Context: an optimization exercise on an open-source flow, tuned for small area and a short achievable clock period. The choices shown serve that exercise and are no tape-out recipe.
In this exercise RTL edits were held to simulation tests only and were not proved equivalent to the original.
The series may have gaps, and a smaller design here may also do less where the tests do not look.

==> flow/design.v <==
`timescale 1ns/1ps
module adder_32bit (
    input wire [31:0] a,
    input wire [31:0] b,
    output wire [31:0] sum
);
    wire [31:0] p, g;
    wire [32:0] c;
    assign c[0] = 1'b0;
    wire [7:0] block_p, block_g;
    wire [8:0] block_c;
    assign block_c[0] = 1'b0;
    assign p = a ^ b;   
    assign g = a & b;   
    assign c[1] = g[0] | (p[0] & c[0]);
    assign c[2] = g[1] | (p[1] & c[1]);
    assign c[3] = g[2] | (p[2] & c[2]);
    assign c[4] = g[3] | (p[3] & c[3]);
    assign block_p[0] = p[0] & p[1] & p[2] & p[3];
    assign block_g[0] = g[3] | (p[3] & g[2]) | (p[3] & p[2] & g[1]) | (p[3] & p[2] & p[1] & g[0]);
    assign c[5] = g[4] | (p[4] & c[4]);
    assign c[6] = g[5] | (p[5] & c[5]);
    assign c[7] = g[6] | (p[6] & c[6]);
    assign c[8] = g[7] | (p[7] & c[7]);
    assign block_p[1] = p[4] & p[5] & p[6] & p[7];
    assign block_g[1] = g[7] | (p[7] & g[6]) | (p[7] & p[6] & g[5]) | (p[7] & p[6] & p[5] & g[4]);
    assign c[9]  = g[8]  | (p[8]  & c[8]);
    assign c[10] = g[9]  | (p[9]  & c[9]);
    assign c[11] = g[10] | (p[10] & c[10]);
    assign c[12] = g[11] | (p[11] & c[11]);
    assign block_p[2] = p[8] & p[9] & p[10] & p[11];
    assign block_g[2] = g[11] | (p[11] & g[10]) | (p[11] & p[10] & g[9]) | (p[11] & p[10] & p[9] & g[8]);
    assign c[13] = g[12] | (p[12] & c[12]);
    assign c[14] = g[13] | (p[13] & c[13]);
    assign c[15] = g[14] | (p[14] & c[14]);
    assign c[16] = g[15] | (p[15] & c[15]);
    assign block_p[3] = p[12] & p[13] & p[14] & p[15];
    assign block_g[3] = g[15] | (p[15] & g[14]) | (p[15] & p[14] & g[13]) | (p[15] & p[14] & p[13] & g[12]);
    assign c[17] = g[16] | (p[16] & c[16]);
    assign c[18] = g[17] | (p[17] & c[17]);
    assign c[19] = g[18] | (p[18] & c[18]);
    assign c[20] = g[19] | (p[19] & c[19]);
    assign block_p[4] = p[16] & p[17] & p[18] & p[19];
    assign block_g[4] = g[19] | (p[19] & g[18]) | (p[19] & p[18] & g[17]) | (p[19] & p[18] & p[17] & g[16]);
    assign c[21] = g[20] | (p[20] & c[20]);
    assign c[22] = g[21] | (p[21] & c[21]);
    assign c[23] = g[22] | (p[22] & c[22]);
    assign c[24] = g[23] | (p[23] & c[23]);
    assign block_p[5] = p[20] & p[21] & p[22] & p[23];
    assign block_g[5] = g[23] | (p[23] & g[22]) | (p[23] & p[22] & g[21]) | (p[23] & p[22] & p[21] & g[20]);
    assign c[25] = g[24] | (p[24] & c[24]);
    assign c[26] = g[25] | (p[25] & c[25]);
    assign c[27] = g[26] | (p[26] & c[26]);
    assign c[28] = g[27] | (p[27] & c[27]);
    assign block_p[6] = p[24] & p[25] & p[26] & p[27];
    assign block_g[6] = g[27] | (p[27] & g[26]) | (p[27] & p[26] & g[25]) | (p[27] & p[26] & p[25] & g[24]);
    assign c[29] = g[28] | (p[28] & c[28]);
    assign c[30] = g[29] | (p[29] & c[29]);
    assign c[31] = g[30] | (p[30] & c[30]);
    assign c[32] = g[31] | (p[31] & c[31]);
    assign block_p[7] = p[28] & p[29] & p[30] & p[31];
    assign block_g[7] = g[31] | (p[31] & g[30]) | (p[31] & p[30] & g[29]) | (p[31] & p[30] & p[29] & g[28]);
    assign block_c[1] = block_g[0] | (block_p[0] & block_c[0]);
    assign block_c[2] = block_g[1] | (block_p[1] & block_c[1]);
    assign block_c[3] = block_g[2] | (block_p[2] & block_c[2]);
    assign block_c[4] = block_g[3] | (block_p[3] & block_c[3]);
    assign block_c[5] = block_g[4] | (block_p[4] & block_c[4]);
    assign block_c[6] = block_g[5] | (block_p[5] & block_c[5]);
    assign block_c[7] = block_g[6] | (block_p[6] & block_c[6]);
    assign block_c[8] = block_g[7] | (block_p[7] & block_c[7]);
    assign sum = p ^ c[31:0];
endmodule
`timescale 1ns/1ps
module csa_32bit (
    input wire [31:0] a,
    input wire [31:0] b,
    input wire [31:0] c,
    output wire [31:0] sum,
    output wire [31:0] carry
);
    genvar i;
    generate
        for (i = 0; i < 32; i = i + 1) begin : csa_bit
            full_adder fa (
                .a(a[i]),
                .b(b[i]),
                .c_in(c[i]),
                .sum(sum[i]),
                .c_out(carry[i])
            );
        end
    endgenerate
endmodule
module full_adder (
    input wire a,
    input wire b,
    input wire c_in,
    output wire sum,
    output wire c_out
);
    wire xor_ab, and_ab, and_xor_cin;
    xor_gate xor1 (.a(a), .b(b), .out(xor_ab));
    xor_gate xor2 (.a(xor_ab), .b(c_in), .out(sum));
    and_gate and1 (.a(a), .b(b), .out(and_ab));
    and_gate and2 (.a(xor_ab), .b(c_in), .out(and_xor_cin));
    or_gate or1 (.a(and_ab), .b(and_xor_cin), .out(c_out));
endmodule
`timescale 1ns/1ps
module and_gate (
    input wire a,
    input wire b,
    output wire out
);
    and(out,a,b);
endmodule
module xor_gate (
    input wire a,
    input wire b,
    output wire out
);
    xor(out,a,b);
endmodule
module or_gate (
    input wire a,
    input wire b,
    output wire out
);
    or(out,a,b);
endmodule
module multiplier_16bit (
    input wire [15:0] a,
    input wire [15:0] b,
    output wire [31:0] product
);
    wire [31:0] pp [15:0];
    genvar i, j;
    generate
        for (i = 0; i < 16; i = i + 1) begin : pp_row
            for (j = 0; j < 16; j = j + 1) begin : pp_col
                wire pp_bit;
                and pp_and (pp_bit, a[j], b[i]);
                assign pp[i][j+i] = pp_bit;
            end
            if (i > 0) begin : lower_zeros
                for (j = 0; j < i; j = j + 1) begin : lz
                    assign pp[i][j] = 1'b0;
                end
            end
            if (i + 16 < 32) begin : upper_zeros
                for (j = i + 16; j < 32; j = j + 1) begin : uz
                    assign pp[i][j] = 1'b0;
                end
            end
        end
    endgenerate
    wire [31:0] s1_sum[5:0], s1_carry[5:0];
    csa_32bit csa1_0 (.a(pp[0]), .b(pp[1]), .c(pp[2]), .sum(s1_sum[0]), .carry(s1_carry[0]));
    csa_32bit csa1_1 (.a(pp[3]), .b(pp[4]), .c(pp[5]), .sum(s1_sum[1]), .carry(s1_carry[1]));
    csa_32bit csa1_2 (.a(pp[6]), .b(pp[7]), .c(pp[8]), .sum(s1_sum[2]), .carry(s1_carry[2]));
    csa_32bit csa1_3 (.a(pp[9]), .b(pp[10]), .c(pp[11]), .sum(s1_sum[3]), .carry(s1_carry[3]));
    csa_32bit csa1_4 (.a(pp[12]), .b(pp[13]), .c(pp[14]), .sum(s1_sum[4]), .carry(s1_carry[4]));
    assign s1_sum[5] = pp[15];
    assign s1_carry[5] = 32'd0;
    wire [31:0] s2_sum[3:0], s2_carry[3:0];
    csa_32bit csa2_0 (.a(s1_sum[0]), .b({s1_carry[0][30:0], 1'b0}), .c(s1_sum[1]),
                      .sum(s2_sum[0]), .carry(s2_carry[0]));
    csa_32bit csa2_1 (.a({s1_carry[1][30:0], 1'b0}), .b(s1_sum[2]), .c({s1_carry[2][30:0], 1'b0}),
                      .sum(s2_sum[1]), .carry(s2_carry[1]));
    csa_32bit csa2_2 (.a(s1_sum[3]), .b({s1_carry[3][30:0], 1'b0}), .c(s1_sum[4]),
                      .sum(s2_sum[2]), .carry(s2_carry[2]));
    csa_32bit csa2_3 (.a({s1_carry[4][30:0], 1'b0}), .b(s1_sum[5]), .c({s1_carry[5][30:0], 1'b0}),
                      .sum(s2_sum[3]), .carry(s2_carry[3]));
    wire [31:0] s3_sum[2:0], s3_carry[2:0];
    csa_32bit csa3_0 (.a(s2_sum[0]), .b({s2_carry[0][30:0], 1'b0}), .c(s2_sum[1]),
                      .sum(s3_sum[0]), .carry(s3_carry[0]));
    csa_32bit csa3_1 (.a({s2_carry[1][30:0], 1'b0}), .b(s2_sum[2]), .c({s2_carry[2][30:0], 1'b0}),
                      .sum(s3_sum[1]), .carry(s3_carry[1]));
    assign s3_sum[2] = s2_sum[3];
    assign s3_carry[2] = {s2_carry[3][30:0], 1'b0};
    wire [31:0] s4_sum[1:0], s4_carry[1:0];
    csa_32bit csa4_0 (.a(s3_sum[0]), .b({s3_carry[0][30:0], 1'b0}), .c(s3_sum[1]),
                      .sum(s4_sum[0]), .carry(s4_carry[0]));
    csa_32bit csa4_1 (.a({s3_carry[1][30:0], 1'b0}), .b(s3_sum[2]), .c(s3_carry[2]),
                      .sum(s4_sum[1]), .carry(s4_carry[1]));
    wire [31:0] final_sum, final_carry;
    csa_32bit csa_final (.a(s4_sum[0]), .b({s4_carry[0][30:0], 1'b0}), .c(s4_sum[1]),
                         .sum(final_sum), .carry(final_carry));
    wire [31:0] shifted_carry;
    assign shifted_carry = {final_carry[30:0], 1'b0};
    wire [31:0] temp_sum;
    adder_32bit final_adder1 (.a(final_sum), .b(shifted_carry), .sum(temp_sum));
    wire [31:0] shifted_carry2;
    assign shifted_carry2 = {s4_carry[1][30:0], 1'b0};
    adder_32bit final_adder2 (.a(temp_sum), .b(shifted_carry2), .sum(product));
endmodule
`timescale 1ns/1ps
module pe (
    input wire clk,
    input wire rst_n,
    input wire en,
    input wire [15:0] a_in,       
    input wire [15:0] b_in,       
    input wire [31:0] partial_sum_in,   
    input wire load_acc,          
    output reg [15:0] a_out,      
    output reg [15:0] b_out,      
    output wire [31:0] acc_out    
);
    wire [31:0] mult_result;
    wire [31:0] add_result;
    reg [31:0] accumulator;
    multiplier_16bit mult_inst (
        .a(a_in),
        .b(b_in),
        .product(mult_result)
    );
    adder_32bit add_inst (
        .a(accumulator),
        .b(mult_result),
        .sum(add_result)
    );
    always @(posedge clk or negedge rst_n) begin
        if (!rst_n) begin
            accumulator <= 32'd0;
        end else if (load_acc) begin
            accumulator <= partial_sum_in;
        end else if (en) begin
            accumulator <= add_result;
        end
    end
    always @(posedge clk or negedge rst_n) begin
        if (!rst_n) begin
            a_out <= 16'd0;
            b_out <= 16'd0;
        end else if (en) begin
            a_out <= a_in;
            b_out <= b_in;
        end
    end
    assign acc_out = accumulator;
endmodule
`timescale 1ns/1ps
module mac_array_4x4 (
    input wire clk,
    input wire rst_n,
    input wire en,
    input wire load_acc,
    input wire [15:0] a_in_0,
    input wire [15:0] a_in_1,
    input wire [15:0] a_in_2,
    input wire [15:0] a_in_3,
    input wire [15:0] b_in_0,
    input wire [15:0] b_in_1,
    input wire [15:0] b_in_2,
    input wire [15:0] b_in_3,
    input wire [511:0] partial_sum_init,
    output wire [31:0] result_0_0, result_0_1, result_0_2, result_0_3,
    output wire [31:0] result_1_0, result_1_1, result_1_2, result_1_3,
    output wire [31:0] result_2_0, result_2_1, result_2_2, result_2_3,
    output wire [31:0] result_3_0, result_3_1, result_3_2, result_3_3
);
    wire [15:0] a_wire [0:3][0:4];   
    wire [15:0] b_wire [0:4][0:3];   
    assign a_wire[0][0] = a_in_0;
    assign a_wire[1][0] = a_in_1;
    assign a_wire[2][0] = a_in_2;
    assign a_wire[3][0] = a_in_3;
    assign b_wire[0][0] = b_in_0;
    assign b_wire[0][1] = b_in_1;
    assign b_wire[0][2] = b_in_2;
    assign b_wire[0][3] = b_in_3;
    wire [31:0] acc_out [0:3][0:3];
    genvar row, col;
    generate
        for (row = 0; row < 4; row = row + 1) begin : pe_row
            for (col = 0; col < 4; col = col + 1) begin : pe_col
                pe pe_inst (
                    .clk(clk),
                    .rst_n(rst_n),
                    .en(en),
                    .a_in(a_wire[row][col]),
                    .b_in(b_wire[row][col]),
                    .partial_sum_in(partial_sum_init[(row*4+col)*32 +: 32]),
                    .load_acc(load_acc),
                    .a_out(a_wire[row][col+1]),
                    .b_out(b_wire[row+1][col]),
                    .acc_out(acc_out[row][col])
                );
            end
        end
    endgenerate
    assign result_0_0 = acc_out[0][0];
    assign result_0_1 = acc_out[0][1];
    assign result_0_2 = acc_out[0][2];
    assign result_0_3 = acc_out[0][3];
    assign result_1_0 = acc_out[1][0];
    assign result_1_1 = acc_out[1][1];
    assign result_1_2 = acc_out[1][2];
    assign result_1_3 = acc_out[1][3];
    assign result_2_0 = acc_out[2][0];
    assign result_2_1 = acc_out[2][1];
    assign result_2_2 = acc_out[2][2];
    assign result_2_3 = acc_out[2][3];
    assign result_3_0 = acc_out[3][0];
    assign result_3_1 = acc_out[3][1];
    assign result_3_2 = acc_out[3][2];
    assign result_3_3 = acc_out[3][3];
endmodule
==> flow/run.sh <==
#!/bin/bash
# synth_recipe.tcl (not shown) runs the flow's synth.tcl, then flattens the netlist and writes it again
# the make line also repeats each setting of config.mk as NAME=value (left out here)
make -C /OpenROAD-flow-scripts/flow DESIGN_CONFIG=/design/flow/config.mk WORK_HOME=/design/flow/orfs CLKGATE_MAP_FILE= SYNTH_SCRIPT=/design/flow/synth_recipe.tcl finish
==> flow/config.mk <==
export PLATFORM = sky130hd
export DESIGN_NAME = mac_array_4x4
export DESIGN_NICKNAME = mac_array_4x4
export VERILOG_FILES = /design/flow/design.v
export SDC_FILE = /design/flow/constraint.sdc
export NUM_CORES = 4
export LEC_CHECK = 0
export CAP_MARGIN = 20
export CORE_MARGIN = 2
export CORE_UTILIZATION = 40
export SLEW_MARGIN = 20
==> flow/constraint.sdc <==
create_clock -name core_clock -period 18.0 [get_ports {clk}]
set_input_delay 3.6000 -clock core_clock [delete_from_list [all_inputs] [get_ports {clk}]]
set_output_delay 3.6000 -clock core_clock [all_outputs]
set_load 0.01 [all_outputs]
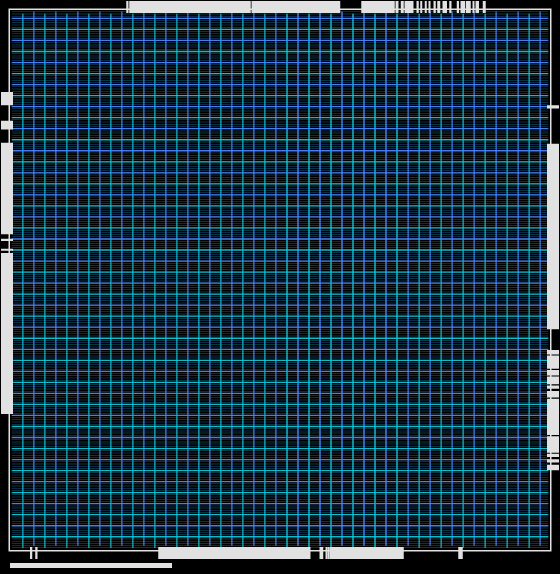
(run_1/floorplan.png)
The bar under the picture is 200 um long. Pins as bars on the die edge.
- VDD: blue
- VSS: cyan
- signal pins: 1156
- met4 straps: 48
core box area: 0.437 sq mm
Die Y: 666 um

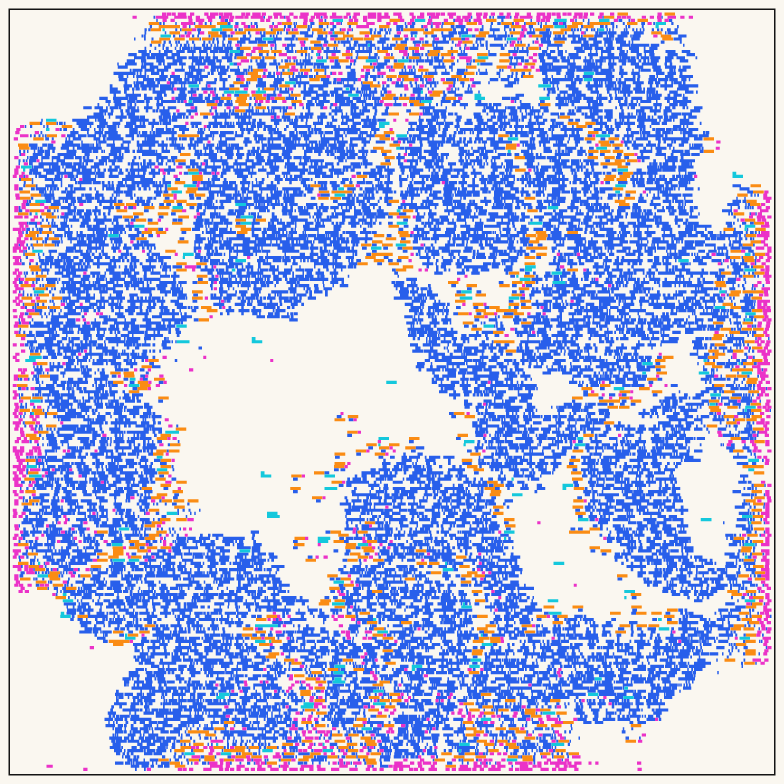
(run_1/class_map.png)
- clock drivers and dummy loads: cyan (cells 236)
- remaining buffers and delay cells: magenta (cells 1538)
- registers: orange (cells 896)
- remaining logic cells: blue (cells 16097)
final design utilization: 0.454
standard-cell rows: 243
final instance area: 0.198 sq mm
fraction of area in registers: 0.113

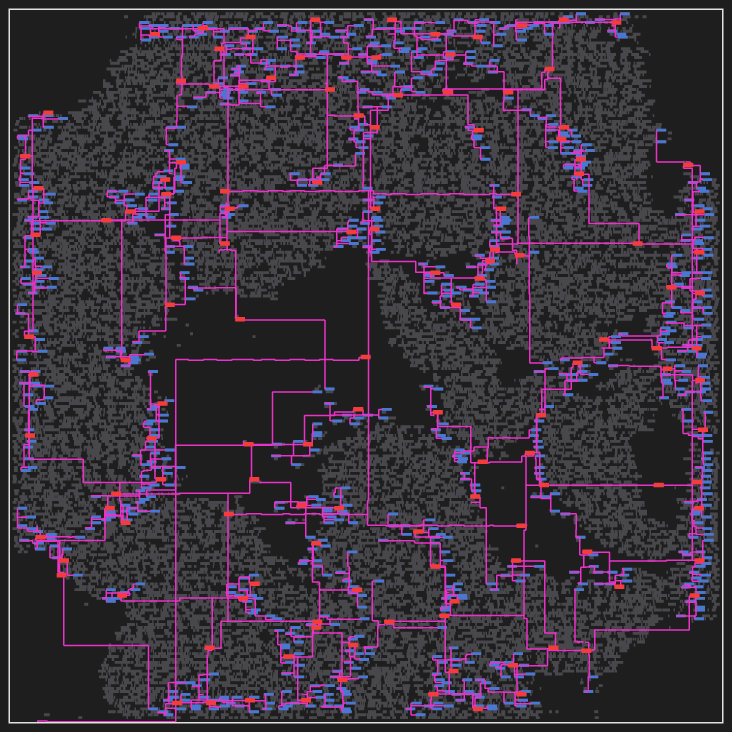
(run_1/clock_wires.png)
- clock-net drivers: red (count 135)
- flip-flops: blue (count 896)
- clock wires: magenta (length 20.2 mm)
- routed clock nets: 136
final clock skew: 0.0586 ns
clk latency of the worst-skew pair: 0.89 ns

==> results.tsv, run 1 <==
metric	value	unit
HPWL Detailed	421000	um
CP Class	primary input to flip-flop	
worst r2r src	pe_row[1].pe_col[1].pe_inst.a_out[6]	
Final Hold Vio Count	0	
Vias	119000	
cell count after placement	24300	
antenna cell count	40	
setup_tns	0	ns
clk tree area frac	0.0236	
Post-synth EDFFs	0	
post-synthesis compound-gate area fraction	0.0293	
Synth Flop Type	dfrtp_1	
status	no timing/DRC/antenna violations	
multi-input combinational area share	0.669	
Reg area	0.0224	sq mm
routed length on met2	253000	um
Cell Count, Final, Fillers Out	24600	
CTS-repair resized insts	0	
Post-Synth Adder-Cell Area	0.534	
Pre-antenna DRT Iters	5	
largest family of logic cells by synthesized area	adder cells	
post-place setup slack	-0.215	ns
Max-cap violations	0	
Mapped Avg Cell Area	9.86	sq um
worst hold endpoint	pe_row[0].pe_col[0].pe_inst.b_out[3]	
largest class	multi-input gates	
sequential cell area fraction in the yosys report	0.128	
Clock Path Buffers	4	
total I/O pin count	1156	
Required @ worst endpoint	18.80	ns
reg-to-reg setup timing slack	2.21	ns
# hold bufs at CTS	0	
Yosys cell types	24	
Final setup viols	0	
Buffers excl. clock	1538	
fmax	58.3	MHz
die area	0.443	sq mm
Post-CTS Setup Bufs	0	
hold path cells	1	
max_slew headroom	0.256	
initial antenna violation count	60	
clk root buf	clkbuf_16	
CP Capture Type	flip-flop	
capturing point of the worst reg2reg path	pe_row[1].pe_col[2].pe_inst.accumulator[31]	
area leader, netlist	fa_1	
grt ovf	0	
RD Place Congestion	0.902	
==> run_1/layers.png <==
The bar under the picture is 200 um long. Only two layers are drawn.
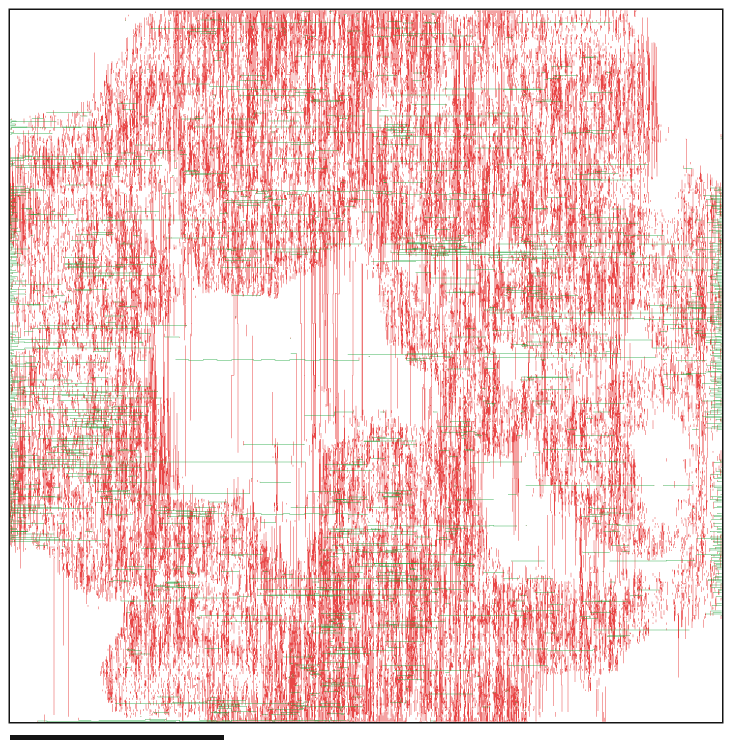

## Run 2: files that changed since run 1, shown whole
removed: flow/run.sh
==> flow/design.v <==
`timescale 1ns/1ps
`timescale 1ns/1ps
module full_adder (
    input wire a,
    input wire b,
    input wire c_in,
    output wire sum,
    output wire c_out
);
    assign sum = a ^ b ^ c_in;
    assign c_out = (a & b) | (a & c_in) | (b & c_in);
endmodule
`timescale 1ns/1ps
`timescale 1ns/1ps
`timescale 1ns/1ps
module mac_array_4x4 (
    input wire clk,
    input wire rst_n,
    input wire en,
    input wire load_acc,
    input wire [15:0] a_in_0,
    input wire [15:0] a_in_1,
    input wire [15:0] a_in_2,
    input wire [15:0] a_in_3,
    input wire [15:0] b_in_0,
    input wire [15:0] b_in_1,
    input wire [15:0] b_in_2,
    input wire [15:0] b_in_3,
    input wire [511:0] partial_sum_init,
    output wire [31:0] result_0_0, result_0_1, result_0_2, result_0_3,
    output wire [31:0] result_1_0, result_1_1, result_1_2, result_1_3,
    output wire [31:0] result_2_0, result_2_1, result_2_2, result_2_3,
    output wire [31:0] result_3_0, result_3_1, result_3_2, result_3_3
);
    wire [15:0] a_op [0:3][0:3];    
    wire [15:0] b_op [0:3][0:3];    
    wire [31:0] acc_q [0:3][0:3];   
    genvar row, col;
    generate
        for (row = 0; row < 4; row = row + 1) begin : pe_row
            for (col = 0; col < 4; col = col + 1) begin : pe_col
                reg [15:0] a_out, b_out;
                reg [31:0] accumulator;
                wire [15:0] a_in = a_op[row][col];
                wire [15:0] b_in = b_op[row][col];
                wire [31:0] partial_sum_in = partial_sum_init[(row*4+col)*32 +: 32];
                wire [15:0] ag = a_in;
                wire [255:0] ppn;
                genvar i, j;
                for (i = 0; i < 16; i = i + 1) begin : ppr
                    for (j = 0; j < 16; j = j + 1) begin : ppc
                        assign ppn[i*16+j] = ~(ag[j] & b_in[i]);
                    end
                end
                reg [7:1] cb;
                wire [31:0] accn = ~accumulator;
                wire [7:1] cbn = ~cb;
                wire hs0, hc0, s0, c0, hs1, hc1, s1, c1, s2, c2, hs2, hc2, s3, c3, s4, c4;
                wire s5, c5, s6, c6, s7, c7, s8, c8, s9, c9, s10, c10, hs3, hc3, s11, c11;
                wire s12, c12, s13, c13, s14, c14, s15, c15, hs4, hc4, s16, c16, s17, c17, s18, c18;
                wire s19, c19, s20, c20, s21, c21, hs5, hc5, s22, c22, s23, c23, s24, c24, s25, c25;
                wire s26, c26, s27, c27, s28, c28, s29, c29, s30, c30, s31, c31, s32, c32, s33, c33;
                wire s34, c34, s35, c35, s36, c36, s37, c37, hs6, hc6, s38, c38, s39, c39, s40, c40;
                wire s41, c41, s42, c42, s43, c43, s44, c44, s45, c45, s46, c46, hs7, hc7, s47, c47;
                wire s48, c48, s49, c49, s50, c50, s51, c51, s52, c52, s53, c53, s54, c54, s55, c55;
                wire s56, c56, hs8, hc8, s57, c57, s58, c58, s59, c59, s60, c60, s61, c61, s62, c62;
                wire s63, c63, s64, c64, s65, c65, s66, c66, s67, c67, s68, c68, s69, c69, s70, c70;
                wire s71, c71, s72, c72, s73, c73, s74, c74, s75, c75, s76, c76, s77, c77, s78, c78;
                wire s79, c79, s80, c80, hs9, hc9, s81, c81, s82, c82, s83, c83, s84, c84, s85, c85;
                wire s86, c86, s87, c87, s88, c88, s89, c89, s90, c90, s91, c91, s92, c92, s93, c93;
                wire hs10, hc10, s94, c94, s95, c95, s96, c96, s97, c97, s98, c98, s99, c99, s100, c100;
                wire s101, c101, s102, c102, s103, c103, s104, c104, s105, c105, s106, c106, s107, c107, hs11, hc11;
                wire s108, c108, s109, c109, s110, c110, s111, c111, s112, c112, s113, c113, s114, c114, s115, c115;
                wire s116, c116, s117, c117, s118, c118, s119, c119, s120, c120, s121, c121, s122, c122, s123, c123;
                wire s124, c124, s125, c125, s126, c126, s127, c127, s128, c128, s129, c129, s130, c130, s131, c131;
                wire s132, c132, s133, c133, s134, c134, s135, c135, s136, c136, s137, c137, s138, c138, s139, c139;
                wire s140, c140, s141, c141, s142, c142, s143, c143, s144, c144, s145, c145, s146, c146, s147, c147;
                wire s148, c148, s149, c149, s150, c150, s151, c151, s152, c152, s153, c153, s154, c154, s155, c155;
                wire s156, c156, s157, c157, s158, c158, s159, c159, s160, c160, s161, c161, s162, c162, s163, c163;
                wire s164, c164, s165, c165, s166, c166, s167, c167, s168, c168, s169, c169, s170, c170, s171, c171;
                wire s172, c172, hs12, hc12, s173, c173, s174, c174, s175, c175, s176, c176, s177, c177, s178, c178;
                wire s179, c179, s180, c180, s181, c181, s182, c182, hs13, hc13, s183, c183, s184, c184, s185, c185;
                wire s186, c186, s187, c187, s188, c188, s189, c189, s190, c190, s191, c191, hs14, hc14, s192, c192;
                wire s193, c193, s194, c194, s195, c195, s196, c196, s197, c197, s198, c198, s199, c199, hs15, hc15;
                wire s200, c200, s201, c201, s202, c202, s203, c203, s204, c204, s205, c205, s206, c206, s207, c207;
                wire s208, c208, s209, c209, s210, c210, s211, c211, s212, c212, s213, c213, hs16, hc16, s214, c214;
                wire s215, c215, s216, c216, s217, c217, s218, c218, hs17, hc17, s219, c219, s220, c220, s221, c221;
                wire s222, c222, hs18, hc18, s223, c223, s224, c224, s225, c225, s226, c226, s227, c227, s228, c228;
                wire hs19, hc19, s229, c229, hs20, hc20, hs21, hc21;
                assign hs0 = ~(ppn[1] ^ ppn[16]);
                assign hc0 = ppn[1] | ppn[16];
                full_adder fa0 (.a(ppn[2]), .b(ppn[17]), .c_in(ppn[32]), .sum(s0), .c_out(c0));
                assign hs1 = ~(accn[2] ^ hc0);
                assign hc1 = accn[2] | hc0;
                full_adder fa1 (.a(ppn[3]), .b(ppn[18]), .c_in(ppn[33]), .sum(s1), .c_out(c1));
                full_adder fa2 (.a(ppn[48]), .b(accn[3]), .c_in(c0), .sum(s2), .c_out(c2));
                assign hs2 = ~(hc1 ^ s1);
                assign hc2 = hc1 | s1;
                full_adder fa3 (.a(ppn[4]), .b(ppn[19]), .c_in(ppn[34]), .sum(s3), .c_out(c3));
                full_adder fa4 (.a(ppn[49]), .b(ppn[64]), .c_in(accn[4]), .sum(s4), .c_out(c4));
                full_adder fa5 (.a(cbn[1]), .b(c1), .c_in(s3), .sum(s5), .c_out(c5));
                full_adder fa6 (.a(s4), .b(hc2), .c_in(c2), .sum(s6), .c_out(c6));
                full_adder fa7 (.a(ppn[5]), .b(ppn[20]), .c_in(ppn[35]), .sum(s7), .c_out(c7));
                full_adder fa8 (.a(ppn[50]), .b(ppn[65]), .c_in(ppn[80]), .sum(s8), .c_out(c8));
                full_adder fa9 (.a(accn[5]), .b(c3), .c_in(c4), .sum(s9), .c_out(c9));
                full_adder fa10 (.a(s7), .b(s8), .c_in(c5), .sum(s10), .c_out(c10));
                assign hs3 = ~(s9 ^ c6);
                assign hc3 = s9 | c6;
                full_adder fa11 (.a(ppn[6]), .b(ppn[21]), .c_in(ppn[36]), .sum(s11), .c_out(c11));
                full_adder fa12 (.a(ppn[51]), .b(ppn[66]), .c_in(ppn[81]), .sum(s12), .c_out(c12));
                full_adder fa13 (.a(ppn[96]), .b(accn[6]), .c_in(c7), .sum(s13), .c_out(c13));
                full_adder fa14 (.a(c8), .b(s11), .c_in(s12), .sum(s14), .c_out(c14));
                full_adder fa15 (.a(c9), .b(s13), .c_in(s14), .sum(s15), .c_out(c15));
                assign hs4 = ~(c10 ^ hc3);
                assign hc4 = c10 | hc3;
                full_adder fa16 (.a(ppn[7]), .b(ppn[22]), .c_in(ppn[37]), .sum(s16), .c_out(c16));
                full_adder fa17 (.a(ppn[52]), .b(ppn[67]), .c_in(ppn[82]), .sum(s17), .c_out(c17));
                full_adder fa18 (.a(ppn[97]), .b(ppn[112]), .c_in(accn[7]), .sum(s18), .c_out(c18));
                full_adder fa19 (.a(c11), .b(c12), .c_in(s16), .sum(s19), .c_out(c19));
                full_adder fa20 (.a(s17), .b(s18), .c_in(c13), .sum(s20), .c_out(c20));
                full_adder fa21 (.a(c14), .b(s19), .c_in(s20), .sum(s21), .c_out(c21));
                assign hs5 = ~(c15 ^ hc4);
                assign hc5 = c15 | hc4;
                full_adder fa22 (.a(ppn[8]), .b(ppn[23]), .c_in(ppn[38]), .sum(s22), .c_out(c22));
                full_adder fa23 (.a(ppn[53]), .b(ppn[68]), .c_in(ppn[83]), .sum(s23), .c_out(c23));
                full_adder fa24 (.a(ppn[98]), .b(ppn[113]), .c_in(ppn[128]), .sum(s24), .c_out(c24));
                full_adder fa25 (.a(accn[8]), .b(cbn[2]), .c_in(c16), .sum(s25), .c_out(c25));
                full_adder fa26 (.a(c17), .b(c18), .c_in(s22), .sum(s26), .c_out(c26));
                full_adder fa27 (.a(s23), .b(s24), .c_in(c19), .sum(s27), .c_out(c27));
                full_adder fa28 (.a(s25), .b(s26), .c_in(c20), .sum(s28), .c_out(c28));
                full_adder fa29 (.a(s27), .b(c21), .c_in(s28), .sum(s29), .c_out(c29));
                full_adder fa30 (.a(ppn[9]), .b(ppn[24]), .c_in(ppn[39]), .sum(s30), .c_out(c30));
                full_adder fa31 (.a(ppn[54]), .b(ppn[69]), .c_in(ppn[84]), .sum(s31), .c_out(c31));
                full_adder fa32 (.a(ppn[99]), .b(ppn[114]), .c_in(ppn[129]), .sum(s32), .c_out(c32));
                full_adder fa33 (.a(ppn[144]), .b(accn[9]), .c_in(c22), .sum(s33), .c_out(c33));
                full_adder fa34 (.a(c23), .b(c24), .c_in(s30), .sum(s34), .c_out(c34));
                full_adder fa35 (.a(s31), .b(s32), .c_in(c25), .sum(s35), .c_out(c35));
                full_adder fa36 (.a(c26), .b(s33), .c_in(s34), .sum(s36), .c_out(c36));
                full_adder fa37 (.a(c27), .b(s35), .c_in(s36), .sum(s37), .c_out(c37));
                assign hs6 = ~(c28 ^ s37);
                assign hc6 = c28 | s37;
                full_adder fa38 (.a(ppn[10]), .b(ppn[25]), .c_in(ppn[40]), .sum(s38), .c_out(c38));
                full_adder fa39 (.a(ppn[55]), .b(ppn[70]), .c_in(ppn[85]), .sum(s39), .c_out(c39));
                full_adder fa40 (.a(ppn[100]), .b(ppn[115]), .c_in(ppn[130]), .sum(s40), .c_out(c40));
                full_adder fa41 (.a(ppn[145]), .b(ppn[160]), .c_in(accn[10]), .sum(s41), .c_out(c41));
                full_adder fa42 (.a(c30), .b(c31), .c_in(c32), .sum(s42), .c_out(c42));
                full_adder fa43 (.a(s38), .b(s39), .c_in(s40), .sum(s43), .c_out(c43));
                full_adder fa44 (.a(s41), .b(c33), .c_in(c34), .sum(s44), .c_out(c44));
                full_adder fa45 (.a(s42), .b(s43), .c_in(c35), .sum(s45), .c_out(c45));
                full_adder fa46 (.a(c36), .b(s44), .c_in(s45), .sum(s46), .c_out(c46));
                assign hs7 = ~(c37 ^ s46);
                assign hc7 = c37 | s46;
                full_adder fa47 (.a(ppn[11]), .b(ppn[26]), .c_in(ppn[41]), .sum(s47), .c_out(c47));
                full_adder fa48 (.a(ppn[56]), .b(ppn[71]), .c_in(ppn[86]), .sum(s48), .c_out(c48));
                full_adder fa49 (.a(ppn[101]), .b(ppn[116]), .c_in(ppn[131]), .sum(s49), .c_out(c49));
                full_adder fa50 (.a(ppn[146]), .b(ppn[161]), .c_in(ppn[176]), .sum(s50), .c_out(c50));
                full_adder fa51 (.a(accn[11]), .b(c38), .c_in(c39), .sum(s51), .c_out(c51));
                full_adder fa52 (.a(c40), .b(c41), .c_in(s47), .sum(s52), .c_out(c52));
                full_adder fa53 (.a(s48), .b(s49), .c_in(s50), .sum(s53), .c_out(c53));
                full_adder fa54 (.a(c42), .b(c43), .c_in(s51), .sum(s54), .c_out(c54));
                full_adder fa55 (.a(s52), .b(s53), .c_in(c44), .sum(s55), .c_out(c55));
                full_adder fa56 (.a(s54), .b(c45), .c_in(s55), .sum(s56), .c_out(c56));
                assign hs8 = ~(c46 ^ s56);
                assign hc8 = c46 | s56;
                full_adder fa57 (.a(ppn[12]), .b(ppn[27]), .c_in(ppn[42]), .sum(s57), .c_out(c57));
                full_adder fa58 (.a(ppn[57]), .b(ppn[72]), .c_in(ppn[87]), .sum(s58), .c_out(c58));
                full_adder fa59 (.a(ppn[102]), .b(ppn[117]), .c_in(ppn[132]), .sum(s59), .c_out(c59));
                full_adder fa60 (.a(ppn[147]), .b(ppn[162]), .c_in(ppn[177]), .sum(s60), .c_out(c60));
                full_adder fa61 (.a(ppn[192]), .b(accn[12]), .c_in(cbn[3]), .sum(s61), .c_out(c61));
                full_adder fa62 (.a(c47), .b(c48), .c_in(c49), .sum(s62), .c_out(c62));
                full_adder fa63 (.a(c50), .b(s57), .c_in(s58), .sum(s63), .c_out(c63));
                full_adder fa64 (.a(s59), .b(s60), .c_in(s61), .sum(s64), .c_out(c64));
                full_adder fa65 (.a(c51), .b(c52), .c_in(c53), .sum(s65), .c_out(c65));
                full_adder fa66 (.a(s62), .b(s63), .c_in(s64), .sum(s66), .c_out(c66));
                full_adder fa67 (.a(c54), .b(s65), .c_in(s66), .sum(s67), .c_out(c67));
                full_adder fa68 (.a(c55), .b(s67), .c_in(c56), .sum(s68), .c_out(c68));
                full_adder fa69 (.a(ppn[13]), .b(ppn[28]), .c_in(ppn[43]), .sum(s69), .c_out(c69));
                full_adder fa70 (.a(ppn[58]), .b(ppn[73]), .c_in(ppn[88]), .sum(s70), .c_out(c70));
                full_adder fa71 (.a(ppn[103]), .b(ppn[118]), .c_in(ppn[133]), .sum(s71), .c_out(c71));
                full_adder fa72 (.a(ppn[148]), .b(ppn[163]), .c_in(ppn[178]), .sum(s72), .c_out(c72));
                full_adder fa73 (.a(ppn[193]), .b(ppn[208]), .c_in(accn[13]), .sum(s73), .c_out(c73));
                full_adder fa74 (.a(c57), .b(c58), .c_in(c59), .sum(s74), .c_out(c74));
                full_adder fa75 (.a(c60), .b(c61), .c_in(s69), .sum(s75), .c_out(c75));
                full_adder fa76 (.a(s70), .b(s71), .c_in(s72), .sum(s76), .c_out(c76));
                full_adder fa77 (.a(s73), .b(c62), .c_in(c63), .sum(s77), .c_out(c77));
                full_adder fa78 (.a(c64), .b(s74), .c_in(s75), .sum(s78), .c_out(c78));
                full_adder fa79 (.a(s76), .b(c65), .c_in(c66), .sum(s79), .c_out(c79));
                full_adder fa80 (.a(s77), .b(s78), .c_in(c67), .sum(s80), .c_out(c80));
                assign hs9 = ~(s79 ^ s80);
                assign hc9 = s79 | s80;
                full_adder fa81 (.a(ppn[14]), .b(ppn[29]), .c_in(ppn[44]), .sum(s81), .c_out(c81));
                full_adder fa82 (.a(ppn[59]), .b(ppn[74]), .c_in(ppn[89]), .sum(s82), .c_out(c82));
                full_adder fa83 (.a(ppn[104]), .b(ppn[119]), .c_in(ppn[134]), .sum(s83), .c_out(c83));
                full_adder fa84 (.a(ppn[149]), .b(ppn[164]), .c_in(ppn[179]), .sum(s84), .c_out(c84));
                full_adder fa85 (.a(ppn[194]), .b(ppn[209]), .c_in(ppn[224]), .sum(s85), .c_out(c85));
                full_adder fa86 (.a(accn[14]), .b(c69), .c_in(c70), .sum(s86), .c_out(c86));
                full_adder fa87 (.a(c71), .b(c72), .c_in(c73), .sum(s87), .c_out(c87));
                full_adder fa88 (.a(s81), .b(s82), .c_in(s83), .sum(s88), .c_out(c88));
                full_adder fa89 (.a(s84), .b(s85), .c_in(c74), .sum(s89), .c_out(c89));
                full_adder fa90 (.a(c75), .b(c76), .c_in(s86), .sum(s90), .c_out(c90));
                full_adder fa91 (.a(s87), .b(s88), .c_in(c77), .sum(s91), .c_out(c91));
                full_adder fa92 (.a(s89), .b(c78), .c_in(s90), .sum(s92), .c_out(c92));
                full_adder fa93 (.a(c79), .b(s91), .c_in(s92), .sum(s93), .c_out(c93));
                assign hs10 = ~(c80 ^ s93);
                assign hc10 = c80 | s93;
                full_adder fa94 (.a(ppn[15]), .b(ppn[30]), .c_in(ppn[45]), .sum(s94), .c_out(c94));
                full_adder fa95 (.a(ppn[60]), .b(ppn[75]), .c_in(ppn[90]), .sum(s95), .c_out(c95));
                full_adder fa96 (.a(ppn[105]), .b(ppn[120]), .c_in(ppn[135]), .sum(s96), .c_out(c96));
                full_adder fa97 (.a(ppn[150]), .b(ppn[165]), .c_in(ppn[180]), .sum(s97), .c_out(c97));
                full_adder fa98 (.a(ppn[195]), .b(ppn[210]), .c_in(ppn[225]), .sum(s98), .c_out(c98));
                full_adder fa99 (.a(ppn[240]), .b(accn[15]), .c_in(c81), .sum(s99), .c_out(c99));
                full_adder fa100 (.a(c82), .b(c83), .c_in(c84), .sum(s100), .c_out(c100));
                full_adder fa101 (.a(c85), .b(s94), .c_in(s95), .sum(s101), .c_out(c101));
                full_adder fa102 (.a(s96), .b(s97), .c_in(s98), .sum(s102), .c_out(c102));
                full_adder fa103 (.a(c86), .b(c87), .c_in(c88), .sum(s103), .c_out(c103));
                full_adder fa104 (.a(s99), .b(s100), .c_in(s101), .sum(s104), .c_out(c104));
                full_adder fa105 (.a(s102), .b(c89), .c_in(c90), .sum(s105), .c_out(c105));
                full_adder fa106 (.a(s103), .b(s104), .c_in(c91), .sum(s106), .c_out(c106));
                full_adder fa107 (.a(c92), .b(s105), .c_in(s106), .sum(s107), .c_out(c107));
                assign hs11 = ~(c93 ^ hc10);
                assign hc11 = c93 | hc10;
                full_adder fa108 (.a(ppn[31]), .b(ppn[46]), .c_in(ppn[61]), .sum(s108), .c_out(c108));
                full_adder fa109 (.a(ppn[76]), .b(ppn[91]), .c_in(ppn[106]), .sum(s109), .c_out(c109));
                full_adder fa110 (.a(ppn[121]), .b(ppn[136]), .c_in(ppn[151]), .sum(s110), .c_out(c110));
                full_adder fa111 (.a(ppn[166]), .b(ppn[181]), .c_in(ppn[196]), .sum(s111), .c_out(c111));
                full_adder fa112 (.a(ppn[211]), .b(ppn[226]), .c_in(ppn[241]), .sum(s112), .c_out(c112));
                full_adder fa113 (.a(accn[16]), .b(cbn[4]), .c_in(c94), .sum(s113), .c_out(c113));
                full_adder fa114 (.a(c95), .b(c96), .c_in(c97), .sum(s114), .c_out(c114));
                full_adder fa115 (.a(c98), .b(s108), .c_in(s109), .sum(s115), .c_out(c115));
                full_adder fa116 (.a(s110), .b(s111), .c_in(s112), .sum(s116), .c_out(c116));
                full_adder fa117 (.a(c99), .b(c100), .c_in(c101), .sum(s117), .c_out(c117));
                full_adder fa118 (.a(c102), .b(s113), .c_in(s114), .sum(s118), .c_out(c118));
                full_adder fa119 (.a(s115), .b(s116), .c_in(c103), .sum(s119), .c_out(c119));
                full_adder fa120 (.a(c104), .b(s117), .c_in(s118), .sum(s120), .c_out(c120));
                full_adder fa121 (.a(c105), .b(s119), .c_in(s120), .sum(s121), .c_out(c121));
                full_adder fa122 (.a(c106), .b(s121), .c_in(c107), .sum(s122), .c_out(c122));
                full_adder fa123 (.a(ppn[47]), .b(ppn[62]), .c_in(ppn[77]), .sum(s123), .c_out(c123));
                full_adder fa124 (.a(ppn[92]), .b(ppn[107]), .c_in(ppn[122]), .sum(s124), .c_out(c124));
                full_adder fa125 (.a(ppn[137]), .b(ppn[152]), .c_in(ppn[167]), .sum(s125), .c_out(c125));
                full_adder fa126 (.a(ppn[182]), .b(ppn[197]), .c_in(ppn[212]), .sum(s126), .c_out(c126));
                full_adder fa127 (.a(ppn[227]), .b(ppn[242]), .c_in(accn[17]), .sum(s127), .c_out(c127));
                full_adder fa128 (.a(c108), .b(c109), .c_in(c110), .sum(s128), .c_out(c128));
                full_adder fa129 (.a(c111), .b(c112), .c_in(s123), .sum(s129), .c_out(c129));
                full_adder fa130 (.a(s124), .b(s125), .c_in(s126), .sum(s130), .c_out(c130));
                full_adder fa131 (.a(s127), .b(c113), .c_in(c114), .sum(s131), .c_out(c131));
                full_adder fa132 (.a(c115), .b(c116), .c_in(s128), .sum(s132), .c_out(c132));
                full_adder fa133 (.a(s129), .b(s130), .c_in(c117), .sum(s133), .c_out(c133));
                full_adder fa134 (.a(c118), .b(s131), .c_in(s132), .sum(s134), .c_out(c134));
                full_adder fa135 (.a(c119), .b(c120), .c_in(s133), .sum(s135), .c_out(c135));
                full_adder fa136 (.a(s134), .b(c121), .c_in(s135), .sum(s136), .c_out(c136));
                full_adder fa137 (.a(ppn[63]), .b(ppn[78]), .c_in(ppn[93]), .sum(s137), .c_out(c137));
                full_adder fa138 (.a(ppn[108]), .b(ppn[123]), .c_in(ppn[138]), .sum(s138), .c_out(c138));
                full_adder fa139 (.a(ppn[153]), .b(ppn[168]), .c_in(ppn[183]), .sum(s139), .c_out(c139));
                full_adder fa140 (.a(ppn[198]), .b(ppn[213]), .c_in(ppn[228]), .sum(s140), .c_out(c140));
                full_adder fa141 (.a(ppn[243]), .b(accn[18]), .c_in(c123), .sum(s141), .c_out(c141));
                full_adder fa142 (.a(c124), .b(c125), .c_in(c126), .sum(s142), .c_out(c142));
                full_adder fa143 (.a(c127), .b(s137), .c_in(s138), .sum(s143), .c_out(c143));
                full_adder fa144 (.a(s139), .b(s140), .c_in(c128), .sum(s144), .c_out(c144));
                full_adder fa145 (.a(c129), .b(c130), .c_in(s141), .sum(s145), .c_out(c145));
                full_adder fa146 (.a(s142), .b(s143), .c_in(c131), .sum(s146), .c_out(c146));
                full_adder fa147 (.a(c132), .b(s144), .c_in(s145), .sum(s147), .c_out(c147));
                full_adder fa148 (.a(c133), .b(s146), .c_in(c134), .sum(s148), .c_out(c148));
                full_adder fa149 (.a(s147), .b(c135), .c_in(s148), .sum(s149), .c_out(c149));
                full_adder fa150 (.a(ppn[79]), .b(ppn[94]), .c_in(ppn[109]), .sum(s150), .c_out(c150));
                full_adder fa151 (.a(ppn[124]), .b(ppn[139]), .c_in(ppn[154]), .sum(s151), .c_out(c151));
                full_adder fa152 (.a(ppn[169]), .b(ppn[184]), .c_in(ppn[199]), .sum(s152), .c_out(c152));
                full_adder fa153 (.a(ppn[214]), .b(ppn[229]), .c_in(ppn[244]), .sum(s153), .c_out(c153));
                full_adder fa154 (.a(accn[19]), .b(c137), .c_in(c138), .sum(s154), .c_out(c154));
                full_adder fa155 (.a(c139), .b(c140), .c_in(s150), .sum(s155), .c_out(c155));
                full_adder fa156 (.a(s151), .b(s152), .c_in(s153), .sum(s156), .c_out(c156));
                full_adder fa157 (.a(c141), .b(c142), .c_in(c143), .sum(s157), .c_out(c157));
                full_adder fa158 (.a(s154), .b(s155), .c_in(s156), .sum(s158), .c_out(c158));
                full_adder fa159 (.a(c144), .b(c145), .c_in(s157), .sum(s159), .c_out(c159));
                full_adder fa160 (.a(s158), .b(c146), .c_in(c147), .sum(s160), .c_out(c160));
                full_adder fa161 (.a(s159), .b(c148), .c_in(s160), .sum(s161), .c_out(c161));
                full_adder fa162 (.a(ppn[95]), .b(ppn[110]), .c_in(ppn[125]), .sum(s162), .c_out(c162));
                full_adder fa163 (.a(ppn[140]), .b(ppn[155]), .c_in(ppn[170]), .sum(s163), .c_out(c163));
                full_adder fa164 (.a(ppn[185]), .b(ppn[200]), .c_in(ppn[215]), .sum(s164), .c_out(c164));
                full_adder fa165 (.a(ppn[230]), .b(ppn[245]), .c_in(accn[20]), .sum(s165), .c_out(c165));
                full_adder fa166 (.a(cbn[5]), .b(c150), .c_in(c151), .sum(s166), .c_out(c166));
                full_adder fa167 (.a(c152), .b(c153), .c_in(s162), .sum(s167), .c_out(c167));
                full_adder fa168 (.a(s163), .b(s164), .c_in(s165), .sum(s168), .c_out(c168));
                full_adder fa169 (.a(c154), .b(c155), .c_in(c156), .sum(s169), .c_out(c169));
                full_adder fa170 (.a(s166), .b(s167), .c_in(s168), .sum(s170), .c_out(c170));
                full_adder fa171 (.a(c157), .b(c158), .c_in(s169), .sum(s171), .c_out(c171));
                full_adder fa172 (.a(s170), .b(c159), .c_in(s171), .sum(s172), .c_out(c172));
                assign hs12 = ~(c160 ^ s172);
                assign hc12 = c160 | s172;
                full_adder fa173 (.a(ppn[111]), .b(ppn[126]), .c_in(ppn[141]), .sum(s173), .c_out(c173));
                full_adder fa174 (.a(ppn[156]), .b(ppn[171]), .c_in(ppn[186]), .sum(s174), .c_out(c174));
                full_adder fa175 (.a(ppn[201]), .b(ppn[216]), .c_in(ppn[231]), .sum(s175), .c_out(c175));
                full_adder fa176 (.a(ppn[246]), .b(accn[21]), .c_in(c162), .sum(s176), .c_out(c176));
                full_adder fa177 (.a(c163), .b(c164), .c_in(c165), .sum(s177), .c_out(c177));
                full_adder fa178 (.a(s173), .b(s174), .c_in(s175), .sum(s178), .c_out(c178));
                full_adder fa179 (.a(c166), .b(c167), .c_in(c168), .sum(s179), .c_out(c179));
                full_adder fa180 (.a(s176), .b(s177), .c_in(s178), .sum(s180), .c_out(c180));
                full_adder fa181 (.a(c169), .b(c170), .c_in(s179), .sum(s181), .c_out(c181));
                full_adder fa182 (.a(s180), .b(c171), .c_in(s181), .sum(s182), .c_out(c182));
                assign hs13 = ~(c172 ^ s182);
                assign hc13 = c172 | s182;
                full_adder fa183 (.a(ppn[127]), .b(ppn[142]), .c_in(ppn[157]), .sum(s183), .c_out(c183));
                full_adder fa184 (.a(ppn[172]), .b(ppn[187]), .c_in(ppn[202]), .sum(s184), .c_out(c184));
                full_adder fa185 (.a(ppn[217]), .b(ppn[232]), .c_in(ppn[247]), .sum(s185), .c_out(c185));
                full_adder fa186 (.a(accn[22]), .b(c173), .c_in(c174), .sum(s186), .c_out(c186));
                full_adder fa187 (.a(c175), .b(s183), .c_in(s184), .sum(s187), .c_out(c187));
                full_adder fa188 (.a(s185), .b(c176), .c_in(c177), .sum(s188), .c_out(c188));
                full_adder fa189 (.a(c178), .b(s186), .c_in(s187), .sum(s189), .c_out(c189));
                full_adder fa190 (.a(c179), .b(s188), .c_in(c180), .sum(s190), .c_out(c190));
                full_adder fa191 (.a(s189), .b(c181), .c_in(s190), .sum(s191), .c_out(c191));
                assign hs14 = ~(c182 ^ s191);
                assign hc14 = c182 | s191;
                full_adder fa192 (.a(ppn[143]), .b(ppn[158]), .c_in(ppn[173]), .sum(s192), .c_out(c192));
                full_adder fa193 (.a(ppn[188]), .b(ppn[203]), .c_in(ppn[218]), .sum(s193), .c_out(c193));
                full_adder fa194 (.a(ppn[233]), .b(ppn[248]), .c_in(accn[23]), .sum(s194), .c_out(c194));
                full_adder fa195 (.a(c183), .b(c184), .c_in(c185), .sum(s195), .c_out(c195));
                full_adder fa196 (.a(s192), .b(s193), .c_in(s194), .sum(s196), .c_out(c196));
                full_adder fa197 (.a(c186), .b(c187), .c_in(s195), .sum(s197), .c_out(c197));
                full_adder fa198 (.a(s196), .b(c188), .c_in(c189), .sum(s198), .c_out(c198));
                full_adder fa199 (.a(s197), .b(c190), .c_in(s198), .sum(s199), .c_out(c199));
                assign hs15 = ~(c191 ^ s199);
                assign hc15 = c191 | s199;
                full_adder fa200 (.a(ppn[159]), .b(ppn[174]), .c_in(ppn[189]), .sum(s200), .c_out(c200));
                full_adder fa201 (.a(ppn[204]), .b(ppn[219]), .c_in(ppn[234]), .sum(s201), .c_out(c201));
                full_adder fa202 (.a(ppn[249]), .b(accn[24]), .c_in(cbn[6]), .sum(s202), .c_out(c202));
                full_adder fa203 (.a(c192), .b(c193), .c_in(c194), .sum(s203), .c_out(c203));
                full_adder fa204 (.a(s200), .b(s201), .c_in(s202), .sum(s204), .c_out(c204));
                full_adder fa205 (.a(c195), .b(c196), .c_in(s203), .sum(s205), .c_out(c205));
                full_adder fa206 (.a(s204), .b(c197), .c_in(s205), .sum(s206), .c_out(c206));
                full_adder fa207 (.a(c198), .b(s206), .c_in(c199), .sum(s207), .c_out(c207));
                full_adder fa208 (.a(ppn[175]), .b(ppn[190]), .c_in(ppn[205]), .sum(s208), .c_out(c208));
                full_adder fa209 (.a(ppn[220]), .b(ppn[235]), .c_in(ppn[250]), .sum(s209), .c_out(c209));
                full_adder fa210 (.a(accn[25]), .b(c200), .c_in(c201), .sum(s210), .c_out(c210));
                full_adder fa211 (.a(c202), .b(s208), .c_in(s209), .sum(s211), .c_out(c211));
                full_adder fa212 (.a(c203), .b(c204), .c_in(s210), .sum(s212), .c_out(c212));
                full_adder fa213 (.a(s211), .b(c205), .c_in(s212), .sum(s213), .c_out(c213));
                assign hs16 = ~(c206 ^ s213);
                assign hc16 = c206 | s213;
                full_adder fa214 (.a(ppn[191]), .b(ppn[206]), .c_in(ppn[221]), .sum(s214), .c_out(c214));
                full_adder fa215 (.a(ppn[236]), .b(ppn[251]), .c_in(accn[26]), .sum(s215), .c_out(c215));
                full_adder fa216 (.a(c208), .b(c209), .c_in(s214), .sum(s216), .c_out(c216));
                full_adder fa217 (.a(s215), .b(c210), .c_in(c211), .sum(s217), .c_out(c217));
                full_adder fa218 (.a(s216), .b(c212), .c_in(s217), .sum(s218), .c_out(c218));
                assign hs17 = ~(c213 ^ s218);
                assign hc17 = c213 | s218;
                full_adder fa219 (.a(ppn[207]), .b(ppn[222]), .c_in(ppn[237]), .sum(s219), .c_out(c219));
                full_adder fa220 (.a(ppn[252]), .b(accn[27]), .c_in(c214), .sum(s220), .c_out(c220));
                full_adder fa221 (.a(c215), .b(s219), .c_in(c216), .sum(s221), .c_out(c221));
                full_adder fa222 (.a(s220), .b(c217), .c_in(s221), .sum(s222), .c_out(c222));
                assign hs18 = ~(c218 ^ s222);
                assign hc18 = c218 | s222;
                full_adder fa223 (.a(ppn[223]), .b(ppn[238]), .c_in(ppn[253]), .sum(s223), .c_out(c223));
                full_adder fa224 (.a(accn[28]), .b(cbn[7]), .c_in(c219), .sum(s224), .c_out(c224));
                full_adder fa225 (.a(s223), .b(c220), .c_in(s224), .sum(s225), .c_out(c225));
                full_adder fa226 (.a(c221), .b(s225), .c_in(c222), .sum(s226), .c_out(c226));
                full_adder fa227 (.a(ppn[239]), .b(ppn[254]), .c_in(accn[29]), .sum(s227), .c_out(c227));
                full_adder fa228 (.a(c223), .b(s227), .c_in(c224), .sum(s228), .c_out(c228));
                assign hs19 = ~(c225 ^ s228);
                assign hc19 = c225 | s228;
                full_adder fa229 (.a(ppn[255]), .b(accn[30]), .c_in(c227), .sum(s229), .c_out(c229));
                assign hs20 = ~(s229 ^ c228);
                assign hc20 = s229 | c228;
                assign hs21 = ~(accn[31] ^ c229);
                assign hc21 = accn[31] | c229;
                wire [31:0] xn = {hs21, hs20, hs19, hc18, hc17, hc16, hs16, hc15, hc14, hc13, hc12, c161, c149, c136, s136, hc11, s107, hc9, c68, hc8, hc7, hc6, c29, hc5, s21, s15, s10, s5, hs2, s0, accn[1], ppn[0]};
                wire [31:0] yn = {hc20, hc19, c226, s226, hs18, hs17, c207, s207, hs15, hs14, hs13, hs12, s161, s149, c122, s122, hs11, hs10, hs9, s68, hs8, hs7, hs6, s29, hs5, hs4, hs3, s6, s2, hs1, hs0, accn[0]};
                wire [31:0] x = ~xn;
                wire [31:0] y = ~yn;
                wire [31:0] sum;
                wire [7:1] cnext;
                assign {cnext[1], sum[3:0]} = x[3:0] + y[3:0];
                assign {cnext[2], sum[7:4]} = x[7:4] + y[7:4];
                assign {cnext[3], sum[11:8]} = x[11:8] + y[11:8];
                assign {cnext[4], sum[15:12]} = x[15:12] + y[15:12];
                assign {cnext[5], sum[19:16]} = x[19:16] + y[19:16];
                assign {cnext[6], sum[23:20]} = x[23:20] + y[23:20];
                assign {cnext[7], sum[27:24]} = x[27:24] + y[27:24];
                assign sum[31:28] = x[31:28] + y[31:28];
                always @(posedge clk or negedge rst_n) begin
                    if (!rst_n) accumulator <= 32'd0;
                    else if (load_acc) accumulator <= partial_sum_in;
                    else if (en) accumulator <= sum;
                end
                always @(posedge clk or negedge rst_n) begin
                    if (!rst_n) cb <= 0;
                    else if (load_acc) cb <= 0;
                    else if (en) cb <= cnext;
                end
                always @(posedge clk or negedge rst_n) begin
                    if (!rst_n) begin
                        a_out <= 16'd0;
                        b_out <= 16'd0;
                    end else if (en) begin
                        a_out <= a_in;
                        b_out <= b_in;
                    end
                end
                assign acc_q[row][col] = accumulator + {1'b0, 1'b0, 1'b0, cb[7], 1'b0, 1'b0, 1'b0, cb[6], 1'b0, 1'b0, 1'b0, cb[5], 1'b0, 1'b0, 1'b0, cb[4], 1'b0, 1'b0, 1'b0, cb[3], 1'b0, 1'b0, 1'b0, cb[2], 1'b0, 1'b0, 1'b0, cb[1], 1'b0, 1'b0, 1'b0, 1'b0};
                if (col < 3) begin : a_link
                    assign a_op[row][col+1] = a_out;
                end
                if (row < 3) begin : b_link
                    assign b_op[row+1][col] = b_out;
                end
            end
        end
    endgenerate
    assign a_op[0][0] = a_in_0;
    assign a_op[1][0] = a_in_1;
    assign a_op[2][0] = a_in_2;
    assign a_op[3][0] = a_in_3;
    assign b_op[0][0] = b_in_0;
    assign b_op[0][1] = b_in_1;
    assign b_op[0][2] = b_in_2;
    assign b_op[0][3] = b_in_3;
    assign result_0_0 = acc_q[0][0];
    assign result_0_1 = acc_q[0][1];
    assign result_0_2 = acc_q[0][2];
    assign result_0_3 = acc_q[0][3];
    assign result_1_0 = acc_q[1][0];
    assign result_1_1 = acc_q[1][1];
    assign result_1_2 = acc_q[1][2];
    assign result_1_3 = acc_q[1][3];
    assign result_2_0 = acc_q[2][0];
    assign result_2_1 = acc_q[2][1];
    assign result_2_2 = acc_q[2][2];
    assign result_2_3 = acc_q[2][3];
    assign result_3_0 = acc_q[3][0];
    assign result_3_1 = acc_q[3][1];
    assign result_3_2 = acc_q[3][2];
    assign result_3_3 = acc_q[3][3];
endmodule
==> flow/flow/run.sh <==
#!/bin/bash
set -euo pipefail
bash standard.sh SETUP_SLACK_MARGIN=10.5 finish > orfs_make.log 2>&1
==> flow/standard.sh <==
#!/bin/bash
# synth_recipe.tcl (not shown) runs the flow's synth.tcl, then flattens the netlist and writes it again
# the make line also repeats each setting of config.mk as NAME=value (left out here)
make -C /OpenROAD-flow-scripts/flow DESIGN_CONFIG=/design/flow/config.mk WORK_HOME=/design/flow/orfs CLKGATE_MAP_FILE= SYNTH_SCRIPT=/design/flow/synth_recipe.tcl "${@:-finish}"
==> flow/config.mk <==
export PLATFORM = sky130hd
export DESIGN_NAME = mac_array_4x4
export DESIGN_NICKNAME = mac_array_4x4
export VERILOG_FILES = /design/flow/design.v
export SDC_FILE = /design/flow/constraint.sdc
export NUM_CORES = 4
export LEC_CHECK = 0
export CAP_MARGIN = 20
export CORE_MARGIN = 2
export CORE_UTILIZATION = 50
export SLEW_MARGIN = 20
export SYNTH_HIERARCHICAL = 1
export SYNTH_MINIMUM_KEEP_SIZE = 0
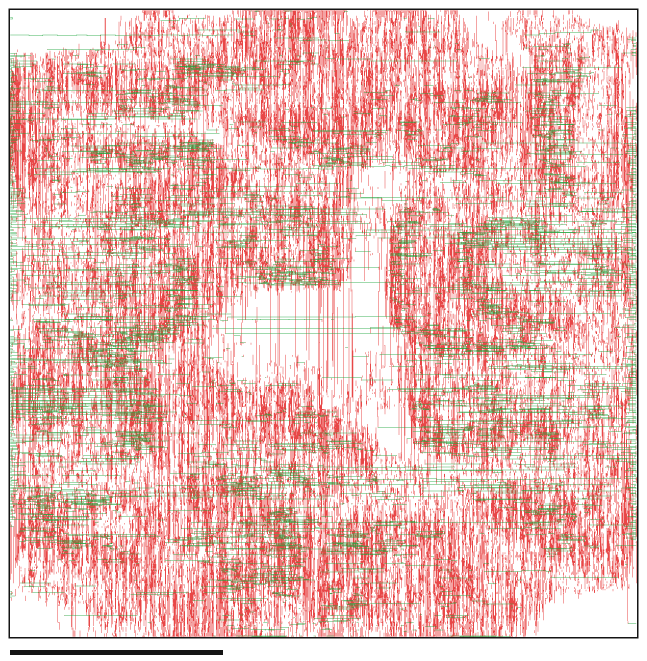
(run_2/layers.png)
The bar under the picture is 200 um long. Only two layers are drawn.
- M2: red (wire length 266 mm)
- M3: green (wire length 57.3 mm)
Routed WL: 597000 um
drt wl/cell: 26.6 um
total global-route track usage: 0.347
Vias: 129000

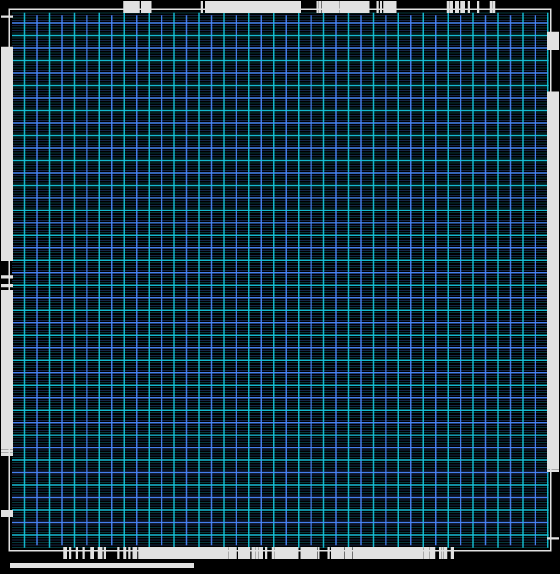
(run_2/floorplan.png)
The bar under the picture is 200 um long. Pins as bars on the die edge.
- VSS: cyan
- VDD: blue
- signal pins: 1156
- met4 straps: 43
- met1 rails: 215
- rows: 214
Die Y: 588 um
core box area: 0.340 sq mm
Chip Width: 588 um

==> run 2 against run 1 <==
  * Worst hold slack worse by 0.0038 ns
  * Sequential cell count grew 112
  * Synthesized cell count shrank 2.9%
  * Final cell count shrank 8.8%
  * Core utilization is 12 points higher
  * Routed wire length rose by 16%
  * First-iteration DRC count increased by 73%
  * Non-clock buffer count rose by 118
  * Via count up 8.3%
  * Largest cell class unchanged
==> results.tsv, run 2 <==
metric	value	unit
CTS-repair resized insts	434	
final design utilization	0.573	
worst r2r src	pe_row[0].pe_col[1].b_out[0]	
final clock skew	0.0475	ns
Clock Path Buffers	4	
Final Hold Vio Count	0	
post-place setup slack	8.84	ns
Yosys cell types	82	
Synth Flop Type	dfrtp_1	
Synth Warn #	7	
Startpoint Class	flip-flop	
fraction of area in registers	0.130	
Required @ worst endpoint	14.40	ns
final instance area	0.195	sq mm
standard-cell rows	214	
HPWL Detailed	448000	um
CP Capture Type	output port	
capturing point of the worst reg2reg path	pe_row[1].pe_col[1].accumulator[18]	
Post-synth EDFFs	0	
Cell Count, Final, Fillers Out	22400	
status	no timing/DRC/antenna violations	
reg-to-reg setup timing slack	12.07	ns
Post-Synth Adder-Cell Area	0.517	
# hold bufs at CTS	0	
hold path cells	1	
CP Class	flip-flop to output port	
initial antenna violation count	75	
fmax	133	MHz
Pre-antenna DRT Iters	6	
Mapped Avg Cell Area	9.89	sq um
Reg area	0.0252	sq mm
Buffers excl. clock	1656	
largest class	multi-input gates	
grt ovf	0	
total I/O pin count	1156	
Synth Area in XOR/XNOR	0.0356	
post-synthesis compound-gate area fraction	0.0465	
routed length on met2	266000	um
clk tree area frac	0.0266	
sequential cell area fraction in the yosys report	0.148	
die area	0.346	sq mm
Worst Max-Slew Pin Slew	1.27	ns
setup_tns	0	ns
max_slew headroom	0.154	
RD Place Congestion	0.944	
Post-CTS Setup Bufs	136	
multi-input combinational area share	0.694	
antenna cell count	28	
vias in the first global route	139000	
clk root buf	clkbuf_16	
clk latency of the worst-skew pair	0.92	ns
cell count after placement	21900	
==> inputs of run 3 (changes only) <==
==> flow/run.sh (new file) <==
#!/bin/bash
# synth_recipe.tcl (not shown) runs the flow's synth.tcl, then flattens the netlist and writes it again
# the make line also repeats each setting of config.mk as NAME=value (left out here)
make -C /OpenROAD-flow-scripts/flow DESIGN_CONFIG=/design/flow/config.mk WORK_HOME=/design/flow/orfs CLKGATE_MAP_FILE= SYNTH_SCRIPT=/design/flow/synth_recipe.tcl finish
removed: flow/flow/run.sh
removed: flow/standard.sh
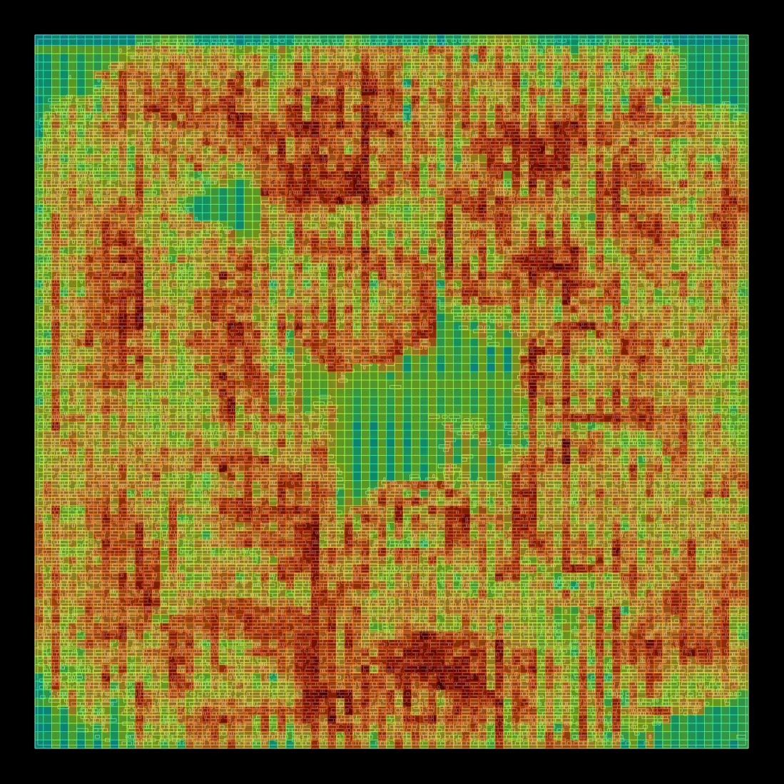
(run_3/congestion_map.png)
final design utilization: 0.558
global routing usage on met1: 0.443
global routing's busiest layer: met2

==> run 3 against run 2 <==
  * Still clean
  * Worst setup slack lost 0.94 ns
  * Global-route usage shrank 1.0 points
  * Synthesized cell count is the same
  * Register-to-register slack is essentially flat
  * Highest routed layer unchanged
  * Count of clock-buffer cells in the layout grew 8
==> results.tsv, run 3 <==
metric	value	unit
grt ovf	0	
final worst slack	9.54	ns
CP peak stage delay	1.18	ns
clk sinks	1008	
top-count cell post-synth	nand2_1	
HPWL Detailed	436000	um
critical path's slowest cell	clkdlybuf4s50_1	
# hold bufs at CTS	0	
Final Cycle Share	0.470	
Pre-antenna DRT Iters	5	
Die Y	588	um
CP arrival	9.22	ns
largest cells by area after synthesis	fa_1 45%, dfrtp_1 15%, nand2_1 10%, ha_1 7.0%, inv_1 4.0%	
Worst Max-Slew Pin Slew	1.19	ns
Max-cap violations	0	
Chip Width	588	um
CP most frequent cell	fa_1	
setup_tns	0	ns
CTS-repair resized insts	0	
Cell Area, Synth	0.171	sq mm
Routed WL	571000	um
total global-route track usage	0.337	
area leader, netlist	fa_1	
Synth Flop Type	dfrtp_1	
Buffers excl. clock	1394	
initial antenna violation count	59	
Vias	126000	
cell count after placement	21800	
fmax	118	MHz
CP Class	primary input to flip-flop	
Clock Path Buffers	4	
Cell Count, Final, Fillers Out	22200	
Post-synth EDFFs	0	
Post-CTS Setup Bufs	0	
Startpoint Class	primary input	
number of remaining DRC errors	0	
worst r2r src	pe_row[1].pe_col[2].b_out[3]	
largest family of logic cells by synthesized area	adder cells	
core box area	0.340	sq mm
asr flop ratio synth	1.00	
antenna cell count	51	
Hold Crit Class	flip-flop to flip-flop	
drt wl/cell	25.8	um
Initial DRC Count	9411	
standard-cell rows	214	
met3 WL	56700	um
Final setup viols	0	
Required @ worst endpoint	18.76	ns
Taps Inserted	4536	
multi-input combinational area share	0.702	
routed length on met2	256000	um
Post-Synth Adder-Cell Area	0.517	
met2 capacity usage during global routing	0.516	
total I/O pin count	1156	
hold path cells	1	
sequential cell area fraction in the yosys report	0.148	
status	no timing/DRC/antenna violations	
clk tree area frac	0.0271	
CP bufs+invs	3	
die area	0.346	sq mm
reg-to-reg setup timing slack	12.08	ns
Syn Nets	22700	
largest class	multi-input gates	
post-place setup slack	8.66	ns
Yosys cell types	82	
highest-count cells in the layout ignoring fill and taps	4711 x nand2_1, 3808 x fa_1, 1839 x inv_1	
clk root buf	clkbuf_16	
clk latency of the worst-skew pair	0.93	ns
Synth Area in XOR/XNOR	0.0356	
Final Hold Vio Count	0	
final clock skew	0.0910	ns
post-synthesis compound-gate area fraction	0.0465	
CP Capture Type	flip-flop	
CTS H-tree depth	4	
vias in the first global route	139000	
#FFs+latches synth	1008	
Area after DPL	0.184	sq mm
final instance area	0.190	sq mm
Mapped Avg Cell Area	9.89	sq um
hold_ws	0.506	ns
largest net degree at the start of global routing	119	
num sequential	1008	
RD Place Congestion	0.934	
max_slew headroom	0.208	
worst hold endpoint	pe_row[0].pe_col[3].b_out[6]	
worst-path cell chain	clkdlybuf4s50_1 > nand2_1 > fa_1 > fa_1 > fa_1 > fa_1 > fa_1 > fa_1 > fa_1 > inv_1 > ha_1 > inv_1 > fa_1 > mux2_2 > o21ai_0	
Reg area	0.0252	sq mm
share of cells above drive strength 1	0.0590	
fraction of area in registers	0.133	
largest register by flop count	pe_row.pe_col.accumulator	
crit-path leading delay family	adder cells	
capturing point of the worst reg2reg path	pe_row[2].pe_col[2].accumulator[18]	
Synth Warn #	7	
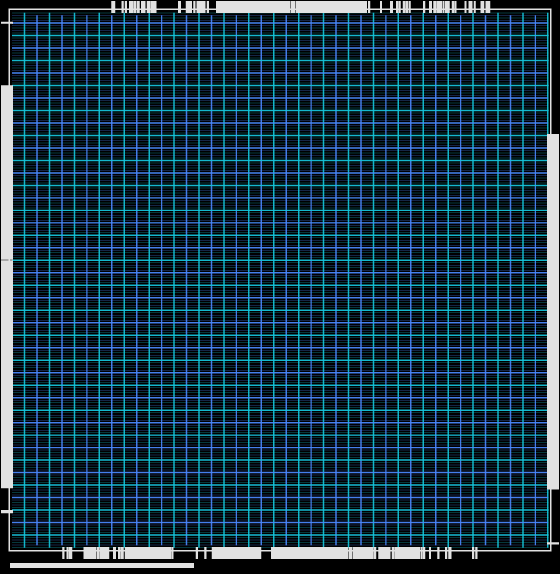
(run_3/floorplan.png)
The bar under the picture is 200 um long. Pins as bars on the die edge.
- VDD: blue
- VSS: cyan
- met4 straps: 43
- signal pins: 1156
- met5 straps: 42

port drivers added, routing unchanged:
The results above use ideal ports. As a check the final layouts listed here were re-extracted and re-timed, cells and wires unchanged. Step 1 (the two cells are an assumption about what drives the block):
set clk [get_ports {clk}]
set_driving_cell -lib_cell sky130_fd_sc_hd__clkbuf_16 $clk
set_driving_cell -lib_cell sky130_fd_sc_hd__buf_2 [delete_from_list [all_inputs] $clk]
Step 2 also shifts input and output timing later by t, the mid clock arrival at the registers, as if the neighbouring blocks saw the same clock. Three values: ideal, step 1, step 2; two values: the first two.
run | t, ns | setup WS [ns] | worst slew at a driven data input, ns
run 1 | 0.992 | 0.843 / 0.871 / -0.120 | 0.49
run 2 | 1.006 | 10.480 / 10.371 / 9.550 | 0.21
run 3 | 0.996 | 9.541 / 9.572 / 8.576 | 0.25
Met with ideal ports but missed after step 2: setup timing in run 1. The setup slack of run 3, which loses most, moves by +0.031 ns with the drivers and by -0.965 ns with both steps.
